Source: an optimization exercise on an open RTL-to-GDS flow (aim: small area and a short achievable clock period). Production flows keep margins and buffers that such runs may drop.
Only simulation tests tie the RTL to the original design; equivalence was not proved.
Not every run is shown, and edits may drop behaviour that the tests do not exercise.
Power figures rest on the tool's default switching activity, not on a simulated workload.

==> flow/design.v <==
module flopr #(parameter N=64)
				  (input logic clk, reset,
				   input logic [N-1:0] d,
					output logic [N-1:0] q);
	always_ff @(posedge clk, posedge reset)
		if (reset) q <= 'b0;
		else q <= d;
endmodule
module mux2 #(parameter N = 64)
				(input logic [N-1:0] d0, d1,
				input logic s,
				output logic [N-1:0] y);
	assign y = s ? d1 : d0;
endmodule
module adder #(parameter N = 64)
					(input logic [N-1:0] a, b,
					output logic [N-1:0] y);
	assign y = a + b;
endmodule
module sl2 #(parameter N = 64)
				(input logic [N-1:0] a,					
				output logic [N-1:0] y);
	assign y[0] = 1'b0;
	assign y[1] = 1'b0;
	assign y[63:2] = a[61:0];
endmodule
module alu(input logic [63:0] a,b,
           input logic [3:0] ALUControl,
			  output logic [63:0] result,
			  output logic zero);
	always_comb
		casez(ALUControl)
			4'b0000: result = a & b;
			4'b0001: result = a | b;
			4'b0010: result = a + b;
			4'b0110: result = a-b;
			4'b0111: result = b;
			default: result = 64'b1;
		endcase
	always_comb
		casez(result)
			64'b0: zero = 'b1;
			default: zero = 'b0;
		endcase
endmodule
module aludec (input  logic [10:0] funct,  
					input  logic [1:0]  aluop,  
					output logic [3:0] alucontrol);  				
	always_comb
		if (aluop == 2'b00) alucontrol = 4'b0010;			 
		else if (aluop == 2'b01) alucontrol = 4'b0111; 	 
		else if((aluop == 2'b10)  & (funct == 11'b10001011000)) alucontrol = 4'b0010;	 
		else if((aluop == 2'b10)  & (funct == 11'b11001011000)) alucontrol = 4'b0110;	 
		else if((aluop == 2'b10)  & (funct == 11'b10001010000)) alucontrol = 4'b0000;	 
		else if((aluop == 2'b10)  & (funct == 11'b10101010000)) alucontrol = 4'b0001;	 
		else alucontrol = 4'b0000;
endmodule
module maindec(input logic [10:0] Op,
               output logic Reg2Loc, ALUSrc, MemtoReg, RegWrite, MemRead, MemWrite, Branch,
					output logic [1:0] ALUOp);
	always_comb
		casez(Op)
			11'b111_1100_0010: {Reg2Loc, ALUSrc, MemtoReg, RegWrite, MemRead, MemWrite, Branch, ALUOp} = 9'b011110000;
			11'b111_1100_0000: {Reg2Loc, ALUSrc, MemtoReg, RegWrite, MemRead, MemWrite, Branch, ALUOp} = 9'b110001000;
		   11'b101_1010_0???: {Reg2Loc, ALUSrc, MemtoReg, RegWrite, MemRead, MemWrite, Branch, ALUOp} = 9'b100000101;
		   11'b100_0101_1000: {Reg2Loc, ALUSrc, MemtoReg, RegWrite, MemRead, MemWrite, Branch, ALUOp} = 9'b000100010;
		   11'b110_0101_1000: {Reg2Loc, ALUSrc, MemtoReg, RegWrite, MemRead, MemWrite, Branch, ALUOp} = 9'b000100010;
		   11'b100_0101_0000: {Reg2Loc, ALUSrc, MemtoReg, RegWrite, MemRead, MemWrite, Branch, ALUOp} = 9'b000100010;
			11'b101_0101_0000: {Reg2Loc, ALUSrc, MemtoReg, RegWrite, MemRead, MemWrite, Branch, ALUOp} = 9'b000100010;
			default: {Reg2Loc, ALUSrc, MemtoReg, RegWrite, MemRead, MemWrite, Branch, ALUOp} = 9'b0;
		endcase
endmodule
module controller(input logic [10:0] instr,
						output logic [3:0] AluControl,						
						output logic reg2loc, regWrite, AluSrc, Branch,
											memtoReg, memRead, memWrite);
	logic [1:0] AluOp_s;
	maindec 	decPpal 	(.Op(instr), 
							.Reg2Loc(reg2loc), 
							.ALUSrc(AluSrc), 
							.MemtoReg(memtoReg), 
							.RegWrite(regWrite), 
							.MemRead(memRead), 
							.MemWrite(memWrite), 
							.Branch(Branch), 
							.ALUOp(AluOp_s));	
	aludec 	decAlu 	(.funct(instr), 
							.aluop(AluOp_s), 
							.alucontrol(AluControl));
endmodule
module signext(input logic [31:0] a,
               output logic [63:0] y);
	always_comb
		casez(a[31:21])
			11'b111_1100_0010: y = {{55{a[20]}}, a[20:12]};
			11'b111_1100_0000: y = {{55{a[20]}}, a[20:12]};
			11'b101_1010_0???: y = {{45{a[23]}}, a[23:5]};
			default: y = 64'b0;
		endcase
endmodule
module regfile(input logic clk, reset, we3,
               input logic [4:0] ra1, ra2, wa3,
					input logic [63:0] wd3,
					output logic [63:0] rd1, rd2);
	logic [31:0][63:0] regs;
	assign regs[31] = 64'd0;
	genvar g;
	generate
		for (g = 0; g < 31; g = g + 1) begin : r
			always_ff @(posedge clk, posedge reset)
				if (reset) regs[g] <= 64'(g);
				else if ((we3) & (wa3 == 5'(g))) regs[g] <= wd3;
		end
	endgenerate
	always_comb
		begin
			if ((we3) & (wa3 != 5'b11111) & (wa3 == ra1)) rd1 = wd3;
			else rd1 = regs[ra1];
			if ((we3) & (wa3 != 5'b11111) & (wa3 == ra2)) rd2 = wd3;
			else rd2 = regs[ra2];
		end
endmodule
module fetch(input logic PCSrc_F, clk, reset,
             input logic [63:0] PCBranch_F,
				 output logic [63:0] imem_addr_F);
	logic [63:0] adder_result, mux_result;
	mux2 #(64) mux(adder_result, PCBranch_F, PCSrc_F, mux_result);
	flopr #(64) PC(clk, reset, mux_result, imem_addr_F);
	adder #(64) add(imem_addr_F, 64'd4, adder_result);
endmodule
module decode #(parameter N = 64)
					(input logic regWrite_D, reg2loc_D, clk, reset,
					input logic [N-1:0] writeData3_D,
					input logic [31:0] instr_D,
					output logic [N-1:0] signImm_D, readData1_D, readData2_D, 
					input logic [4:0] wa3_D);  
	logic [4:0] ra2;			
	mux2 	#(5) 	ra2mux	(.d0(instr_D[20:16]), .d1(instr_D[4:0]), .s(reg2loc_D), .y(ra2));
	regfile 		registers(.clk(clk), .reset(reset), .we3(regWrite_D), .ra1(instr_D[9:5]), .ra2(ra2), .wa3(wa3_D), 
								 .wd3(writeData3_D), .rd1(readData1_D), .rd2(readData2_D));
	signext 		ext		(.a(instr_D), .y(signImm_D));	
endmodule
module execute #(parameter N = 64)
					(input logic AluSrc,
                input logic [3:0] AluControl,
					 input logic [N-1:0] PC_E,signImm_E, readData1_E, readData2_E,
					 output logic zero_E,
					 output logic [N-1:0] PCBranch_E, aluResult_E, writeData_E);
	logic [N-1:0] shift_result, mux_result;
	sl2 shift(signImm_E, shift_result);
	mux2 mux(readData2_E, signImm_E, AluSrc, mux_result);
	adder add(PC_E, shift_result, PCBranch_E);
	alu ALU(readData1_E, mux_result, AluControl, aluResult_E, zero_E);
	assign writeData_E = readData2_E;
endmodule
module memory 	(input logic Branch_M, zero_M,					
					output logic PCSrc_M);
	assign PCSrc_M = Branch_M & zero_M;
endmodule
module writeback #(parameter N = 64)
					(input logic [N-1:0] aluResult_W, DM_readData_W,
					input logic memtoReg,
					output logic [N-1:0] writeData3_W);					
	mux2 #(64) MtoRmux (.d0(aluResult_W), .d1(DM_readData_W), .s(memtoReg), .y(writeData3_W));
endmodule
module datapath #(parameter N = 64)
					(input logic reset, clk,
					input logic reg2loc,									
					input logic AluSrc,
					input logic [3:0] AluControl,
					input logic	Branch,
					input logic memRead,
					input logic memWrite,
					input logic regWrite,	
					input logic memtoReg,									
					input logic [31:0] IM_readData,
					input logic [N-1:0] DM_readData,
					output logic [N-1:0] IM_addr, DM_addr, DM_writeData,
					output logic DM_writeEnable, DM_readEnable );					
	logic PCSrc;
	logic [N-1:0] PCBranch_E, aluResult_E, writeData_E, writeData3; 
	logic [N-1:0] signImm_D, readData1_D, readData2_D;
	logic zero_E;
	logic [95:0] qIF_ID;
	logic [270:0] qID_EX;
	logic [202:0] qEX_MEM;
	logic [134:0] qMEM_WB;
	fetch					FETCH 	(.PCSrc_F(PCSrc),
										.clk(clk),
										.reset(reset),
										.PCBranch_F(qEX_MEM[197:134]),
										.imem_addr_F(IM_addr));								
	flopr 	#(96)		IF_ID 	(.clk(clk),
										.reset(reset), 
										.d({IM_addr, IM_readData}),
										.q(qIF_ID));
	decode 	#(64) 	DECODE 	(.regWrite_D(qMEM_WB[134]),
										.reg2loc_D(reg2loc), 
										.clk(clk),
										.reset(reset),
										.writeData3_D(writeData3),
										.instr_D(qIF_ID[31:0]), 
										.signImm_D(signImm_D), 
										.readData1_D(readData1_D),
										.readData2_D(readData2_D),
										.wa3_D(qMEM_WB[4:0]));				
	flopr 	#(271)	ID_EX 	(.clk(clk),
										.reset(reset), 
										.d({AluSrc, AluControl, Branch, memRead, memWrite, regWrite, memtoReg,	
											qIF_ID[95:32], signImm_D, readData1_D, readData2_D, qIF_ID[4:0]}),
										.q(qID_EX));	
	execute 	#(64) 	EXECUTE 	(.AluSrc(qID_EX[270]),
										.AluControl(qID_EX[269:266]),
										.PC_E(qID_EX[260:197]), 
										.signImm_E(qID_EX[196:133]), 
										.readData1_E(qID_EX[132:69]), 
										.readData2_E(qID_EX[68:5]), 
										.PCBranch_E(PCBranch_E), 
										.aluResult_E(aluResult_E), 
										.writeData_E(writeData_E), 
										.zero_E(zero_E));											
	flopr 	#(203)	EX_MEM 	(.clk(clk),
										.reset(reset), 
										.d({qID_EX[265:261], PCBranch_E, zero_E, aluResult_E, writeData_E, qID_EX[4:0]}),
										.q(qEX_MEM));	
	memory				MEMORY	(.Branch_M(qEX_MEM[202]), 
										.zero_M(qEX_MEM[133]), 
										.PCSrc_M(PCSrc));
	assign DM_writeData = qEX_MEM[68:5];
	assign DM_addr = qEX_MEM[132:69];
	assign DM_writeEnable = qEX_MEM[200];
	assign DM_readEnable = qEX_MEM[201];
	flopr 	#(135)	MEM_WB 	(.clk(clk),
										.reset(reset), 
										.d({qEX_MEM[199:198], qEX_MEM[132:69],	DM_readData, qEX_MEM[4:0]}),
										.q(qMEM_WB));
	writeback #(64) 	WRITEBACK (.aluResult_W(qMEM_WB[132:69]), 
										.DM_readData_W(qMEM_WB[68:5]), 
										.memtoReg(qMEM_WB[133]), 
										.writeData3_W(writeData3));		
endmodule
module arm_core #(parameter N = 64)
							(input logic CLOCK_50, reset,
							output logic [N-1:0] IM_addr,
							input logic [31:0] IM_readData,
							output logic [N-1:0] DM_writeData, DM_addr,
							output logic DM_writeEnable, DM_readEnable,
							input logic [N-1:0] DM_readData);
	logic [3:0] AluControl;
	logic reg2loc, regWrite, AluSrc, Branch, memtoReg, memRead, memWrite;
	logic [10:0] instr;
	controller 		c 			(.instr(instr),
									.AluControl(AluControl),
									.reg2loc(reg2loc),
									.regWrite(regWrite),
									.AluSrc(AluSrc),
									.Branch(Branch),
									.memtoReg(memtoReg),
									.memRead(memRead),
									.memWrite(memWrite));
	datapath #(64) dp 		(.reset(reset),
									.clk(CLOCK_50),
									.reg2loc(reg2loc),
									.AluSrc(AluSrc),
									.AluControl(AluControl),
									.Branch(Branch),
									.memRead(memRead),
									.memWrite(memWrite),
									.regWrite(regWrite),
									.memtoReg(memtoReg),
									.IM_readData(IM_readData),
									.DM_readData(DM_readData),
									.IM_addr(IM_addr),
									.DM_addr(DM_addr),
									.DM_writeData(DM_writeData),
									.DM_writeEnable(DM_writeEnable),
									.DM_readEnable(DM_readEnable));
	flopr #(11)		IF_ID_TOP(.clk(CLOCK_50),
									.reset(reset),
									.d(IM_readData[31:21]),
									.q(instr));
endmodule
==> flow/run.sh <==
#!/bin/bash
# synth_recipe.tcl (not shown) runs the flow's synth.tcl, then flattens the netlist and writes it again
# the make line also repeats each setting of config.mk as NAME=value (left out here)
make -C /OpenROAD-flow-scripts/flow DESIGN_CONFIG=/design/flow/config.mk WORK_HOME=/design/flow/orfs CLKGATE_MAP_FILE= SYNTH_SCRIPT=/design/flow/synth_recipe.tcl finish
==> flow/config.mk <==
export PLATFORM = sky130hd
export DESIGN_NAME = arm_core
export DESIGN_NICKNAME = arm_core
export VERILOG_FILES = /design/flow/design.v
export SDC_FILE = /design/flow/constraint.sdc
export NUM_CORES = 4
export LEC_CHECK = 0
export CAP_MARGIN = 20
export CORE_MARGIN = 2
export CORE_UTILIZATION = 40
export SLEW_MARGIN = 20
==> flow/constraint.sdc <==
create_clock -name core_clock -period 10.0 [get_ports {CLOCK_50}]
set_input_delay 2.0000 -clock core_clock [delete_from_list [all_inputs] [get_ports {CLOCK_50}]]
set_output_delay 2.0000 -clock core_clock [all_outputs]
set_load 0.01 [all_outputs]
Run 1, hierarchy map of the flops:
Scale: 1 px per um. Other cells in grey.
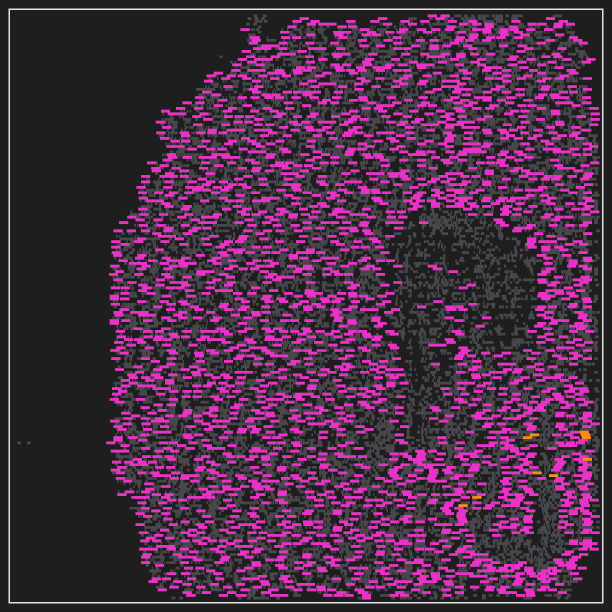
[magenta] `dp` | flops: 2,695 | where: spread over the die
[orange] `IF_ID_TOP` | flops: 10 | where: bottom right
fraction of the core area covered by cells at the end of the flow: 45.0%
number of cells in the finished layout apart from fillers: 18.9k
Die ar.: 0.351 mm^2

Run 1, PDN straps and rails:
Pins as bars on the die edge.
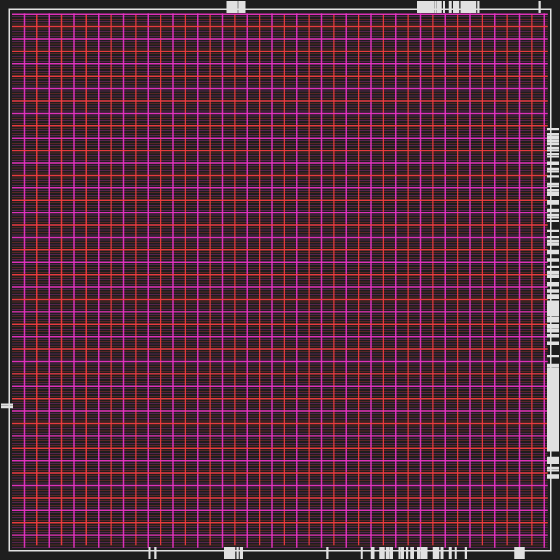
[magenta] VSS
[red] VDD
met5 straps: 43
met4 straps: 43

==> impl_metrics.py, run 1 <==
metrics = {
    "cells_and_area": {
        "finish.instance_area_mm2": 0.155,
        "multi_input_comb_area_mm2": 0.0649,
        "fillers": 32632,
        "layout-area-overhead-vs-synth_pct": 11.7,
    },
    "setup_path": {
        "worst-setup-path-type": "flop to flop",
        "cp_slowest_cell": "dfrtp_4",
        "critical_path_required_ns": 10.86,
        "worst-path-buf-inv": 2,
        "cp-end-kind": "flop",
        "critical_path_s_most_frequent_cell": "nor4_1",
    },
    "synth": {
        "synth_cell_type_count": 98,
        "synth-xor-area-share_pct": 1.53,
        "syn-instance-count": 14763,
        "synth-compound-area-share_pct": 16.2,
        "combinational_family_with_the_most_area_after_synthesis": "simple AND/OR/NAND/NOR gates",
        "synth_simple_gate_area_share_pct": 16.4,
        "ys_ff_latch": 2705,
        "synth_enable_flop_cells": 0,
    },
    "grt": {
        "met2_usage_pct": 43.9,
        "maximum_number_of_pins_on_one_net_before_global_route_repair": 190,
        "groute.layer.met3.usage_pct": 5.89,
        "vias_in_the_first_global_route": 108747,
        "grt_antenna_before_repair": 41,
        "first_pass_grt_wire_length_um": 756000,
        "grt_remaining_overflow": 0,
        "grt_util_all_layers_pct": 28.9,
    },
    "routing": {
        "vias_per_cell": 6.01,
        "detail_route.first_pass.iterations": 6,
        "routed_wl_um": 514000,
        "wl_met1_um": 213000,
        "drc_errors": 0,
        "routed.top_layer": "met5",
        "detailedRoute.firstIterationViolations": 13100,
        "drt-wirelength-per-cell_um": 27.1,
        "met2RoutedLength_um": 226000,
    },
    "cts": {
        "clock_tree.root_cell": "clkbuf_16",
        "clock_sinks": 2705,
        "total_cts_buffers": 298,
        "cts.hold.buffers_added": 0,
        "tritoncts": "done",
        "cts.path.max_buffers": 4,
        "path_clk_slew_ns": 0.07,
    },
    "placed_design": {
        "dp_worst_setup_slack_ns": 2.25,
        "dpl_cell_area_mm2": 0.144,
    },
    "floorplanning": {
        "die_h_um": 592,
        "num_io_pins": 292,
    },
    "timing": {
        "finalHoldViolCount": 0,
        "finalSetupViolations": 0,
        "setup_ws_ns": 2.11,
        "period_minus_slack_ns": 7.89,
    },
    "run_status": {
        "status": "no timing/DRC/antenna violations",
    },
    "pwr": {
        "swShare_pct": 26.7,
        "top_power_group": "sequential cells",
        "sequentialPowerShare_pct": 45.4,
        "power.clock.fraction_pct": 45.1,
        "comb_power_mw": 2.41,
    },
}
Run 1, local utilization:
Scale: 0.5 px per um. 30 x 30 tiles, from black (low) to pale yellow (high), 0 to 100% covered.
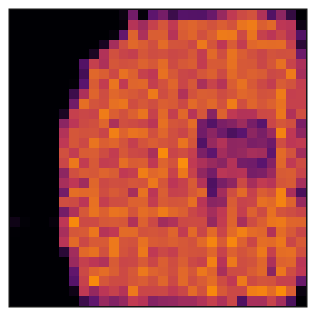
emptiest ninth of the die: top left
nearly empty tiles: 21%
tiles over 75% full: 0.10%
fullest tile: 76%
mean over tiles: 42%
effective utilization at floorplan: 40.3%
Core Region: 0.344 mm^2

-- run 1: cell usage in the layout (no fill, tap or decap), types with 29 or more instances in the layout --
cell type / instances
a211oi_1: 79
nor2b_1: 87
o21a_1: 29
mux2i_4: 34
a21o_1: 83
xor2_1: 90
a31oi_1: 80
clkinv_2: 43
o211ai_1: 84
mux2i_2: 35
nand2_1: 3211
clkdlybuf4s50_1: 291
nand4_1: 50
mux4_2: 576
ha_1: 128
o21ai_0: 1417
dfrtp_1: 2621
a311oi_1: 387
a21oi_1: 1397
a211o_1: 69
maj3_1: 56
clkbuf_1: 50
clkbuf_8: 71
buf_4: 251
dfstp_2: 75
mux2i_1: 75
nand3_1: 445
xnor2_1: 151
inv_1: 70
nor2_1: 1193
clkbuf_16: 311
and3_1: 284
nor3_1: 52
a22oi_1: 34
buf_12: 46
-- run 1: metrics by stage --
stage,hold slack [ns],instances
6_report,0.338,18936
2_1_floorplan,0.331,14763
3_3_place_gp,0.333,18399
4_1_cts,0.341,18914
5_1_grt,0.347,18923
3_5_place_dp,0.335,18400
-- run 1: area by class of cell --
class	count	share of cell area, %
clock buffers	432	5.79
multi-input cells	10476	42.0
inverters	73	0.180
repair buffers	594	3.78
well taps	4557	3.69
clock inverters	82	0.628
diodes	17	0.0275
flip-flops and latches	2705	43.9
-- run 1: final timing paths --
| path | start | end | slack, ns | cells past startpoint |
|---|---|---|---|---|
| hold reg to reg | dp.IF_ID.q[45] | dp.ID_EX.q[210] | 0.34 | 0 |
| setup reg to reg | dp.ID_EX.q[270] | dp.EX_MEM.q[133] | 2.11 | 24 |
| hold / removal | dp.IF_ID.q[45] | dp.ID_EX.q[210] | 0.34 | 0 |
| min in group asynchronous | reset | dp.ID_EX.q[61] | 1.61 | 2 |
| setup / recovery | dp.ID_EX.q[270] | dp.EX_MEM.q[133] | 2.11 | 24 |
| max in group asynchronous | reset | dp.FETCH.PC.q[26] | 6.18 | 4 |
-- run 1: registers in the layout, indices dropped and copies added, names as in the netlist --
signal and flops:
dp.FETCH.PC.q 64, dp.ID_EX.q 224, dp.EX_MEM.q 202, IF_ID_TOP.q 10, dp.IF_ID.q 86, dp.DECODE.registers.regs 1984, dp.MEM_WB.q 135
Run 1, clock tree branches:
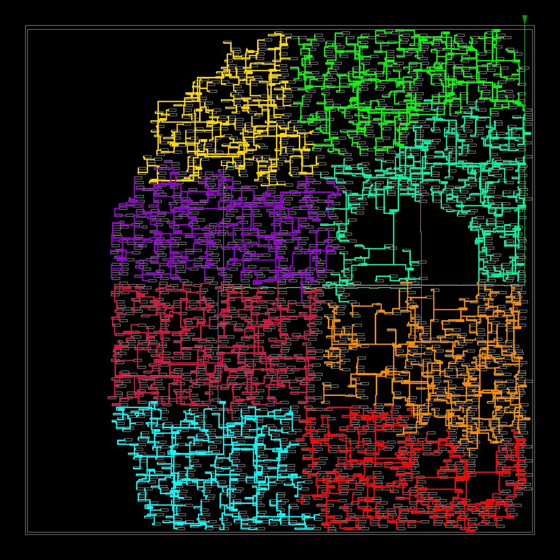

## Run 2: files that changed since run 1, shown whole
==> flow/design.v <==
module arm_core #(parameter N = 64)
	(input  logic CLOCK_50, reset,
	 output logic [N-1:0] IM_addr,
	 input  logic [31:0] IM_readData,
	 output logic [N-1:0] DM_writeData, DM_addr,
	 output logic DM_writeEnable, DM_readEnable,
	 input  logic [N-1:0] DM_readData);
	function automatic logic [63:0] ks_add64(input logic [63:0] a, b, input logic ci);
		logic [63:0] p, g, pp, gg, c;
		p = a ^ b;
		g = a & b;
		pp = p; gg = g;
		for (int d = 1; d < 64; d = d * 2) begin
			for (int i = 63; i >= d; i--) begin
				gg[i] = gg[i] | (pp[i] & gg[i-d]);
				pp[i] = pp[i] & pp[i-d];
			end
		end
		c = {gg[62:0] | (pp[62:0] & {63{ci}}), ci};
		ks_add64 = p ^ c;
	endfunction
	function automatic logic [19:0] ks_add19(input logic [18:0] a, b);
		logic [18:0] p, g, pp, gg;
		p = a ^ b;
		g = a & b;
		pp = p; gg = g;
		for (int d = 1; d < 19; d = d * 2) begin
			for (int i = 18; i >= d; i--) begin
				gg[i] = gg[i] | (pp[i] & gg[i-d]);
				pp[i] = pp[i] & pp[i-d];
			end
		end
		ks_add19 = {gg[18], p ^ {gg[17:0], 1'b0}};
	endfunction
	logic [63:0] pc_q;
	logic        m_taken;
	logic [63:0] m_res;
	assign IM_addr = pc_q;
	always_ff @(posedge CLOCK_50, posedge reset)
		if (reset) pc_q[63:2] <= 62'd0;
		else       pc_q[63:2] <= m_taken ? m_res[63:2] : pc_q[63:2] + 62'd1;
	assign pc_q[1:0] = 2'b00;
	logic [31:0] ins;
	assign ins = IM_readData;
	logic f_add, f_sub, f_and, f_orr, f_ld, f_st, f_cbz;
	assign f_add = ins[31:21] == 11'b10001011000;
	assign f_sub = ins[31:21] == 11'b11001011000;
	assign f_and = ins[31:21] == 11'b10001010000;
	assign f_orr = ins[31:21] == 11'b10101010000;
	assign f_ld  = ins[31:21] == 11'b11111000010;
	assign f_st  = ins[31:21] == 11'b11111000000;
	assign f_cbz = ins[31:24] == 8'b10110100;
	logic [63:0] regs [0:30];
	logic [30:0] written;
	logic        m_we;
	logic [4:0]  m_rd;
	logic        m_ld;
	logic [63:0] wdata;
	assign wdata = m_ld ? DM_readData : m_res;
	genvar g;
	generate
		for (g = 0; g < 31; g = g + 1) begin : r
			always_ff @(posedge CLOCK_50)
				if (m_we && m_rd == 5'(g)) regs[g] <= wdata;
			always_ff @(posedge CLOCK_50, posedge reset)
				if (reset) written[g] <= 1'b0;
				else written[g] <= written_n[g];
			assign written_n[g] = written[g] | (m_we && m_rd == 5'(g));
		end
	endgenerate
	logic d_add, d_sub, d_and, d_orr, d_ld, d_st, d_cbz;
	logic [23:0] d_ins;
	logic [63:0] d_pc;
	logic [18:0] d_tlo;
	logic        d_tinc, d_tdec;
	logic [18:0] f_tlo;
	logic        f_tco;
	assign {f_tco, f_tlo} = ks_add19(pc_q[20:2], ins[23:5]);
	logic [30:0] d_s1, d_s2;
	logic [4:0]  d_ra2;
	logic [30:0] written_n;
	logic [4:0]  f_ra1, f_ra2;
	assign f_ra1 = ins[9:5];
	assign f_ra2 = (f_st | f_cbz) ? ins[4:0] : ins[20:16];
	always_ff @(posedge CLOCK_50, posedge reset)
		if (reset) {d_add, d_sub, d_and, d_orr, d_ld, d_st, d_cbz} <= 7'd0;
		else       {d_add, d_sub, d_and, d_orr, d_ld, d_st, d_cbz} <=
		           {f_add, f_sub, f_and, f_orr, f_ld, f_st, f_cbz};
	always_ff @(posedge CLOCK_50) begin
		d_ins <= ins[23:0];
		d_pc  <= pc_q;
		d_tlo <= f_tlo;
		d_tinc <= f_tco & ~ins[23];    
		d_tdec <= ~f_tco & ins[23];    
		for (int i = 0; i < 31; i++) begin
			d_s1[i] <= !f_cbz && f_ra1 == 5'(i) && written_n[i];
			d_s2[i] <= f_ra2 == 5'(i) && written_n[i];
		end
		d_ra2 <= f_ra2;
	end
	logic [63:0] target;
	logic [18:0] tlo;
	assign tlo = d_tlo;
	logic [42:0] all1, all0;
	always_comb begin
		all1[0] = 1'b1;
		all0[0] = 1'b1;
		for (int i = 1; i < 43; i++) begin
			all1[i] = all1[i-1] & d_pc[20+i];
			all0[i] = all0[i-1] & ~d_pc[20+i];
		end
	end
	assign target[1:0]   = d_pc[1:0];
	assign target[20:2]  = tlo;
	assign target[63:21] = d_pc[63:21] ^ (({43{d_tinc}} & all1) | ({43{d_tdec}} & all0));
	logic [4:0] d_i1, d_i2;
	logic [31:0] wr32;
	assign wr32 = {1'b1, written};
	assign d_i1 = (!d_cbz && !wr32[d_ins[9:5]]) ? d_ins[9:5] : 5'd0;
	assign d_i2 = !wr32[d_ra2] ? d_ra2 : 5'd0;
	logic [63:0] rd1, rd2;
	always_comb begin
		rd1 = (d_cbz ? target : 64'd0) | {59'd0, d_i1};
		rd2 = {59'd0, d_i2};
		for (int i = 0; i < 31; i++) begin
			rd1 = rd1 | (d_s1[i] ? regs[i] : 64'd0);
			rd2 = rd2 | (d_s2[i] ? regs[i] : 64'd0);
		end
	end
	logic [63:0] e_a, e_b;
	logic [8:0]  e_imm;
	logic [4:0]  e_rd;
	logic e_sub, e_and, e_orr, e_ldst, e_ld, e_st, e_cbz, e_we;
	always_ff @(posedge CLOCK_50, posedge reset)
		if (reset) {e_sub, e_and, e_orr, e_ldst, e_ld, e_st, e_cbz, e_we} <= 8'd0;
		else       {e_sub, e_and, e_orr, e_ldst, e_ld, e_st, e_cbz, e_we} <=
		           {d_sub, d_and, d_orr, d_ld | d_st, d_ld, d_st, d_cbz,
		            d_add | d_sub | d_and | d_orr | d_ld};
	always_ff @(posedge CLOCK_50) begin
		e_a   <= rd1;
		e_b   <= d_sub ? ~rd2 : rd2;
		e_imm <= d_ins[20:12];
		e_rd  <= d_ins[4:0];
	end
	logic [63:0] bop, sum, res;
	assign bop = e_ldst ? {{55{e_imm[8]}}, e_imm} : e_b;
	assign sum = ks_add64(e_a, bop, e_sub);
	always_comb
		if (e_and)      res = e_a & e_b;
		else if (e_orr) res = e_a | e_b;
		else if (e_cbz) res = e_a;
		else            res = sum;
	logic [63:0] m_wd;
	logic m_st;
	always_ff @(posedge CLOCK_50, posedge reset)
		if (reset) {m_we, m_ld, m_st, m_taken} <= 4'd0;
		else       {m_we, m_ld, m_st, m_taken} <=
		           {e_we, e_ld, e_st, e_cbz && e_b == 64'd0};
	always_ff @(posedge CLOCK_50) begin
		m_res <= res;
		m_wd  <= e_b;
		m_rd  <= e_rd;
	end
	assign DM_addr        = m_res;
	assign DM_writeData   = m_wd;
	assign DM_writeEnable = m_st;
	assign DM_readEnable  = m_ld;
endmodule
==> flow/config.mk <==
export PLATFORM = sky130hd
export DESIGN_NAME = arm_core
export DESIGN_NICKNAME = arm_core
export VERILOG_FILES = /design/flow/design.v
export SDC_FILE = /design/flow/constraint.sdc
export NUM_CORES = 4
export LEC_CHECK = 0
export CAP_MARGIN = 20
export CORE_MARGIN = 2
export CORE_UTILIZATION = 40
export PLACE_DENSITY = 0.55
export SETUP_SLACK_MARGIN = 5
export SLEW_MARGIN = 20
export TNS_END_PERCENT = 20
Run 2, clock tree branches:
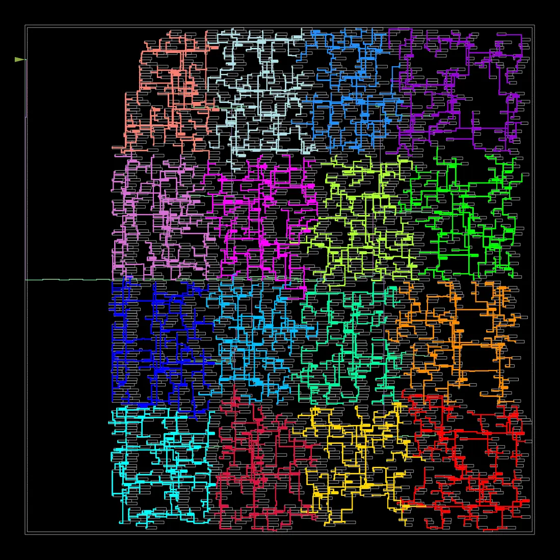
total CTS buffers: 278
cell chosen for the clock root: clkbuf_16
sequential cell count: 2,521
# H-tree levels: 5
Num Clock Sinks: 2,521

==> run 2 against run 1 <==
Still clean on timing, DRC and antenna. Clock power down 11%. Worst setup slack better by 3.1 ns. Combinational power down about 80%. Clock skew down 0.018 ns. Sequential share of layout area up 15 points. Flip-flop and latch count down 184. Non-clock buffer count down 85. Synthesized cell count down 50%. Hold slack worse by 0.029 ns.
==> impl_metrics.py, run 2 <==
metrics = {
    "run_status": {
        "status": "no timing/DRC/antenna violations",
    },
    "timing": {
        "final.setup_skew_ns": 0.0531,
        "finalSetupViolations": 0,
        "final_setup_tns_ns": 0,
        "fmax_mhz": 208,
        "finalHoldViolCount": 0,
        "timing.final.crit_share_pct": 48.1,
        "period_minus_slack_ns": 4.81,
    },
    "setup_path": {
        "critical_path_required_ns": 10.79,
        "worstPathArrival_ns": 5.61,
        "rr_worst_depth": 16,
        "cp_slowest_cell": "a2111oi_1",
        "crit_path_cell_trace": "buf_12 -> mux2_2 -> ha_1 -> a2111oi_1 -> o21ai_1 -> a211oi_2 -> nand3b_1 -> a311oi_4 -> o31ai_2 -> o21a_1 -> o211ai_1 -> buf_4 -> and3_1 -> a2111oi_1 -> mux2i_1 -> a21oi_1",
        "critical_path_s_most_frequent_cell": "a2111oi_1",
        "worst-setup-path-type": "flop to flop",
        "worstPathMaxFanout": 66,
        "cp-end-kind": "flop",
    },
    "cts": {
        "tritoncts": "done",
        "path_clk_slew_ns": 0.06,
        "cts.path.max_buffers": 4,
        "cts.hold.buffers_added": 0,
    },
    "min_path": {
        "worst_hold_path.num_cells": 0,
        "hold_class": "flop to flop",
    },
    "routing": {
        "drc_errors": 0,
        "route.vias.total": 86513,
        "detail_route.first_pass.iterations": 10,
        "detailedRoute.firstIterationViolations": 20869,
        "drt-wirelength-per-cell_um": 48.7,
        "route.antenna.remaining_nets": 0,
        "routed_wl_um": 546000,
        "vias_per_cell": 7.72,
    },
    "grt": {
        "grt_antenna_before_repair": 51,
        "vias_in_the_first_global_route": 79212,
        "maximum_number_of_pins_on_one_net_before_global_route_repair": 84,
        "grt_remaining_overflow": 0,
        "first_pass_grt_wire_length_um": 711000,
        "grt_util_all_layers_pct": 39.8,
    },
    "cells_and_area": {
        "largest_register_ff_count": 1984,
        "fillers": 22380,
        "final_core_util_pct": 46.6,
        "sequential_cell_area_mm2": 0.0711,
        "registers.top_by_ff_count": "regs",
        "layout-area-overhead-vs-synth_pct": 16.0,
        "leading_cell_type_in_the_layout_fill_and_taps_excluded": "edfxtp_1",
        "post_route_cells_drive_above_1_share_pct": 11.0,
        "final_cell_mix": "1,984 x edfxtp_1, 660 x a22oi_1, 610 x a221oi_1, 592 x a22o_1, 363 x dfxtp_1",
        "design.final.nets": 7744,
        "multi_input_comb_area_mm2": 0.0311,
    },
    "synth": {
        "area_share_of_fa_ha_maj_cells_after_synthesis_pct": 1.04,
        "share_of_flip_flops_with_an_asynchronous_set_or_reset_after_synthesis_pct": 4.44,
        "synth_enable_flop_cells": 1984,
        "netlist_top_cells_count": "1,984 x edfxtp_1, 660 x a22oi_1, 610 x a221oi_1",
        "combinational_family_with_the_most_area_after_synthesis": "compound AO/OA/AOI/OAI gates",
        "ys_ff_latch": 2521,
        "syn_area_mm2": 0.104,
        "synth-compound-area-share_pct": 19.3,
        "yosys.cell_count.top_type": "edfxtp_1",
        "syn-instance-count": 7311,
        "synth-xor-area-share_pct": 1.95,
        "synthesis_warning_total": 3,
        "netlist_top_cells_area": "edfxtp_1 57%, dfxtp_1 8.2%, a221oi_1 5.1%",
        "synth_largest_area_cell": "edfxtp_1",
        "synth_mux_area_share_pct": 1.31,
        "synth_simple_gate_area_share_pct": 5.78,
        "synth_cell_type_count": 80,
    },
    "floorplanning": {
        "initial_core_util_pct": 40.2,
        "num_io_pins": 292,
        "fp.dieArea_mm2": 0.264,
    },
    "placed_design": {
        "buffer_ports.inserted": 289,
        "hpwl_detailed_um": 303000,
    },
}
Run 2, PDN straps and rails:
Scale: 1 px per um. Pins as bars on the die edge.
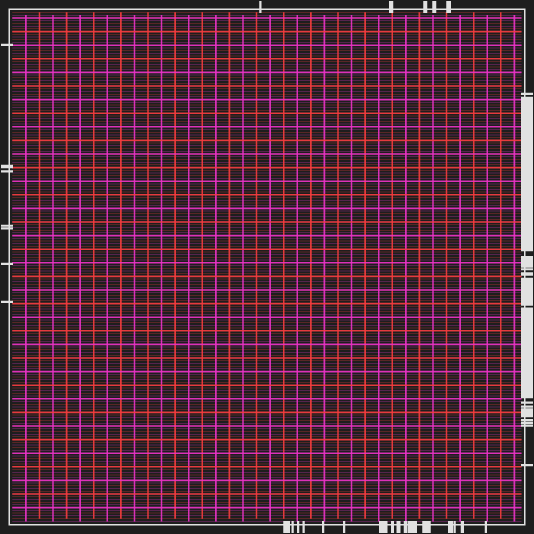
[red] VDD
[magenta] VSS
met1 rails: 188
met5 straps: 37
signal pins: 292
rows: 187
met4 straps: 37
width of the chip: 514 um
height of the die: 514 um
Core Region: 0.259 mm^2
largest vdd supply drop: 0.125 mV

==> run 2: worst max-delay path, delay by kind of cell, from the launching register on <==
kind            cells  cell delay (ns)
compound gates      9             2.32
fa+ha+maj           1             0.33
simple gates        2             0.50
buf+inv             2             0.47
flops               1             0.38
mux                 2             0.61
==> run 2: worst paths after layout <==
| kind | startpoint | endpoint | slack [ns] |
|---|---|---|---|
| worst max-delay path | e_ldst | m_res[63] | 5.19 |
| worst min-delay path | d_ins[4] | e_rd[4] | 0.31 |
| worst max register to register | e_ldst | m_res[63] | 5.19 |
| worst min register to register | d_ins[4] | e_rd[4] | 0.31 |
| max in group asynchronous | reset | m_taken | 7.16 |
| min in group asynchronous | reset | pc_q[5] | 1.47 |
==> run 2: what timing repair did <==
item / in CTS / in global routing
hold endpoints to repair: 0 / 0
gates resized for setup: 6 / 10
setup endpoints to repair: 31 / 19
pin swaps: 1 / 1
setup buffers: 1 / 0
==> run 2: cells by family after synthesis <==
group / count (synthesis)
buf+inv: 676
fa+ha+maj: 85
compound gates: 2546
other cells: 1
flops: 2521
mux: 106
xor+xnor: 231
simple gates: 1145
==> run 2: layout make-up <==
| class | instances | share of cell area (%) |
|---|---|---|
| Inverter | 136 | 0.431 |
| Sequential cell | 2521 | 59.0 |
| Timing Repair Buffer | 509 | 4.01 |
| Clock buffer | 349 | 6.24 |
| Multi-Input combinational cell | 4115 | 25.7 |
| Tap cell | 3402 | 3.53 |
| Clock inverter | 127 | 0.965 |
| Antenna cell | 49 | 0.102 |
==> run 2: through the flow <==
stage	instances	hold slack, ns	power [mW]	cell area (um^2)	setup WS, ns
2_1_floorplan	7312	0.310	11.8	104000	5.04
3_3_place_gp	10680	0.310	12.1	112000	3.81
3_5_place_dp	10681	0.312	12.1	112000	3.90
4_1_cts	11158	0.300	22.0	120000	4.89
5_1_grt	11164	0.299	22.5	121000	4.93
6_report	11208	0.309	22.1	121000	5.19
==> run 2: power by group <==
part | switching [mW] | internal (mW)
sequential | 0.149 | 11.3
clock | 4.33 | 5.86
combinational | 0.307 | 0.179
total | 4.79 | 17.3
==> run 2: routing by layer <==
layer  vias to the layer above  share of wire (%)  GRT usage [%]  wire length, um
li1                      31042                  -              -                -
met1                     42559                 34           49.1           183000
met2                     10114                 40           55.4           219000
met3                      2752                 18           19.9           101000
met4                        46                7.8           24.1            42600
met5                         -              0.094         0.0731              512
Run 2, local utilization:
26 x 26 tiles, from black (low) to pale yellow (high), 0 to 100% covered.
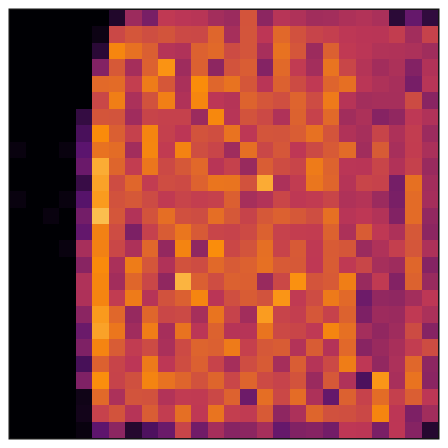

## Run 3: what changed since run 2
==> flow/flow/run.sh (new file) <==
#!/bin/bash
# Own layout flow: the standard ORFS flow (standard.sh, standard synthesis
# unchanged), with plain buffers (not delay cells) on the ports and a tighter
# setup repair target. Each tool's output goes to a log file in this folder.
set -euo pipefail
export BUFFER_PORTS_ARGS="-buffer_cell sky130_fd_sc_hd__buf_2"
bash standard.sh SETUP_SLACK_MARGIN=6.5 finish > run_make.log 2>&1
==> flow/standard.sh (new file) <==
#!/bin/bash
# synth_recipe.tcl (not shown) runs the flow's synth.tcl, then flattens the netlist and writes it again
# the make line also repeats each setting of config.mk as NAME=value (left out here)
make -C /OpenROAD-flow-scripts/flow DESIGN_CONFIG=/design/flow/config.mk WORK_HOME=/design/flow/orfs CLKGATE_MAP_FILE= SYNTH_SCRIPT=/design/flow/synth_recipe.tcl "${@:-finish}"
--- a/flow/config.mk
+++ b/flow/config.mk
@@ -8,7 +8,8 @@
 export CAP_MARGIN = 20
 export CORE_MARGIN = 2
 export CORE_UTILIZATION = 40
+export CTS_CLUSTER_DIAMETER = 80
+export CTS_CLUSTER_SIZE = 24
 export PLACE_DENSITY = 0.55
-export SETUP_SLACK_MARGIN = 5
 export SLEW_MARGIN = 20
 export TNS_END_PERCENT = 20
removed: flow/run.sh
Run 3, local utilization:
26 x 26 tiles, from black (low) to pale yellow (high), 0 to 100% covered.
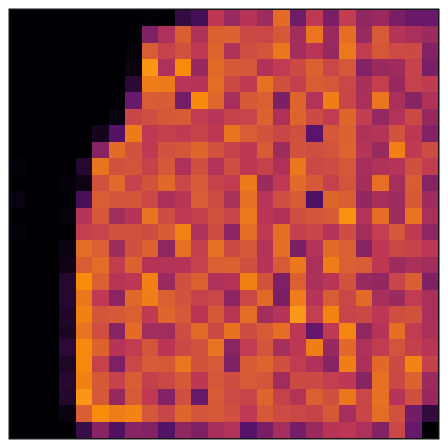
mean over tiles: 43%
fullest tile: 78%
emptiest ninth of the die: top left
nearly empty tiles: 18%
effective utilization at floorplan: 40.2%
fraction of the core area covered by cells at the end of the flow: 45.0%

==> run 3 against run 2 <==
Cell count fell by 1.5%. Combinational power rose by 1%. Via count barely moved. Largest cell class unchanged. Clock skew fell by 0.011 ns. Highest routed layer unchanged. Utilization fell by 1.6 points. Flip-flop and latch count did not move. Worst setup slack improved by 0.61 ns. Sequential power barely moved. Wire length rose by 0.53%. Final area fell by 3.4%. Register-to-register slack improved by 0.61 ns. Critical endpoint is now m_res[57].
==> impl_metrics.py, run 3 <==
metrics = {
    "setup_path": {
        "worstPathArrival_ns": 4.95,
        "setup.reg_to_reg.worst_slack_ns": 5.80,
        "cp-end-kind": "flop",
        "worstPathMaxFanout": 5,
        "worst-setup-path-type": "flop to flop",
        "worst_r2r_startpoint": "e_ldst",
        "critical_path_required_ns": 10.75,
        "rr_endpoint": "m_res[57]",
        "crit_path_start_kind": "flop",
        "rr_worst_depth": 19,
    },
    "cells_and_area": {
        "layout-area-overhead-vs-synth_pct": 12.0,
        "post_route_cells_drive_above_1_share_pct": 15.6,
        "registers.top_by_ff_count": "regs",
        "design.final.nets": 7695,
        "leading_cell_type_in_the_layout_fill_and_taps_excluded": "edfxtp_1",
        "stdcell_count": 11042,
        "finish.instance_area_mm2": 0.117,
        "fillers": 22681,
        "final_cell_mix": "1,984 x edfxtp_1, 660 x a22oi_1, 609 x a221oi_1, 592 x a22o_1, 349 x dfxtp_1",
        "largest_register_ff_count": 1984,
    },
    "cts": {
        "clock_sinks": 2521,
        "cts_htree_levels": 4,
        "clock_insertion_delay_worst_skew_ns": 0.88,
        "tritoncts": "done",
        "clock_tree.root_cell": "clkbuf_16",
        "total_cts_buffers": 133,
        "cts.path.max_buffers": 3,
        "path_clk_slew_ns": 0.10,
    },
    "timing": {
        "finalSetupViolations": 0,
        "final_setup_tns_ns": 0,
        "unrepaired_setup_endpoints_after_global_routing": "true",
        "slew-limit-headroom_pct": 11.3,
        "fin_worst_hold_slack_ns": 0.330,
        "period_minus_slack_ns": 4.20,
        "fmax_mhz": 238,
        "drv_slew": 0,
        "final.setup_skew_ns": 0.0420,
        "finalHoldViolCount": 0,
        "setup_ws_ns": 5.80,
        "timing.final.crit_share_pct": 42.0,
        "worstMarginPinSlew_ns": 1.32,
    },
    "pwr": {
        "p_leak_nw": 39.6,
        "power.density_cell_area_mw_per_mm2": 156,
        "report.power.total_mw": 18.2,
    },
    "routing": {
        "vias_per_cell": 7.83,
        "drc_errors": 0,
        "detail_route.first_pass.iterations": 13,
        "route.antenna.remaining_nets": 0,
        "route.vias.total": 86462,
        "detailedRoute.firstIterationViolations": 21427,
        "routed_wl_um": 549000,
        "drt-wirelength-per-cell_um": 49.7,
    },
    "grt": {
        "maximum_number_of_pins_on_one_net_before_global_route_repair": 90,
        "first_pass_grt_wire_length_um": 713000,
        "grt_antenna_before_repair": 58,
        "grt_remaining_overflow": 0,
        "vias_in_the_first_global_route": 78361,
        "grt_util_all_layers_pct": 39.9,
    },
    "synth": {
        "synth_cell_type_count": 80,
        "ys_ff_latch": 2521,
        "netlist_top_cells_area": "edfxtp_1 57%, dfxtp_1 8.2%, a221oi_1 5.1%",
        "synth_mux_area_share_pct": 1.31,
        "area_share_of_fa_ha_maj_cells_after_synthesis_pct": 1.04,
        "syn_area_mm2": 0.104,
        "yosys.cell_count.top_type": "edfxtp_1",
        "synth_enable_flop_cells": 1984,
        "combinational_family_with_the_most_area_after_synthesis": "compound AO/OA/AOI/OAI gates",
        "synth_top_cell_area_share_pct": 57.3,
        "synthesis_warning_total": 3,
        "sequential_to_total_area_share_from_yosys_stat_pct": 68.2,
        "synth_largest_area_cell": "edfxtp_1",
        "synth-xor-area-share_pct": 1.95,
        "syn-instance-count": 7311,
        "synth.avg_cell_area_um2": 14.2,
        "synth-compound-area-share_pct": 19.3,
        "netlist_top_cells_count": "1,984 x edfxtp_1, 660 x a22oi_1, 610 x a221oi_1",
        "share_of_flip_flops_with_an_asynchronous_set_or_reset_after_synthesis_pct": 4.44,
        "synth_simple_gate_area_share_pct": 5.78,
        "postSynth.topFlopCell": "edfxtp_1",
    },
    "floorplanning": {
        "core_region_area_mm2": 0.259,
        "die_h_um": 514,
        "width_of_the_chip_um": 514,
        "fp.dieArea_mm2": 0.264,
        "num_io_pins": 292,
        "rows": 187,
    },
    "job": {
        "maxCapViolCount": 0,
    },
    "placed_design": {
        "dp_worst_setup_slack_ns": 4.37,
        "dpl_cell_area_mm2": 0.111,
        "buffer_ports.inserted": 289,
        "hpwl_detailed_um": 302000,
        "final_gp_congestion": 0.950,
        "placed_cells_incl_taps": 10677,
    },
    "min_path": {
        "hold_class": "flop to flop",
        "hp-start": "d_ins[2]",
        "worst_hold_path.num_cells": 0,
        "whs_endpoint": "e_rd[2]",
    },
    "run_status": {
        "status": "no timing/DRC/antenna violations",
    },
}
Run 3, PDN straps and rails:
Scale: 1 px per um. Pins as bars on the die edge.
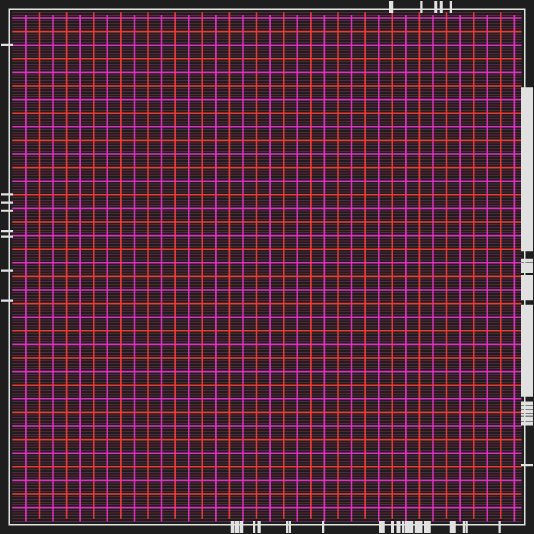
[red] VDD
[magenta] VSS
met4 straps: 37
signal pins: 292
rows: 187
met5 straps: 37
met1 rails: 188
largest vdd supply drop: 0.149 mV

## run 3: cell counts after synthesis
Identical to the previous run, type by type.
## run 3: cells by family (layout without fill, tap and decap cells)
group | Yosys count | after routing
muxes | 106 | 106
and+or+nand+nor | 1145 | 1145
xor gates and xnor gates | 231 | 231
adders and majority gates | 85 | 85
AOI/OAI and AO/OA | 2546 | 2546
buffers and inverters | 676 | 957
other | 1 | 49
DFF | 2521 | 2521
## run 3: final cells by class
type	instances	area, um^2	area share [%]
Sequential cell	2521	71200	61.1
Multi-Input combinational cell	4115	31900	27.4
Timing Repair Buffer	605	4450	3.82
Tap cell	3402	4260	3.65
Clock buffer	168	3630	3.11
Inverter	136	517	0.443
Clock inverter	48	475	0.408
Antenna cell	47	118	0.101
## run 3: worst max-delay path, cell delays in order (launching register included)
cell and delay, ns:
dfrtp_2 0.47, buf_12 0.15, buf_4 0.14, mux2_4 0.32, ha_4 0.29, nand4_1 0.12, a21oi_2 0.14, a211oi_2 0.10
nand3b_1 0.32, a311oi_4 0.37, buf_12 0.18, o31ai_4 0.07, o21a_1 0.22, o211ai_1 0.18, buf_4 0.19, buf_4 0.17
nand2_2 0.07, xnor2_1 0.15, o22ai_1 0.10, a221oi_1 0.35
## run 3: power breakdown
part	total, mW	leakage, nW	switching, mW	internal [mW]
logic	0.492	14.2	0.319	0.173
clock network	6.32	1.99	3.62	2.70
registers	11.4	23.4	0.147	11.3
total	18.2	39.6	4.09	14.1
## run 3: worst max path at each step
| stage | from | slack, ns | depth (start not counted) | end |
|---|---|---|---|---|
| 3_3_place_gp | e_ldst | 4.28 | 17 | m_res[63] |
| 2_1_floorplan | IM_readData[6] | 5.62 | 13 | d_tdec |
| 4_1_cts | e_ldst | 5.71 | 19 | m_res[62] |
| 5_1_grt | e_ldst | 5.67 | 17 | m_res[63] |
| 3_5_place_dp | e_ldst | 4.37 | 17 | m_res[63] |
| 6_report | e_ldst | 5.80 | 19 | m_res[57] |
## run 3: metal layers
metal | wire length [um] | GRT usage [%] | share of wire [%]
met5 | 687 | 0.566 | 0.13
met1 | 183000 | 48.8 | 33
met4 | 43700 | 24.1 | 8.0
met2 | 218000 | 55.4 | 40
met3 | 103000 | 20.7 | 19
## run 3: repair_timing
item / CTS / global route
gates resized for setup: 72 / 106
hold buffers: 0 / 0
setup buffers: 43 / 51
gates cloned: 5 / 1
endpoints found under the setup margin: 294 / 364
pin swaps: 43 / 77
Run 3, clock tree branches:
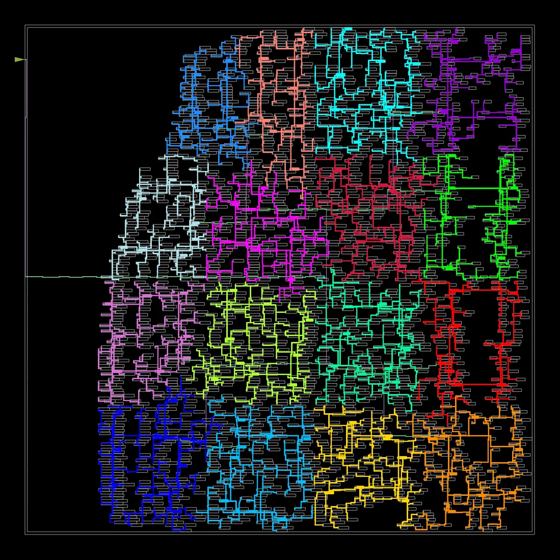

==> run 4: a larger rewrite; changed files in full <==
==> flow/design.v <==
module arm_core #(parameter N = 64)
	(input  logic CLOCK_50, reset,
	 output logic [N-1:0] IM_addr,
	 input  logic [31:0] IM_readData,
	 output logic [N-1:0] DM_writeData, DM_addr,
	 output logic DM_writeEnable, DM_readEnable,
	 input  logic [N-1:0] DM_readData);
	function automatic logic [63:0] ks_add64(input logic [63:0] a, b, input logic ci);
		logic [63:0] p, g, pp, gg, c;
		p = a ^ b;
		g = a & b;
		pp = p; gg = g;
		for (int d = 1; d < 64; d = d * 2) begin
			for (int i = 63; i >= d; i--) begin
				gg[i] = gg[i] | (pp[i] & gg[i-d]);
				pp[i] = pp[i] & pp[i-d];
			end
		end
		c = {gg[62:0] | (pp[62:0] & {63{ci}}), ci};
		ks_add64 = p ^ c;
	endfunction
	logic [63:0] pc_q;
	logic        m_taken;
	logic [63:0] m_res;
	assign IM_addr = pc_q;
	always_ff @(posedge CLOCK_50, posedge reset)
		if (reset) pc_q[63:2] <= 62'd0;
		else       pc_q[63:2] <= m_taken ? m_res[63:2] : pc_q[63:2] + 62'd1;
	assign pc_q[1:0] = 2'b00;
	logic [31:0] ins;
	assign ins = IM_readData;
	logic f_add, f_sub, f_and, f_orr, f_ld, f_st, f_cbz;
	assign f_add = ins[31:21] == 11'b10001011000;
	assign f_sub = ins[31:21] == 11'b11001011000;
	assign f_and = ins[31:21] == 11'b10001010000;
	assign f_orr = ins[31:21] == 11'b10101010000;
	assign f_ld  = ins[31:21] == 11'b11111000010;
	assign f_st  = ins[31:21] == 11'b11111000000;
	assign f_cbz = ins[31:24] == 8'b10110100;
	logic [63:0] regs [0:30];
	logic [30:0] written;
	logic [30:0] m_wen;    
	logic        m_ld;
	logic [63:0] wdata;
	assign wdata = m_ld ? DM_readData : m_res;
	genvar g;
	generate
		for (g = 0; g < 31; g = g + 1) begin : r
			always_ff @(posedge CLOCK_50)
				if (m_wen[g]) regs[g] <= wdata;
			always_ff @(posedge CLOCK_50, posedge reset)
				if (reset) written[g] <= 1'b0;
				else if (m_wen[g]) written[g] <= 1'b1;
		end
	endgenerate
	logic d_add, d_sub, d_and, d_orr, d_ld, d_st, d_cbz;
	logic [23:0] d_ins;
	logic [63:0] d_pc;
	logic [30:0] d_s1, d_s2;
	logic [4:0]  d_ra2;
	logic [4:0]  f_ra1, f_ra2;
	assign f_ra1 = ins[9:5];
	assign f_ra2 = (f_st | f_cbz) ? ins[4:0] : ins[20:16];
	always_ff @(posedge CLOCK_50, posedge reset)
		if (reset) {d_add, d_sub, d_and, d_orr, d_ld, d_st, d_cbz} <= 7'd0;
		else       {d_add, d_sub, d_and, d_orr, d_ld, d_st, d_cbz} <=
		           {f_add, f_sub, f_and, f_orr, f_ld, f_st, f_cbz};
	always_ff @(posedge CLOCK_50) begin
		d_ins <= ins[23:0];
		d_pc  <= pc_q;
		for (int i = 0; i < 31; i++) begin
			d_s1[i] <= !f_cbz && f_ra1 == 5'(i);
			d_s2[i] <= f_ra2 == 5'(i);
		end
		d_ra2 <= f_ra2;
	end
	logic [4:0] d_i1, d_i2;
	logic [31:0] wr32;
	assign wr32 = {1'b1, written};
	assign d_i1 = (!d_cbz && !wr32[d_ins[9:5]]) ? d_ins[9:5] : 5'd0;
	assign d_i2 = !wr32[d_ra2] ? d_ra2 : 5'd0;
	logic [63:0] rd1, rd2;
	always_comb begin
		rd1 = (d_cbz ? d_pc : 64'd0) | {59'd0, d_i1};
		rd2 = {59'd0, d_i2};
		for (int i = 0; i < 31; i++) begin
			rd1 = rd1 | ((d_s1[i] & written[i]) ? regs[i] : 64'd0);
			rd2 = rd2 | ((d_s2[i] & written[i]) ? regs[i] : 64'd0);
		end
	end
	logic [63:0] e_a, e_b;
	logic [63:0] e_sd;
	logic [4:0]  e_rd;
	logic e_sub, e_and, e_orr, e_ld, e_st, e_cbz, e_we;
	always_ff @(posedge CLOCK_50, posedge reset)
		if (reset) {e_sub, e_and, e_orr, e_ld, e_st, e_cbz, e_we} <= 7'd0;
		else       {e_sub, e_and, e_orr, e_ld, e_st, e_cbz, e_we} <=
		           {d_sub, d_and, d_orr, d_ld, d_st, d_cbz,
		            d_add | d_sub | d_and | d_orr | d_ld};
	always_ff @(posedge CLOCK_50) begin
		e_a   <= rd1;
		e_b   <= (d_ld | d_st) ? {{55{d_ins[20]}}, d_ins[20:12]} :
		         d_cbz         ? {{43{d_ins[23]}}, d_ins[23:5], 2'b00} :
		                         (d_sub ? ~rd2 : rd2);
		e_sd  <= rd2;    
		e_rd  <= d_ins[4:0];
	end
	logic [63:0] bop, sum, res;
	assign bop = e_b;
	assign sum = ks_add64(e_a, bop, e_sub);
	always_comb
		if (e_and)      res = e_a & e_b;
		else if (e_orr) res = e_a | e_b;
		else            res = sum;
	logic [63:0] m_wd;
	logic m_st;
	always_ff @(posedge CLOCK_50, posedge reset)
		if (reset) {m_wen, m_ld, m_st, m_taken} <= 34'd0;
		else begin
			for (int i = 0; i < 31; i++) m_wen[i] <= e_we && e_rd == 5'(i);
			{m_ld, m_st, m_taken} <= {e_ld, e_st, e_cbz && e_sd == 64'd0};
		end
	always_ff @(posedge CLOCK_50) begin
		m_res <= res;
		m_wd  <= e_sd;
	end
	assign DM_addr        = m_res;
	assign DM_writeData   = m_wd;
	assign DM_writeEnable = m_st;
	assign DM_readEnable  = m_ld;
endmodule
Run 4, clock tree branches:
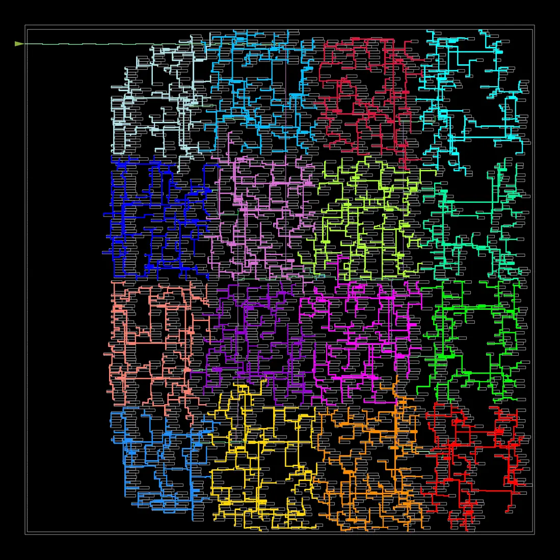
total CTS buffers: 135
Num Clock Sinks: 2,603
# H-tree levels: 4
sequential cell count: 2,603

Run 4, PDN straps and rails:
Scale: 1 px per um. Pins as bars on the die edge.
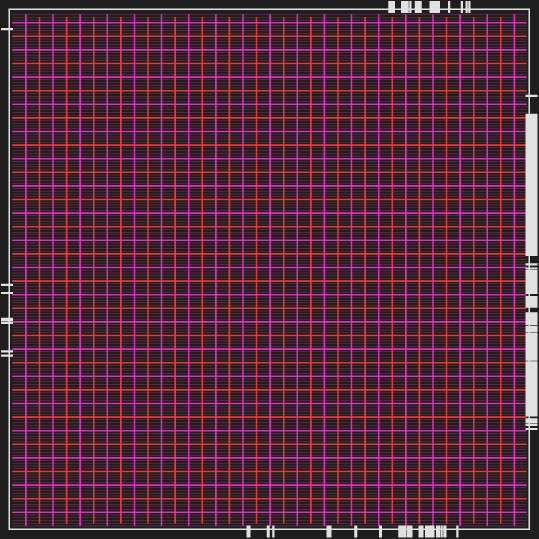
[red] VDD
[magenta] VSS
met4 straps: 37
signal pins: 292
met1 rails: 189
met5 straps: 37
rows: 188

==> run 4 against run 3 <==
Still clean. Fmax is 4.8% higher. Via count decreased by 0.79%. Die area is 1.8% higher.
==> impl_metrics.py, run 4 <==
metrics = {
    "floorplanning": {
        "initial_core_util_pct": 40.3,
        "fp.dieArea_mm2": 0.269,
        "width_of_the_chip_um": 519,
        "rows": 188,
        "num_io_pins": 292,
        "core_region_area_mm2": 0.263,
    },
    "routing": {
        "drc_errors": 0,
        "routed_wl_um": 545000,
        "vias_per_cell": 7.62,
        "detailedRoute.firstIterationViolations": 20490,
        "drt-wirelength-per-cell_um": 48.4,
        "route.vias.total": 85778,
        "route.antenna.remaining_nets": 0,
        "detail_route.first_pass.iterations": 16,
    },
    "pwr": {
        "power.density_cell_area_mw_per_mm2": 160,
        "internal_power_mw": 14.6,
        "report.power.total_mw": 18.7,
        "share_comb_of_total_power_pct": 1.7,
        "power.switching_mw": 4.05,
        "sequentialPowerShare_pct": 62.7,
        "p_leak_nw": 37.7,
        "worst_ir_drop_vdd_mv": 0.137,
        "power.clock.fraction_pct": 35.6,
    },
    "cells_and_area": {
        "registers.top_by_ff_count": "regs",
        "largest_register_ff_count": 1984,
        "final_core_util_pct": 44.3,
        "layout-area-overhead-vs-synth_pct": 10.1,
        "post_route_cells_drive_above_1_share_pct": 13.0,
        "design.final.nets": 7816,
        "leading_cell_type_in_the_layout_fill_and_taps_excluded": "edfxtp_1",
        "final_cell_mix": "1,984 x edfxtp_1, 954 x a22oi_1, 483 x a221oi_1, 482 x a22o_1, 464 x dfxtp_1",
    },
    "synth": {
        "area_share_of_fa_ha_maj_cells_after_synthesis_pct": 1.54,
        "synth_cell_type_count": 90,
        "netlist_top_cells_count": "1,984 x edfxtp_1, 955 x a22oi_1, 483 x a221oi_1",
        "postSynth.topFlopCell": "edfxtp_1",
        "share_of_flip_flops_with_an_asynchronous_set_or_reset_after_synthesis_pct": 5.42,
        "synth_enable_flop_cells": 1984,
        "synth_simple_gate_area_share_pct": 6.49,
        "synth_top_cell_area_share_pct": 56.2,
        "syn_area_mm2": 0.106,
        "sequential_to_total_area_share_from_yosys_stat_pct": 68.6,
        "ys_ff_latch": 2603,
        "synth-compound-area-share_pct": 18.0,
        "combinational_family_with_the_most_area_after_synthesis": "compound AO/OA/AOI/OAI gates",
        "netlist_top_cells_area": "edfxtp_1 56%, dfxtp_1 9.0%, a22oi_1 6.8%",
        "synth-xor-area-share_pct": 1.47,
        "yosys.cell_count.top_type": "edfxtp_1",
    },
    "setup_path": {
        "worstPathMaxFanout": 22,
        "crit_path_cell_trace": "and2_4 -> buf_4 -> buf_4 -> a22o_1 -> a221oi_1 -> nand3_1 -> or4_1",
        "worst_path_largest_cell_delay_ns": 0.75,
        "crit_path_start_kind": "flop",
        "cp-end-kind": "flop",
        "worstPathArrival_ns": 4.69,
        "worst-setup-path-type": "flop to flop",
        "cp_slowest_cell": "and2_4",
    },
    "run_status": {
        "status": "no timing/DRC/antenna violations",
    },
    "cts": {
        "path_clk_slew_ns": 0.10,
        "postCtsSetupBuffers": 13,
        "cts.path.max_buffers": 3,
        "clock_tree.root_cell": "clkbuf_16",
        "cts_resized": 65,
        "clock_insertion_delay_worst_skew_ns": 0.90,
    },
    "timing": {
        "final_setup_tns_ns": 0,
        "drv_slew": 0,
        "finalSetupViolations": 0,
        "slew-limit-headroom_pct": 4.71,
        "timing.final.crit_share_pct": 40.1,
        "worstMarginPinSlew_ns": 1.43,
        "final.setup_skew_ns": 0.0576,
        "period_minus_slack_ns": 4.01,
    },
    "placed_design": {
        "final_gp_congestion": 0.985,
        "hpwl_detailed_um": 313000,
    },
    "min_path": {
        "hold_class": "flop to flop",
    },
    "job": {
        "maxCapViolCount": 0,
    },
    "grt": {
        "first_pass_grt_wire_length_um": 709000,
        "grt_util_all_layers_pct": 38.8,
        "grt_remaining_overflow": 0,
    },
}
-- run 4: per-layer routing --
| metal | global-route usage [%] | vias up | part of all wire, % |
|---|---|---|---|
| li1 | - | 30688 | - |
| met3 | 20.3 | 2624 | 18 |
| met4 | 21.6 | 51 | 7.3 |
| met2 | 54.3 | 10054 | 40 |
| met5 | 0.213 | - | 0.18 |
| met1 | 47.9 | 42361 | 34 |
-- run 4: path summary, 6_finish.rpt --
path,from,end,slack (ns),cells past startpoint
max,written[1],e_a[46],5.99,7
min,d_ins[4],e_rd[4],0.33,0
max in group asynchronous,reset,m_wen[17],7.39,3
min in group asynchronous,reset,d_orr,1.21,2
min reg2reg,d_ins[4],e_rd[4],0.33,0
max reg2reg,written[1],e_a[46],5.99,7
-- run 4: stage by stage --
step,cells,instance area [um^2],setup slack [ns],hold WS (ns)
floorplan,7494,106000,6.24,0.310
global placement,10939,111000,5.58,0.310
detailed placement,10940,111000,5.49,0.312
CTS,11187,116000,6.33,0.334
global route,11203,116000,6.28,0.340
finish,11260,117000,5.99,0.329
-- run 4: critical path: cells and delay by family, from the launching register on --
| family | cells | cell delay (ns) |
|---|---|---|
| AOI/OAI and AO/OA | 2 | 0.32 |
| buffers and inverters | 2 | 1.36 |
| DFF | 1 | 0.61 |
| and+or+nand+nor | 3 | 1.36 |
-- run 4: power by group through the flow --
| stage | Combinational (mW) | Sequential [mW] | Clock [mW] |
|---|---|---|---|
| floorplan | 0.142 | 11.9 | 0 |
| global placement | 0.300 | 12.0 | 0 |
| detailed placement | 0.302 | 12.0 | 0 |
| CTS | 0.306 | 11.7 | 6.61 |
| global route | 0.336 | 11.7 | 6.97 |
| finish | 0.324 | 11.7 | 6.65 |
-- run 4: cell type report --
class	count	area [um^2]
flip-flops and latches	2603	72900
repair buffers	504	3320
multi-input cells	4178	30900
clock buffers	188	3810
inverters	166	628
clock inverters	45	584
fillers	23435	146000
well taps	3515	4400
diodes	61	153
-- run 4: cell families (layout without fill, tap and decap cells) --
| group | Yosys count | count (layout) |
|---|---|---|
| AOI/OAI and AO/OA | 2461 | 2461 |
| other | 1 | 63 |
| DFF | 2603 | 2603 |
| buffers and inverters | 715 | 903 |
| adders and majority gates | 130 | 130 |
| muxes | 98 | 98 |
| xor gates and xnor gates | 178 | 178 |
| and+or+nand+nor | 1307 | 1309 |
Run 4, local utilization:
26 x 26 tiles, from black (low) to pale yellow (high), 0 to 100% covered.
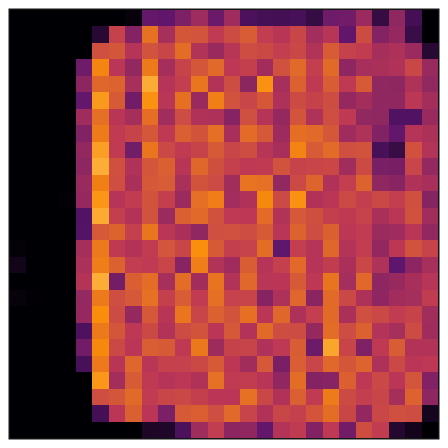

## Run 5: what changed since run 4
--- a/flow/design.v
+++ b/flow/design.v
@@ -70,7 +70,7 @@
 		d_pc  <= pc_q;
 		for (int i = 0; i < 31; i++) begin
 			d_s1[i] <= !f_cbz && f_ra1 == 5'(i);
-			d_s2[i] <= f_ra2 == 5'(i);
+			d_s2[i] <= (f_st | f_cbz) ? (ins[4:0] == 5'(i)) : (ins[20:16] == 5'(i));
 		end
 		d_ra2 <= f_ra2;
 	end
--- a/flow/config.mk
+++ b/flow/config.mk
@@ -7,9 +7,9 @@
 export LEC_CHECK = 0
 export CAP_MARGIN = 20
 export CORE_MARGIN = 2
-export CORE_UTILIZATION = 40
+export CORE_UTILIZATION = 50
 export CTS_CLUSTER_DIAMETER = 80
 export CTS_CLUSTER_SIZE = 24
-export PLACE_DENSITY = 0.55
+export PLACE_DENSITY = 0.6
 export SLEW_MARGIN = 20
 export TNS_END_PERCENT = 20
Run 5, local utilization:
23 x 23 tiles, from black (low) to pale yellow (high), 0 to 100% covered.
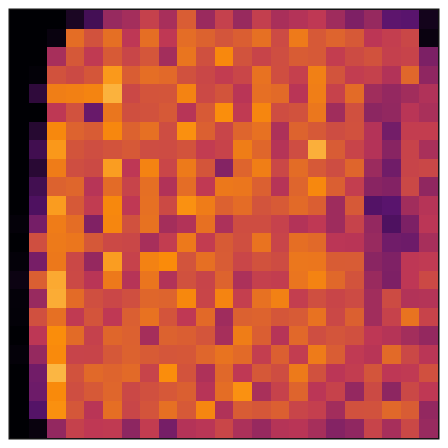
tiles over 75% full: 3.2%
mean over tiles: 52%
nearly empty tiles: 5.3%
emptiest ninth of the die: top left
fullest tile: 84%

Run 5, clock tree branches:
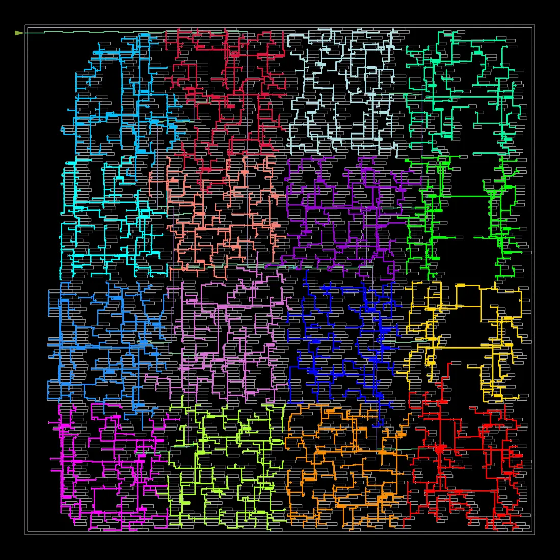
total CTS buffers: 136

==> run 5 against run 4 <==
Still clean. Global-route usage grew 8.5 points. Synthesized cell count increased by 0.41%. Count of clock-buffer cells in the layout is 10 lower. Fmax increased by 1.7%. Non-clock buffer count unchanged. Sequential power hardly changed.
==> impl_metrics.py, run 5 <==
metrics = {
    "timing": {
        "final_setup_tns_ns": 0,
        "unrepaired_setup_endpoints_after_global_routing": "true",
        "finalSetupViolations": 0,
        "timing.final.crit_share_pct": 39.4,
        "final.setup_skew_ns": 0.0605,
        "drv_slew": 0,
        "fin_worst_hold_slack_ns": 0.327,
        "fmax_mhz": 254,
        "slew-limit-headroom_pct": 11.1,
    },
    "placed_design": {
        "buffer_ports.inserted": 289,
        "final_gp_congestion": 0.990,
        "hpwl_detailed_um": 301000,
    },
    "setup_path": {
        "rr_worst_depth": 7,
        "critical_path_s_most_frequent_cell": "buf_4",
        "worstPathMaxFanout": 26,
        "worst_path_largest_cell_delay_ns": 0.88,
    },
    "floorplanning": {
        "core_region_area_mm2": 0.211,
        "num_io_pins": 292,
    },
    "cts": {
        "path_clk_slew_ns": 0.10,
        "clock_insertion_delay_worst_skew_ns": 0.88,
    },
    "pwr": {
        "comb_power_mw": 0.301,
        "sequentialPowerShare_pct": 63.3,
        "report.power.total_mw": 18.5,
        "power.density_cell_area_mw_per_mm2": 160,
        "power_of_the_sequential_group_mw": 11.7,
        "top_power_group": "sequential cells",
        "swShare_pct": 21.5,
    },
    "cells_and_area": {
        "registers.top_by_ff_count": "regs",
        "final_core_util_pct": 54.7,
        "leading_cell_type_in_the_layout_fill_and_taps_excluded": "edfxtp_1",
        "final_cell_mix": "1,984 x edfxtp_1, 939 x a22oi_1, 490 x a22o_1, 490 x a221oi_1, 463 x dfxtp_1",
    },
    "synth": {
        "yosys.cell_count.top_type": "edfxtp_1",
        "synth_top_cell_area_share_pct": 56.2,
        "postSynth.topFlopCell": "edfxtp_1",
        "synth.avg_cell_area_um2": 14.1,
    },
    "routing": {
        "route.antenna.remaining_nets": 0,
        "route.vias.total": 86212,
        "vias_per_cell": 8.11,
        "detail_route.first_pass.iterations": 13,
        "drt-wirelength-per-cell_um": 49.7,
    },
    "job": {
        "maxCapViolCount": 0,
    },
    "grt": {
        "first_pass_grt_wire_length_um": 691000,
        "grt_remaining_overflow": 0,
    },
    "run_status": {
        "status": "no timing/DRC/antenna violations",
    },
    "min_path": {
        "worst_hold_path.num_cells": 0,
    },
}
==> run 5: cell count changes after synthesis, moves of 8 or more <==
cell	delta
a22oi_1	-16
clkbuf_1	+20
o21ai_0	+20
buf_1	-17
nand4_1	-20
nor3_1	+8
a22o_1	+8
xnor2_1	-9
nand3_1	+18
==> run 5: worst paths after layout <==
| path | start | to | slack, ns |
|---|---|---|---|
| min reg2reg | d_ins[4] | e_rd[4] | 0.33 |
| max reg2reg | written[18] | e_a[42] | 6.06 |
| min | d_ins[4] | e_rd[4] | 0.33 |
| max | written[18] | e_a[42] | 6.06 |
| min in group asynchronous | reset | d_ld | 1.21 |
| max in group asynchronous | reset | m_wen[24] | 7.38 |
==> run 5: layer usage <==
layer | up-vias | part of all wire (%) | GRT usage [%]
li1 | 30846 | - | -
met1 | 42087 | 33 | 58.3
met2 | 10488 | 39 | 63.3
met3 | 2726 | 21 | 28.7
met4 | 65 | 7.4 | 25.8
met5 | - | 0.34 | 4.92
==> run 5: timing repair <==
action,4_1_cts,5_1_grt
cloned,0,0
setup buffers,18,12
endpoints found under the setup margin,127,172
resized for setup,43,49
pin swaps,1,11
endpoints found under the hold margin,0,0
==> run 5: stage by stage <==
| stage | setup WS [ns] | area, um^2 |
|---|---|---|
| floorplan | 6.24 | 106000 |
| global placement | 5.61 | 111000 |
| detailed placement | 5.62 | 111000 |
| CTS | 6.21 | 115000 |
| global route | 6.32 | 115000 |
| finish | 6.06 | 116000 |
==> run 5: layout make-up <==
class / instances / area, um^2 / area share [%]
flip-flops and latches: 2603 / 72900 / 63.0
multi-input cells: 4217 / 31000 / 26.8
clock buffers: 178 / 3660 / 3.16
well taps: 2821 / 3530 / 3.05
repair buffers: 504 / 3220 / 2.78
inverters: 161 / 609 / 0.527
clock inverters: 45 / 548 / 0.474
diodes: 99 / 248 / 0.214
==> run 5: cells by family (layout without fill, tap and decap cells) <==
family | after synthesis | after routing | share of synthesized area (%)
xor gates and xnor gates | 176 | 176 | 1.45
other | 1 | 101 | 0.00354
muxes | 103 | 103 | 1.27
AOI/OAI and AO/OA | 2475 | 2475 | 18.0
buffers and inverters | 705 | 888 | 2.56
and+or+nand+nor | 1331 | 1331 | 6.58
DFF | 2603 | 2603 | 68.5
adders and majority gates | 130 | 130 | 1.54
Run 5, where the registers sit:
Scale: 1 px per um. Other sequential cells in the stronger grey, the rest of the logic in the fainter grey.
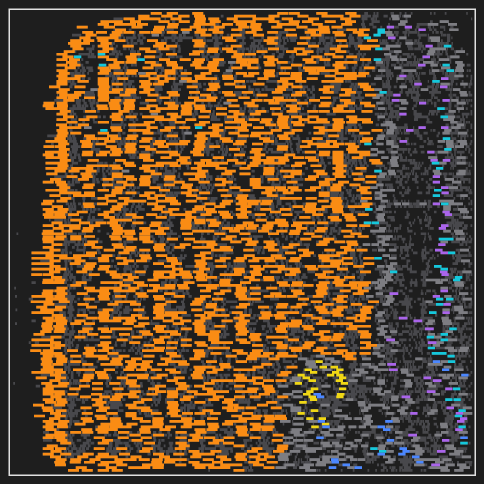

## Run 6: what changed since run 5
--- a/flow/design.v
+++ b/flow/design.v
@@ -53,6 +53,8 @@
 				else if (m_wen[g]) written[g] <= 1'b1;
 		end
 	endgenerate
+	logic [30:0] written_n;
+	assign written_n = written | m_wen;
 	logic d_add, d_sub, d_and, d_orr, d_ld, d_st, d_cbz;
 	logic [23:0] d_ins;
 	logic [63:0] d_pc;
@@ -69,8 +71,8 @@
 		d_ins <= ins[23:0];
 		d_pc  <= pc_q;
 		for (int i = 0; i < 31; i++) begin
-			d_s1[i] <= !f_cbz && f_ra1 == 5'(i);
-			d_s2[i] <= (f_st | f_cbz) ? (ins[4:0] == 5'(i)) : (ins[20:16] == 5'(i));
+			d_s1[i] <= !f_cbz && f_ra1 == 5'(i) && written_n[i];
+			d_s2[i] <= ((f_st | f_cbz) ? (ins[4:0] == 5'(i)) : (ins[20:16] == 5'(i))) && written_n[i];
 		end
 		d_ra2 <= f_ra2;
 	end
@@ -84,8 +86,8 @@
 		rd1 = (d_cbz ? d_pc : 64'd0) | {59'd0, d_i1};
 		rd2 = {59'd0, d_i2};
 		for (int i = 0; i < 31; i++) begin
-			rd1 = rd1 | ((d_s1[i] & written[i]) ? regs[i] : 64'd0);
-			rd2 = rd2 | ((d_s2[i] & written[i]) ? regs[i] : 64'd0);
+			rd1 = rd1 | (d_s1[i] ? regs[i] : 64'd0);
+			rd2 = rd2 | (d_s2[i] ? regs[i] : 64'd0);
 		end
 	end
 	logic [63:0] e_a, e_b;
--- a/flow/config.mk
+++ b/flow/config.mk
@@ -7,9 +7,9 @@
 export LEC_CHECK = 0
 export CAP_MARGIN = 20
 export CORE_MARGIN = 2
-export CORE_UTILIZATION = 50
+export CORE_UTILIZATION = 40
 export CTS_CLUSTER_DIAMETER = 80
 export CTS_CLUSTER_SIZE = 24
-export PLACE_DENSITY = 0.6
+export PLACE_DENSITY = 0.55
 export SLEW_MARGIN = 20
-export TNS_END_PERCENT = 20
+export TNS_END_PERCENT = 100
Run 6, where the registers sit:
Scale: 1 px per um. Other sequential cells in the stronger grey, the rest of the logic in the fainter grey.
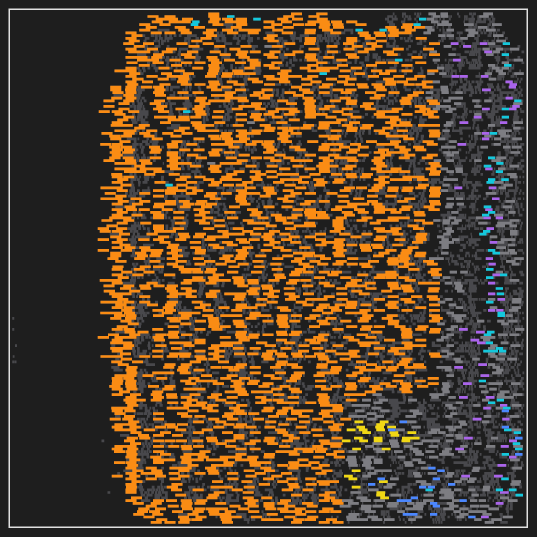
[purple] `m_res` | flops: 64 | where: a column on the right
[cyan] `d_pc` | flops: 62
[blue] `d_ins` | flops: 24 | where: bottom right
[yellow] `d_s1` | flops: 31
[orange] `regs` | flops: 1,984
not coloured: 438

==> run 6 against run 5 <==
Flip-flop and latch count unchanged. Combinational power up 21%. Sequential power about the same. Power up 0.40%. Count of clock-buffer cells in the layout decreased by 4. Largest power group unchanged. Final area rose by 0.70%. Hold slack improved by 0.013 ns. Cell count rose by 6.1%. Wire length grew 3.5%. Global-route usage decreased by 7.7 points. Via count is 1.2% lower. Fmax grew 5.3%.
==> impl_metrics.py, run 6 <==
metrics = {
    "placed_design": {
        "placed_cells_incl_taps": 10902,
        "final_gp_congestion": 0.983,
        "buffer_ports.inserted": 289,
        "dp_worst_setup_slack_ns": 5.91,
    },
    "synth": {
        "synth-compound-area-share_pct": 17.6,
        "combinational_family_with_the_most_area_after_synthesis": "compound AO/OA/AOI/OAI gates",
        "synthesis_warning_total": 3,
        "area_share_of_fa_ha_maj_cells_after_synthesis_pct": 1.56,
        "synth_mux_area_share_pct": 1.28,
        "synth.avg_cell_area_um2": 14.1,
        "postSynth.topFlopCell": "edfxtp_1",
        "netlist_top_cells_area": "edfxtp_1 57%, a22oi_1 9.8%, dfxtp_1 9.1%",
        "yosys.cell_count.top_type": "edfxtp_1",
        "ys_ff_latch": 2603,
        "synth_enable_flop_cells": 1984,
        "synth_cell_type_count": 84,
        "synth_simple_gate_area_share_pct": 6.34,
        "synth_top_cell_area_share_pct": 56.7,
    },
    "cells_and_area": {
        "largest_register_ff_count": 1984,
        "stdcell_count": 11277,
        "layout-area-overhead-vs-synth_pct": 10.8,
        "final_cell_mix": "1,984 x edfxtp_1, 1,376 x a22oi_1, 379 x dfxtp_1, 344 x nand3_1, 276 x buf_2",
        "post_route_cells_drive_above_1_share_pct": 14.1,
        "registers.top_by_ff_count": "regs",
        "design.final.nets": 7827,
    },
    "cts": {
        "clock_sinks": 2603,
        "path_clk_slew_ns": 0.10,
        "cts.path.max_buffers": 3,
        "tritoncts": "done",
        "total_cts_buffers": 134,
        "cts.hold.buffers_added": 0,
    },
    "setup_path": {
        "worst-setup-path-type": "flop to flop",
        "crit_path_cell_trace": "buf_4 -> buf_4 -> a222oi_1 -> nand3_1 -> or4_1 -> xnor2_1 -> o21ai_0",
        "worst_r2r_startpoint": "d_s2[24]",
        "critical_path_required_ns": 10.71,
        "rr_endpoint": "e_b[49]",
        "setup.reg_to_reg.worst_slack_ns": 6.26,
        "worstPathMaxFanout": 25,
        "startpoint": "d_s2[24]",
        "cp_slowest_cell": "dfxtp_4",
        "rr_worst_depth": 7,
        "critical_path_s_most_frequent_cell": "buf_4",
        "cp-end-kind": "flop",
        "crit_path_start_kind": "flop",
    },
    "floorplanning": {
        "num_io_pins": 292,
        "die_h_um": 517,
        "width_of_the_chip_um": 517,
        "core_region_area_mm2": 0.262,
        "rows": 188,
        "fp.dieArea_mm2": 0.267,
    },
    "routing": {
        "drc_errors": 0,
        "drt-wirelength-per-cell_um": 48.5,
        "detail_route.first_pass.iterations": 17,
        "routed_wl_um": 547000,
        "detailedRoute.firstIterationViolations": 20808,
        "route.vias.total": 85183,
        "route.antenna.remaining_nets": 0,
        "vias_per_cell": 7.55,
    },
    "min_path": {
        "whs_endpoint": "e_rd[2]",
        "worst_hold_path.num_cells": 0,
        "hold_class": "flop to flop",
        "hp-start": "d_ins[2]",
    },
    "grt": {
        "grt_util_all_layers_pct": 39.6,
        "grt_antenna_before_repair": 60,
        "maximum_number_of_pins_on_one_net_before_global_route_repair": 72,
        "vias_in_the_first_global_route": 77742,
        "grt_remaining_overflow": 0,
    },
    "pwr": {
        "p_leak_nw": 39.5,
        "power.density_cell_area_mw_per_mm2": 160,
        "report.power.total_mw": 18.6,
    },
    "timing": {
        "period_minus_slack_ns": 3.74,
        "fmax_mhz": 267,
        "slew-limit-headroom_pct": 12.7,
        "drv_slew": 0,
        "setup_ws_ns": 6.26,
        "finalSetupViolations": 0,
        "worstMarginPinSlew_ns": 1.31,
        "unrepaired_setup_endpoints_after_global_routing": "true",
        "timing.final.crit_share_pct": 37.4,
    },
    "run_status": {
        "status": "no timing/DRC/antenna violations",
    },
    "job": {
        "maxCapViolCount": 0,
    },
}
Run 6, local utilization:
26 x 26 tiles, from black (low) to pale yellow (high), 0 to 100% covered.
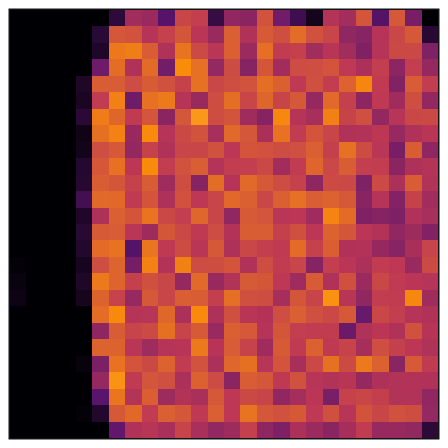
tiles over 75% full: 0.40%
fullest tile: 78%
nearly empty tiles: 17%
mean over tiles: 42%

run 6: worst max-delay path by stage:
stage | slack, ns | to | depth (start not counted)
2_1_floorplan | 6.24 | d_add | 1
3_3_place_gp | 5.94 | d_s2[20] | 8
3_5_place_dp | 5.91 | d_s2[26] | 8
4_1_cts | 6.41 | DM_addr[17] | 1
5_1_grt | 6.42 | m_res[63] | 13
6_report | 6.26 | e_b[49] | 7
run 6: kinds of logic (layout without fill, tap and decap cells):
group,after synthesis,in the layout
adders and majority gates,130,130
DFF,2603,2603
and+or+nand+nor,1267,1267
buffers and inverters,716,952
other,1,85
muxes,103,103
AOI/OAI and AO/OA,2448,2448
xor gates and xnor gates,174,174
run 6: layout make-up:
type                       count  area, um^2
timing repair buffer         550        3830
fill                       23298      145000
sequential                  2603       73200
multi-input combinational   4124       29900
clock inverter                42         518
tap                         3515        4400
antenna                       83         208
clock buffer                 174        3700
inverter                     186         703
run 6: where the power goes:
| group | internal (mW) | switching, mW | leakage (nW) |
|---|---|---|---|
| sequential | 11.6 | 0.0950 | 24.1 |
| clock | 2.92 | 3.63 | 2.06 |
| combinational | 0.112 | 0.251 | 13.4 |
| total | 14.6 | 3.97 | 39.5 |
run 6: timing repair:
item                                   4_1_cts  5_1_grt
endpoints found under the hold margin        0        0
cloned                                       0        0
setup endpoints to repair                  107       43
setup buffers                               62       12
pin swaps                                    0        5
resized for setup                          120       29
run 6: layer usage:
layer | vias up | share of wire, % | global-route usage (%)
li1 | 30627 | - | -
met1 | 42275 | 34 | 48.6
met2 | 9823 | 40 | 54.9
met3 | 2400 | 19 | 22.1
met4 | 58 | 7.1 | 21.5
met5 | - | 0.12 | 0.523
run 6: stage by stage:
stage | area, um^2 | hold WS [ns] | util (%)
finish | 116000 | 0.340 | 44.5
global route | 116000 | 0.352 | 44.4
CTS | 116000 | 0.340 | 44.3
detailed placement | 111000 | 0.315 | 42.4
global placement | 111000 | 0.311 | 42.4
floorplan | 105000 | 0.310 | -
Run 6, PDN straps and rails:
Scale: 1 px per um. Pins as bars on the die edge.
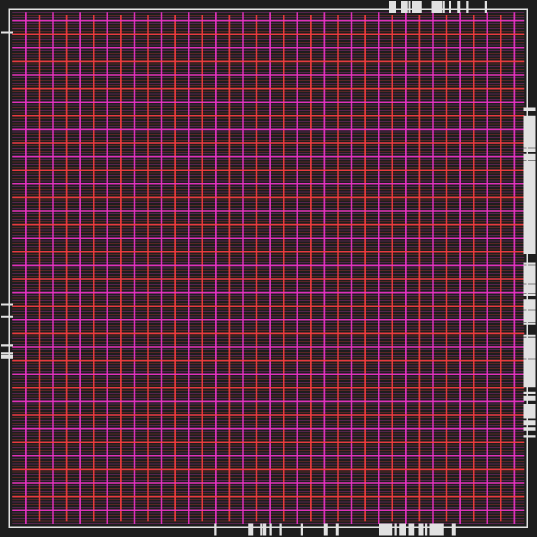

## Run 7: what changed since run 6
--- a/flow/config.mk
+++ b/flow/config.mk
@@ -7,9 +7,9 @@
 export LEC_CHECK = 0
 export CAP_MARGIN = 20
 export CORE_MARGIN = 2
-export CORE_UTILIZATION = 40
+export CORE_UTILIZATION = 50
 export CTS_CLUSTER_DIAMETER = 80
 export CTS_CLUSTER_SIZE = 24
-export PLACE_DENSITY = 0.55
+export PLACE_DENSITY = 0.6
 export SLEW_MARGIN = 20
 export TNS_END_PERCENT = 100
Run 7, PDN straps and rails:
Scale: 1 px per um. Pins as bars on the die edge.
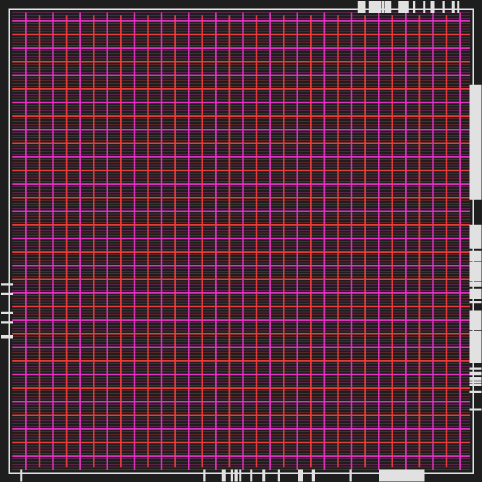
[red] VDD
[magenta] VSS
met5 straps: 33
met4 straps: 33
rows: 168
largest vdd supply drop: 0.208 mV
height of the die: 462 um

==> run 7 against run 6 <==
Area after synthesis unchanged. Flip-flop and latch count unchanged. Synthesized cell count unchanged.
==> impl_metrics.py, run 7 <==
metrics = {
    "run_status": {
        "status": "no timing/DRC/antenna violations",
    },
    "setup_path": {
        "critical_path_s_most_frequent_cell": "buf_4",
        "cp-end-kind": "flop",
        "crit_path_start_kind": "flop",
        "cp_top_family": "buffers and inverters",
        "worstPathArrival_ns": 4.45,
        "worst_r2r_startpoint": "d_s2[20]",
        "worstPathMaxFanout": 25,
        "rr_worst_depth": 8,
        "setup.worst_path.end": "e_b[51]",
        "cp_slowest_cell": "dfxtp_4",
        "critical_path_required_ns": 10.73,
        "startpoint": "d_s2[20]",
        "setup.reg_to_reg.worst_slack_ns": 6.28,
    },
    "placed_design": {
        "hpwl_detailed_um": 297000,
        "dp_worst_setup_slack_ns": 5.84,
        "placed_cells_incl_taps": 10192,
        "final_gp_congestion": 1.02,
        "buffer_ports.inserted": 289,
        "dpl_cell_area_mm2": 0.110,
    },
    "timing": {
        "period_minus_slack_ns": 3.72,
        "timing.final.crit_share_pct": 37.2,
        "drv_slew": 0,
        "finalHoldViolCount": 0,
        "unrepaired_setup_endpoints_after_global_routing": "true",
        "finalSetupViolations": 0,
        "final_setup_tns_ns": 0,
    },
    "synth": {
        "synth_cell_type_count": 84,
        "share_of_flip_flops_with_an_asynchronous_set_or_reset_after_synthesis_pct": 5.42,
        "sequential_to_total_area_share_from_yosys_stat_pct": 69.2,
        "ys_ff_latch": 2603,
        "yosys.cell_count.top_type": "edfxtp_1",
        "synth-compound-area-share_pct": 17.6,
        "synth_simple_gate_area_share_pct": 6.34,
        "synth_top_cell_area_share_pct": 56.7,
        "synth-xor-area-share_pct": 1.45,
        "combinational_family_with_the_most_area_after_synthesis": "compound AO/OA/AOI/OAI gates",
        "syn_area_mm2": 0.105,
        "synth_largest_area_cell": "edfxtp_1",
        "synth_enable_flop_cells": 1984,
        "synth.avg_cell_area_um2": 14.1,
    },
    "floorplanning": {
        "fp.dieArea_mm2": 0.214,
        "rows": 168,
        "num_io_pins": 292,
    },
    "min_path": {
        "hold_class": "flop to flop",
        "hp-start": "d_ins[3]",
    },
    "grt": {
        "grt_remaining_overflow": 0,
        "maximum_number_of_pins_on_one_net_before_global_route_repair": 70,
        "grt_util_all_layers_pct": 47.5,
        "grt-busiest-layer": "met2",
        "vias_in_the_first_global_route": 78044,
        "grt_antenna_before_repair": 58,
    },
    "cells_and_area": {
        "largest_register_ff_count": 1984,
        "layout-area-overhead-vs-synth_pct": 9.68,
        "sequential_cell_area_mm2": 0.0732,
        "multi_input_comb_area_mm2": 0.0299,
        "fillers": 16912,
        "leading_cell_type_in_the_layout_fill_and_taps_excluded": "edfxtp_1",
        "final_cell_mix": "1,984 x edfxtp_1, 1,376 x a22oi_1, 381 x dfxtp_1, 344 x nand3_1, 282 x buf_2",
        "stdcell_count": 10550,
        "post_route_cells_drive_above_1_share_pct": 13.8,
        "finish.instance_area_mm2": 0.115,
    },
    "pwr": {
        "p_leak_nw": 39.4,
        "power.density_cell_area_mw_per_mm2": 161,
    },
    "cts": {
        "cts.path.max_buffers": 3,
        "total_cts_buffers": 135,
        "path_clk_slew_ns": 0.10,
        "clock_sinks": 2603,
        "clock_insertion_delay_worst_skew_ns": 0.87,
    },
    "routing": {
        "route.vias.total": 86297,
        "detail_route.first_pass.iterations": 14,
        "route.antenna.remaining_nets": 0,
        "drc_errors": 0,
        "vias_per_cell": 8.18,
    },
    "job": {
        "maxCapViolCount": 0,
    },
}
Run 7, local utilization:
23 x 23 tiles, from black (low) to pale yellow (high), 0 to 100% covered.
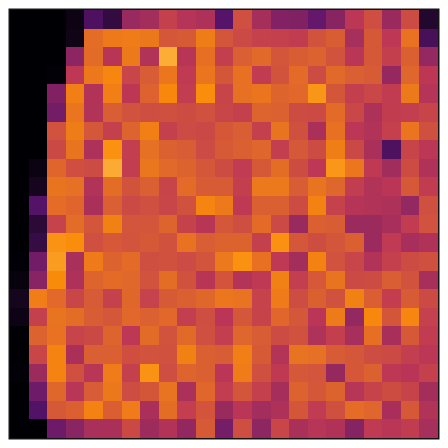
mean over tiles: 52%
tiles over 75% full: 2.3%
fullest tile: 82%
emptiest ninth of the die: top left
effective utilization at floorplan: 50.2%
fraction of the core area covered by cells at the end of the flow: 55.1%
Core Region: 0.209 mm^2

-- run 7: cell counts after synthesis --
Identical to the previous run, type by type.
-- run 7: cell type report --
type / count / share of cell area, %
sequential: 2603 / 63.5
multi-input combinational: 4124 / 25.9
clock buffer: 189 / 3.33
tap: 2805 / 3.05
timing repair buffer: 537 / 3.02
inverter: 186 / 0.610
clock inverter: 39 / 0.383
antenna: 67 / 0.145
-- run 7: kinds of logic (layout without fill, tap and decap cells) --
| group | count (synthesis) | count (layout) |
|---|---|---|
| XOR/XNOR | 174 | 174 |
| other | 1 | 69 |
| AND/OR/NAND/NOR | 1267 | 1267 |
| flip-flops | 2603 | 2603 |
| AO/OA/AOI/OAI | 2448 | 2448 |
| multiplexers | 103 | 103 |
| buffers and inverters | 716 | 951 |
| adder cells (fa/ha/maj) | 130 | 130 |
-- run 7: per-stage QoR --
stage | hold slack [ns] | power [mW]
4_1_cts | 0.337 | 18.4
3_5_place_dp | 0.314 | 12.2
2_1_floorplan | 0.310 | 12.0
5_1_grt | 0.342 | 18.9
6_report | 0.336 | 18.5
3_3_place_gp | 0.313 | 12.2
-- run 7: worst min-delay path by stage --
stage,to,slack [ns],depth (start not counted)
after floorplan,e_rd[0],0.31,0
after global placement,e_rd[0],0.31,0
after detailed placement,e_rd[2],0.31,0
after CTS,e_rd[4],0.34,0
after global routing,e_rd[3],0.34,0
final,e_rd[3],0.34,0
-- run 7: power by group --
| group | internal [mW] | switching (mW) | leakage, nW | total (mW) |
|---|---|---|---|---|
| clock network | 2.90 | 3.64 | 2.07 | 6.53 |
| registers | 11.6 | 0.0863 | 24.1 | 11.7 |
| logic | 0.102 | 0.240 | 13.2 | 0.342 |
| total | 14.6 | 3.96 | 39.4 | 18.5 |
-- run 7: routing by layer --
metal / wire length [um] / vias up
met1: 173000 / 42133
li1: - / 30576
met4: 40200 / 69
met5: 1780 / -
met2: 202000 / 10678
met3: 110000 / 2841
-- run 7: repair_timing --
action                                  in CTS  in global routing
endpoints found under the setup margin      92                 30
pin swaps                                    1                  1
gates resized for setup                    109                 23
hold buffers                                 0                  0
buffers inserted                            58                  5
Run 7, where the registers sit:
Scale: 1 px per um. Other sequential cells in the stronger grey, the rest of the logic in the fainter grey.
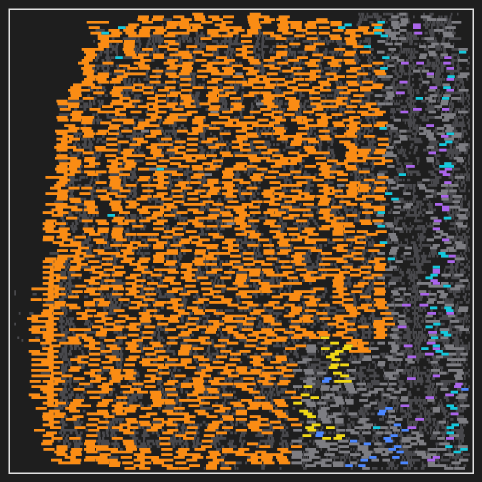

## Run 8: what changed since run 7
--- a/flow/flow/run.sh
+++ b/flow/flow/run.sh
@@ -4,4 +4,4 @@
 # setup repair target. Each tool's output goes to a log file in this folder.
 set -euo pipefail
 export BUFFER_PORTS_ARGS="-buffer_cell sky130_fd_sc_hd__buf_2"
-bash standard.sh SETUP_SLACK_MARGIN=6.5 finish > run_make.log 2>&1
+bash standard.sh SETUP_SLACK_MARGIN=7 finish > run_make.log 2>&1
--- a/flow/config.mk
+++ b/flow/config.mk
@@ -7,9 +7,9 @@
 export LEC_CHECK = 0
 export CAP_MARGIN = 20
 export CORE_MARGIN = 2
-export CORE_UTILIZATION = 50
+export CORE_UTILIZATION = 40
 export CTS_CLUSTER_DIAMETER = 80
 export CTS_CLUSTER_SIZE = 24
-export PLACE_DENSITY = 0.6
+export PLACE_DENSITY = 0.55
 export SLEW_MARGIN = 20
 export TNS_END_PERCENT = 100
Run 8, where the registers sit:
Scale: 1 px per um. Other sequential cells in the stronger grey, the rest of the logic in the fainter grey.
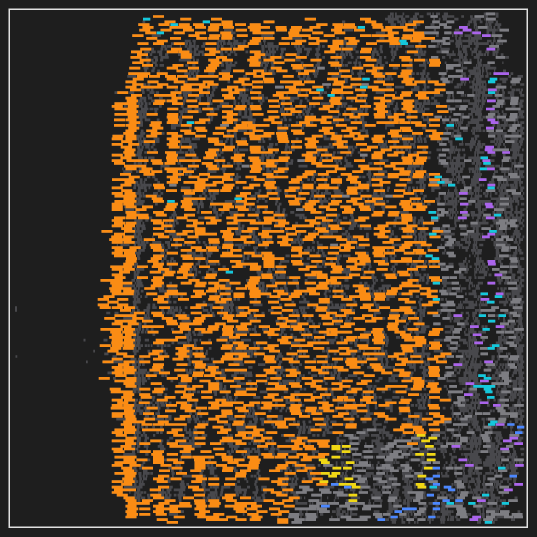
[orange] `regs` | flops: 1,984
[yellow] `d_s1` | flops: 31
[purple] `m_res` | flops: 64 | where: a column on the right
[cyan] `d_pc` | flops: 62
[blue] `d_ins` | flops: 24 | where: bottom right
flip-flop and latch area: 0.0734 mm^2
power of the sequential group: 11.7 mW
fraction of the core area covered by cells at the end of the flow: 45.8%
register fraction of the total cell area: 61.3%

Run 8, local utilization:
26 x 26 tiles, from black (low) to pale yellow (high), 0 to 100% covered.
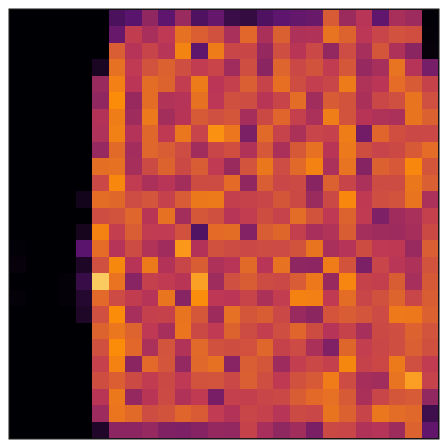
tiles over 75% full: 1.0%
mean over tiles: 43%
fullest tile: 89%
nearly empty tiles: 19%
emptiest ninth of the die: top left

==> run 8 against run 7 <==
First-iteration DRC count shrank 8.1%. Power shrank 0.31%. Still clean on timing, DRC and antenna. Sequential power is essentially flat. Die area grew 25%. Critical path type is now flop to output port. Non-clock buffer count grew 160. Combinational power grew 21%. Sequential share of layout area shrank 2.3 points. Via count is essentially flat.
==> impl_metrics.py, run 8 <==
metrics = {
    "run_status": {
        "status": "no timing/DRC/antenna violations",
    },
    "grt": {
        "grt_antenna_before_repair": 55,
        "maximum_number_of_pins_on_one_net_before_global_route_repair": 66,
        "grt_util_all_layers_pct": 39.4,
        "first_pass_grt_wire_length_um": 709000,
        "vias_in_the_first_global_route": 78564,
        "grt_remaining_overflow": 0,
    },
    "synth": {
        "netlist_top_cells_count": "1,984 x edfxtp_1, 1,376 x a22oi_1, 478 x dfxtp_1",
        "sequential_to_total_area_share_from_yosys_stat_pct": 69.2,
        "synth.avg_cell_area_um2": 14.1,
        "share_of_flip_flops_with_an_asynchronous_set_or_reset_after_synthesis_pct": 5.42,
        "synth_enable_flop_cells": 1984,
        "synth_largest_area_cell": "edfxtp_1",
        "yosys.cell_count.top_type": "edfxtp_1",
        "synth_cell_type_count": 84,
        "netlist_top_cells_area": "edfxtp_1 57%, a22oi_1 9.8%, dfxtp_1 9.1%",
        "postSynth.topFlopCell": "edfxtp_1",
        "syn-instance-count": 7442,
        "synthesis_warning_total": 3,
        "syn_area_mm2": 0.105,
        "synth_top_cell_area_share_pct": 56.7,
        "ys_ff_latch": 2603,
    },
    "timing": {
        "unrepaired_setup_endpoints_after_global_routing": "true",
        "finalHoldViolCount": 0,
        "fmax_mhz": 284,
        "final.setup_skew_ns": 0.0412,
        "slew-limit-headroom_pct": 16.0,
        "final_setup_tns_ns": 0,
        "drv_slew": 0,
        "finalSetupViolations": 0,
        "timing.final.crit_share_pct": 35.3,
        "period_minus_slack_ns": 3.53,
        "worstMarginPinSlew_ns": 1.26,
        "fin_worst_hold_slack_ns": 0.335,
    },
    "cts": {
        "clock_insertion_delay_worst_skew_ns": 0.88,
        "cts.hold.buffers_added": 0,
        "total_cts_buffers": 132,
        "clock_sinks": 2603,
        "cts.path.max_buffers": 3,
        "cts_htree_levels": 4,
        "path_clk_slew_ns": 0.09,
        "tritoncts": "done",
        "clock_tree.root_cell": "clkbuf_16",
    },
    "setup_path": {
        "cp-end-kind": "output port",
        "crit_path_start_kind": "flop",
        "worst_path_largest_cell_delay_ns": 0.54,
        "critical_path_required_ns": 8.00,
        "cp_slowest_cell": "dfrtp_4",
        "worst-path-buf-inv": 1,
        "worstPathMaxFanout": 2,
        "crit_path_cell_trace": "buf_6",
        "worstPathArrival_ns": 1.53,
        "cp_top_family": "flip-flops",
        "worst-setup-path-type": "flop to output port",
    },
    "cells_and_area": {
        "fillers": 22921,
        "design.final.nets": 7973,
        "leading_cell_type_in_the_layout_fill_and_taps_excluded": "edfxtp_1",
        "multi_input_comb_area_mm2": 0.0311,
        "layout-area-overhead-vs-synth_pct": 14.0,
        "registers.top_by_ff_count": "regs",
        "final_cell_mix": "1,984 x edfxtp_1, 1,376 x a22oi_1, 340 x buf_4, 338 x nand3_1, 284 x dfxtp_1",
        "largest_register_ff_count": 1984,
        "post_route_cells_drive_above_1_share_pct": 19.2,
    },
    "pwr": {
        "worst_ir_drop_vdd_mv": 0.143,
        "p_leak_nw": 40.6,
        "power.density_cell_area_mw_per_mm2": 154,
    },
    "floorplanning": {
        "num_io_pins": 292,
        "fp.dieArea_mm2": 0.267,
        "core_region_area_mm2": 0.262,
        "rows": 188,
        "die_h_um": 517,
        "width_of_the_chip_um": 517,
        "initial_core_util_pct": 40.1,
    },
    "placed_design": {
        "buffer_ports.inserted": 289,
        "hpwl_detailed_um": 307000,
        "final_gp_congestion": 1.01,
    },
    "routing": {
        "drt-wirelength-per-cell_um": 48.0,
        "route.antenna.remaining_nets": 0,
        "drc_errors": 0,
        "detailedRoute.firstIterationViolations": 20614,
        "vias_per_cell": 7.57,
        "detail_route.first_pass.iterations": 17,
        "route.vias.total": 86374,
        "routed_wl_um": 548000,
    },
    "job": {
        "maxCapViolCount": 0,
    },
    "min_path": {
        "hold_class": "flop to flop",
    },
}
==> run 8: power breakdown <==
part	internal, mW	switching (mW)
Combinational	0.145	0.270
Sequential	11.6	0.0993
Clock	2.76	3.63
==> run 8: cells by family (layout without fill, tap and decap cells) <==
kind of cell | Yosys count | count (layout) | share of synthesized area, %
AOI/OAI and AO/OA | 2448 | 2448 | 17.6
xor gates and xnor gates | 174 | 174 | 1.45
adders and majority gates | 130 | 130 | 1.56
buffers and inverters | 716 | 1105 | 2.58
DFF | 2603 | 2603 | 69.2
muxes | 103 | 103 | 1.28
other | 1 | 57 | 0.00357
and+or+nand+nor | 1267 | 1268 | 6.34
==> run 8: worst paths after layout <==
check	startpoint	end	slack (ns)	depth (start not counted)
max in group asynchronous	reset	m_wen[29]	7.32	3
setup reg to reg	d_s1[1]	e_a[24]	6.71	5
setup / recovery	pc_q[42]	IM_addr[42]	6.47	1
hold / removal	d_ins[2]	e_rd[2]	0.33	0
min in group asynchronous	reset	pc_q[7]	1.24	2
hold reg to reg	d_ins[2]	e_rd[2]	0.33	0
==> run 8: cell type report <==
cell class	count	share of cell area, %
antenna	55	0.115
inverter	186	0.587
clock inverter	33	0.242
multi-input combinational	4125	26.0
clock buffer	189	3.16
tap	3515	3.67
timing repair buffer	697	4.97
sequential	2603	61.3
==> run 8: timing repair <==
action	4_1_cts	5_1_grt
setup endpoints to repair	350	650
setup buffers	149	56
cloned	0	1
gates resized for setup	487	237
pin swaps	50	83
==> run 8: stage by stage <==
step / util, % / total power [mW] / instances / instance area (um^2) / setup slack (ns)
6_report: 45.8 / 18.5 / 11403 / 120000 / 6.47
2_1_floorplan: - / 12.0 / 7443 / 105000 / 6.24
3_5_place_dp: 42.4 / 12.2 / 10920 / 111000 / 5.90
3_3_place_gp: 42.4 / 12.2 / 10919 / 111000 / 5.91
4_1_cts: 45.2 / 18.4 / 11291 / 118000 / 6.41
5_1_grt: 45.7 / 18.8 / 11351 / 120000 / 6.45
==> run 8: worst reg2reg max path, delay by kind of cell, from the launching register on <==
kind,cells,cell delay [ns]
compound gates,1,0.20
flops,1,0.64
simple gates,2,0.73
buf+inv,2,1.52
==> run 8: routing by layer <==
layer / part of all wire (%) / GRT usage [%] / up-vias
met3: 19 / 20.7 / 2589
li1: - / - / 30927
met4: 7.6 / 22.7 / 48
met5: 0.16 / 1.35 / -
met2: 39 / 54.4 / 10070
met1: 34 / 48.8 / 42740

[afterwards: timing with drivers on the ports]
No port has a modelled driver above. Below, the same layouts with a new extraction and two added sets of constraints.
Step 1, drivers: a clkbuf_16 drives CLOCK_50 and a buf_2 each remaining input, both assumed.
Step 2 times the ports against the registers' clock, not the clock port: input delays grow and output delays shrink by t, the midpoint of the rising clock arrivals with the driver on.
Slacks: ideal / step 1 / step 2; pairs: ideal / step 1.
run | t (ns) | setup slack, ns | slew at the worst register clock pin (ns) | worst slew at a driven data input, ns | cell pins on the clock port's net
run 1 | 0.995 | 2.109 / 2.109 / 2.109 | 0.07 / 0.07 | 0.12 | 1
run 2 | 1.050 | 5.186 / 5.186 / 4.174 | 0.07 / 0.07 | 0.14 | 1
run 3 | 0.955 | 5.799 / 5.799 / 5.244 | 0.11 / 0.11 | 0.15 | 1
run 4 | 0.980 | 5.991 / 5.991 / 5.728 | 0.11 / 0.11 | 0.08 | 1
run 5 | 0.949 | 6.059 / 6.059 / 5.853 | 0.11 / 0.11 | 0.09 | 1
run 6 | 0.951 | 6.256 / 6.256 / 5.904 | 0.10 / 0.10 | 0.15 | 1
run 7 | 0.945 | 6.281 / 6.281 / 5.761 | 0.10 / 0.10 | 0.06 | 1
run 8 | 0.966 | 6.474 / 6.370 / 6.119 | 0.10 / 0.10 | 0.10 | 1
After both steps setup and hold are still met in every run listed. For run 2, which loses most, drivers alone change the setup slack by 0.000 ns; drivers and shift together by -1.012 ns.
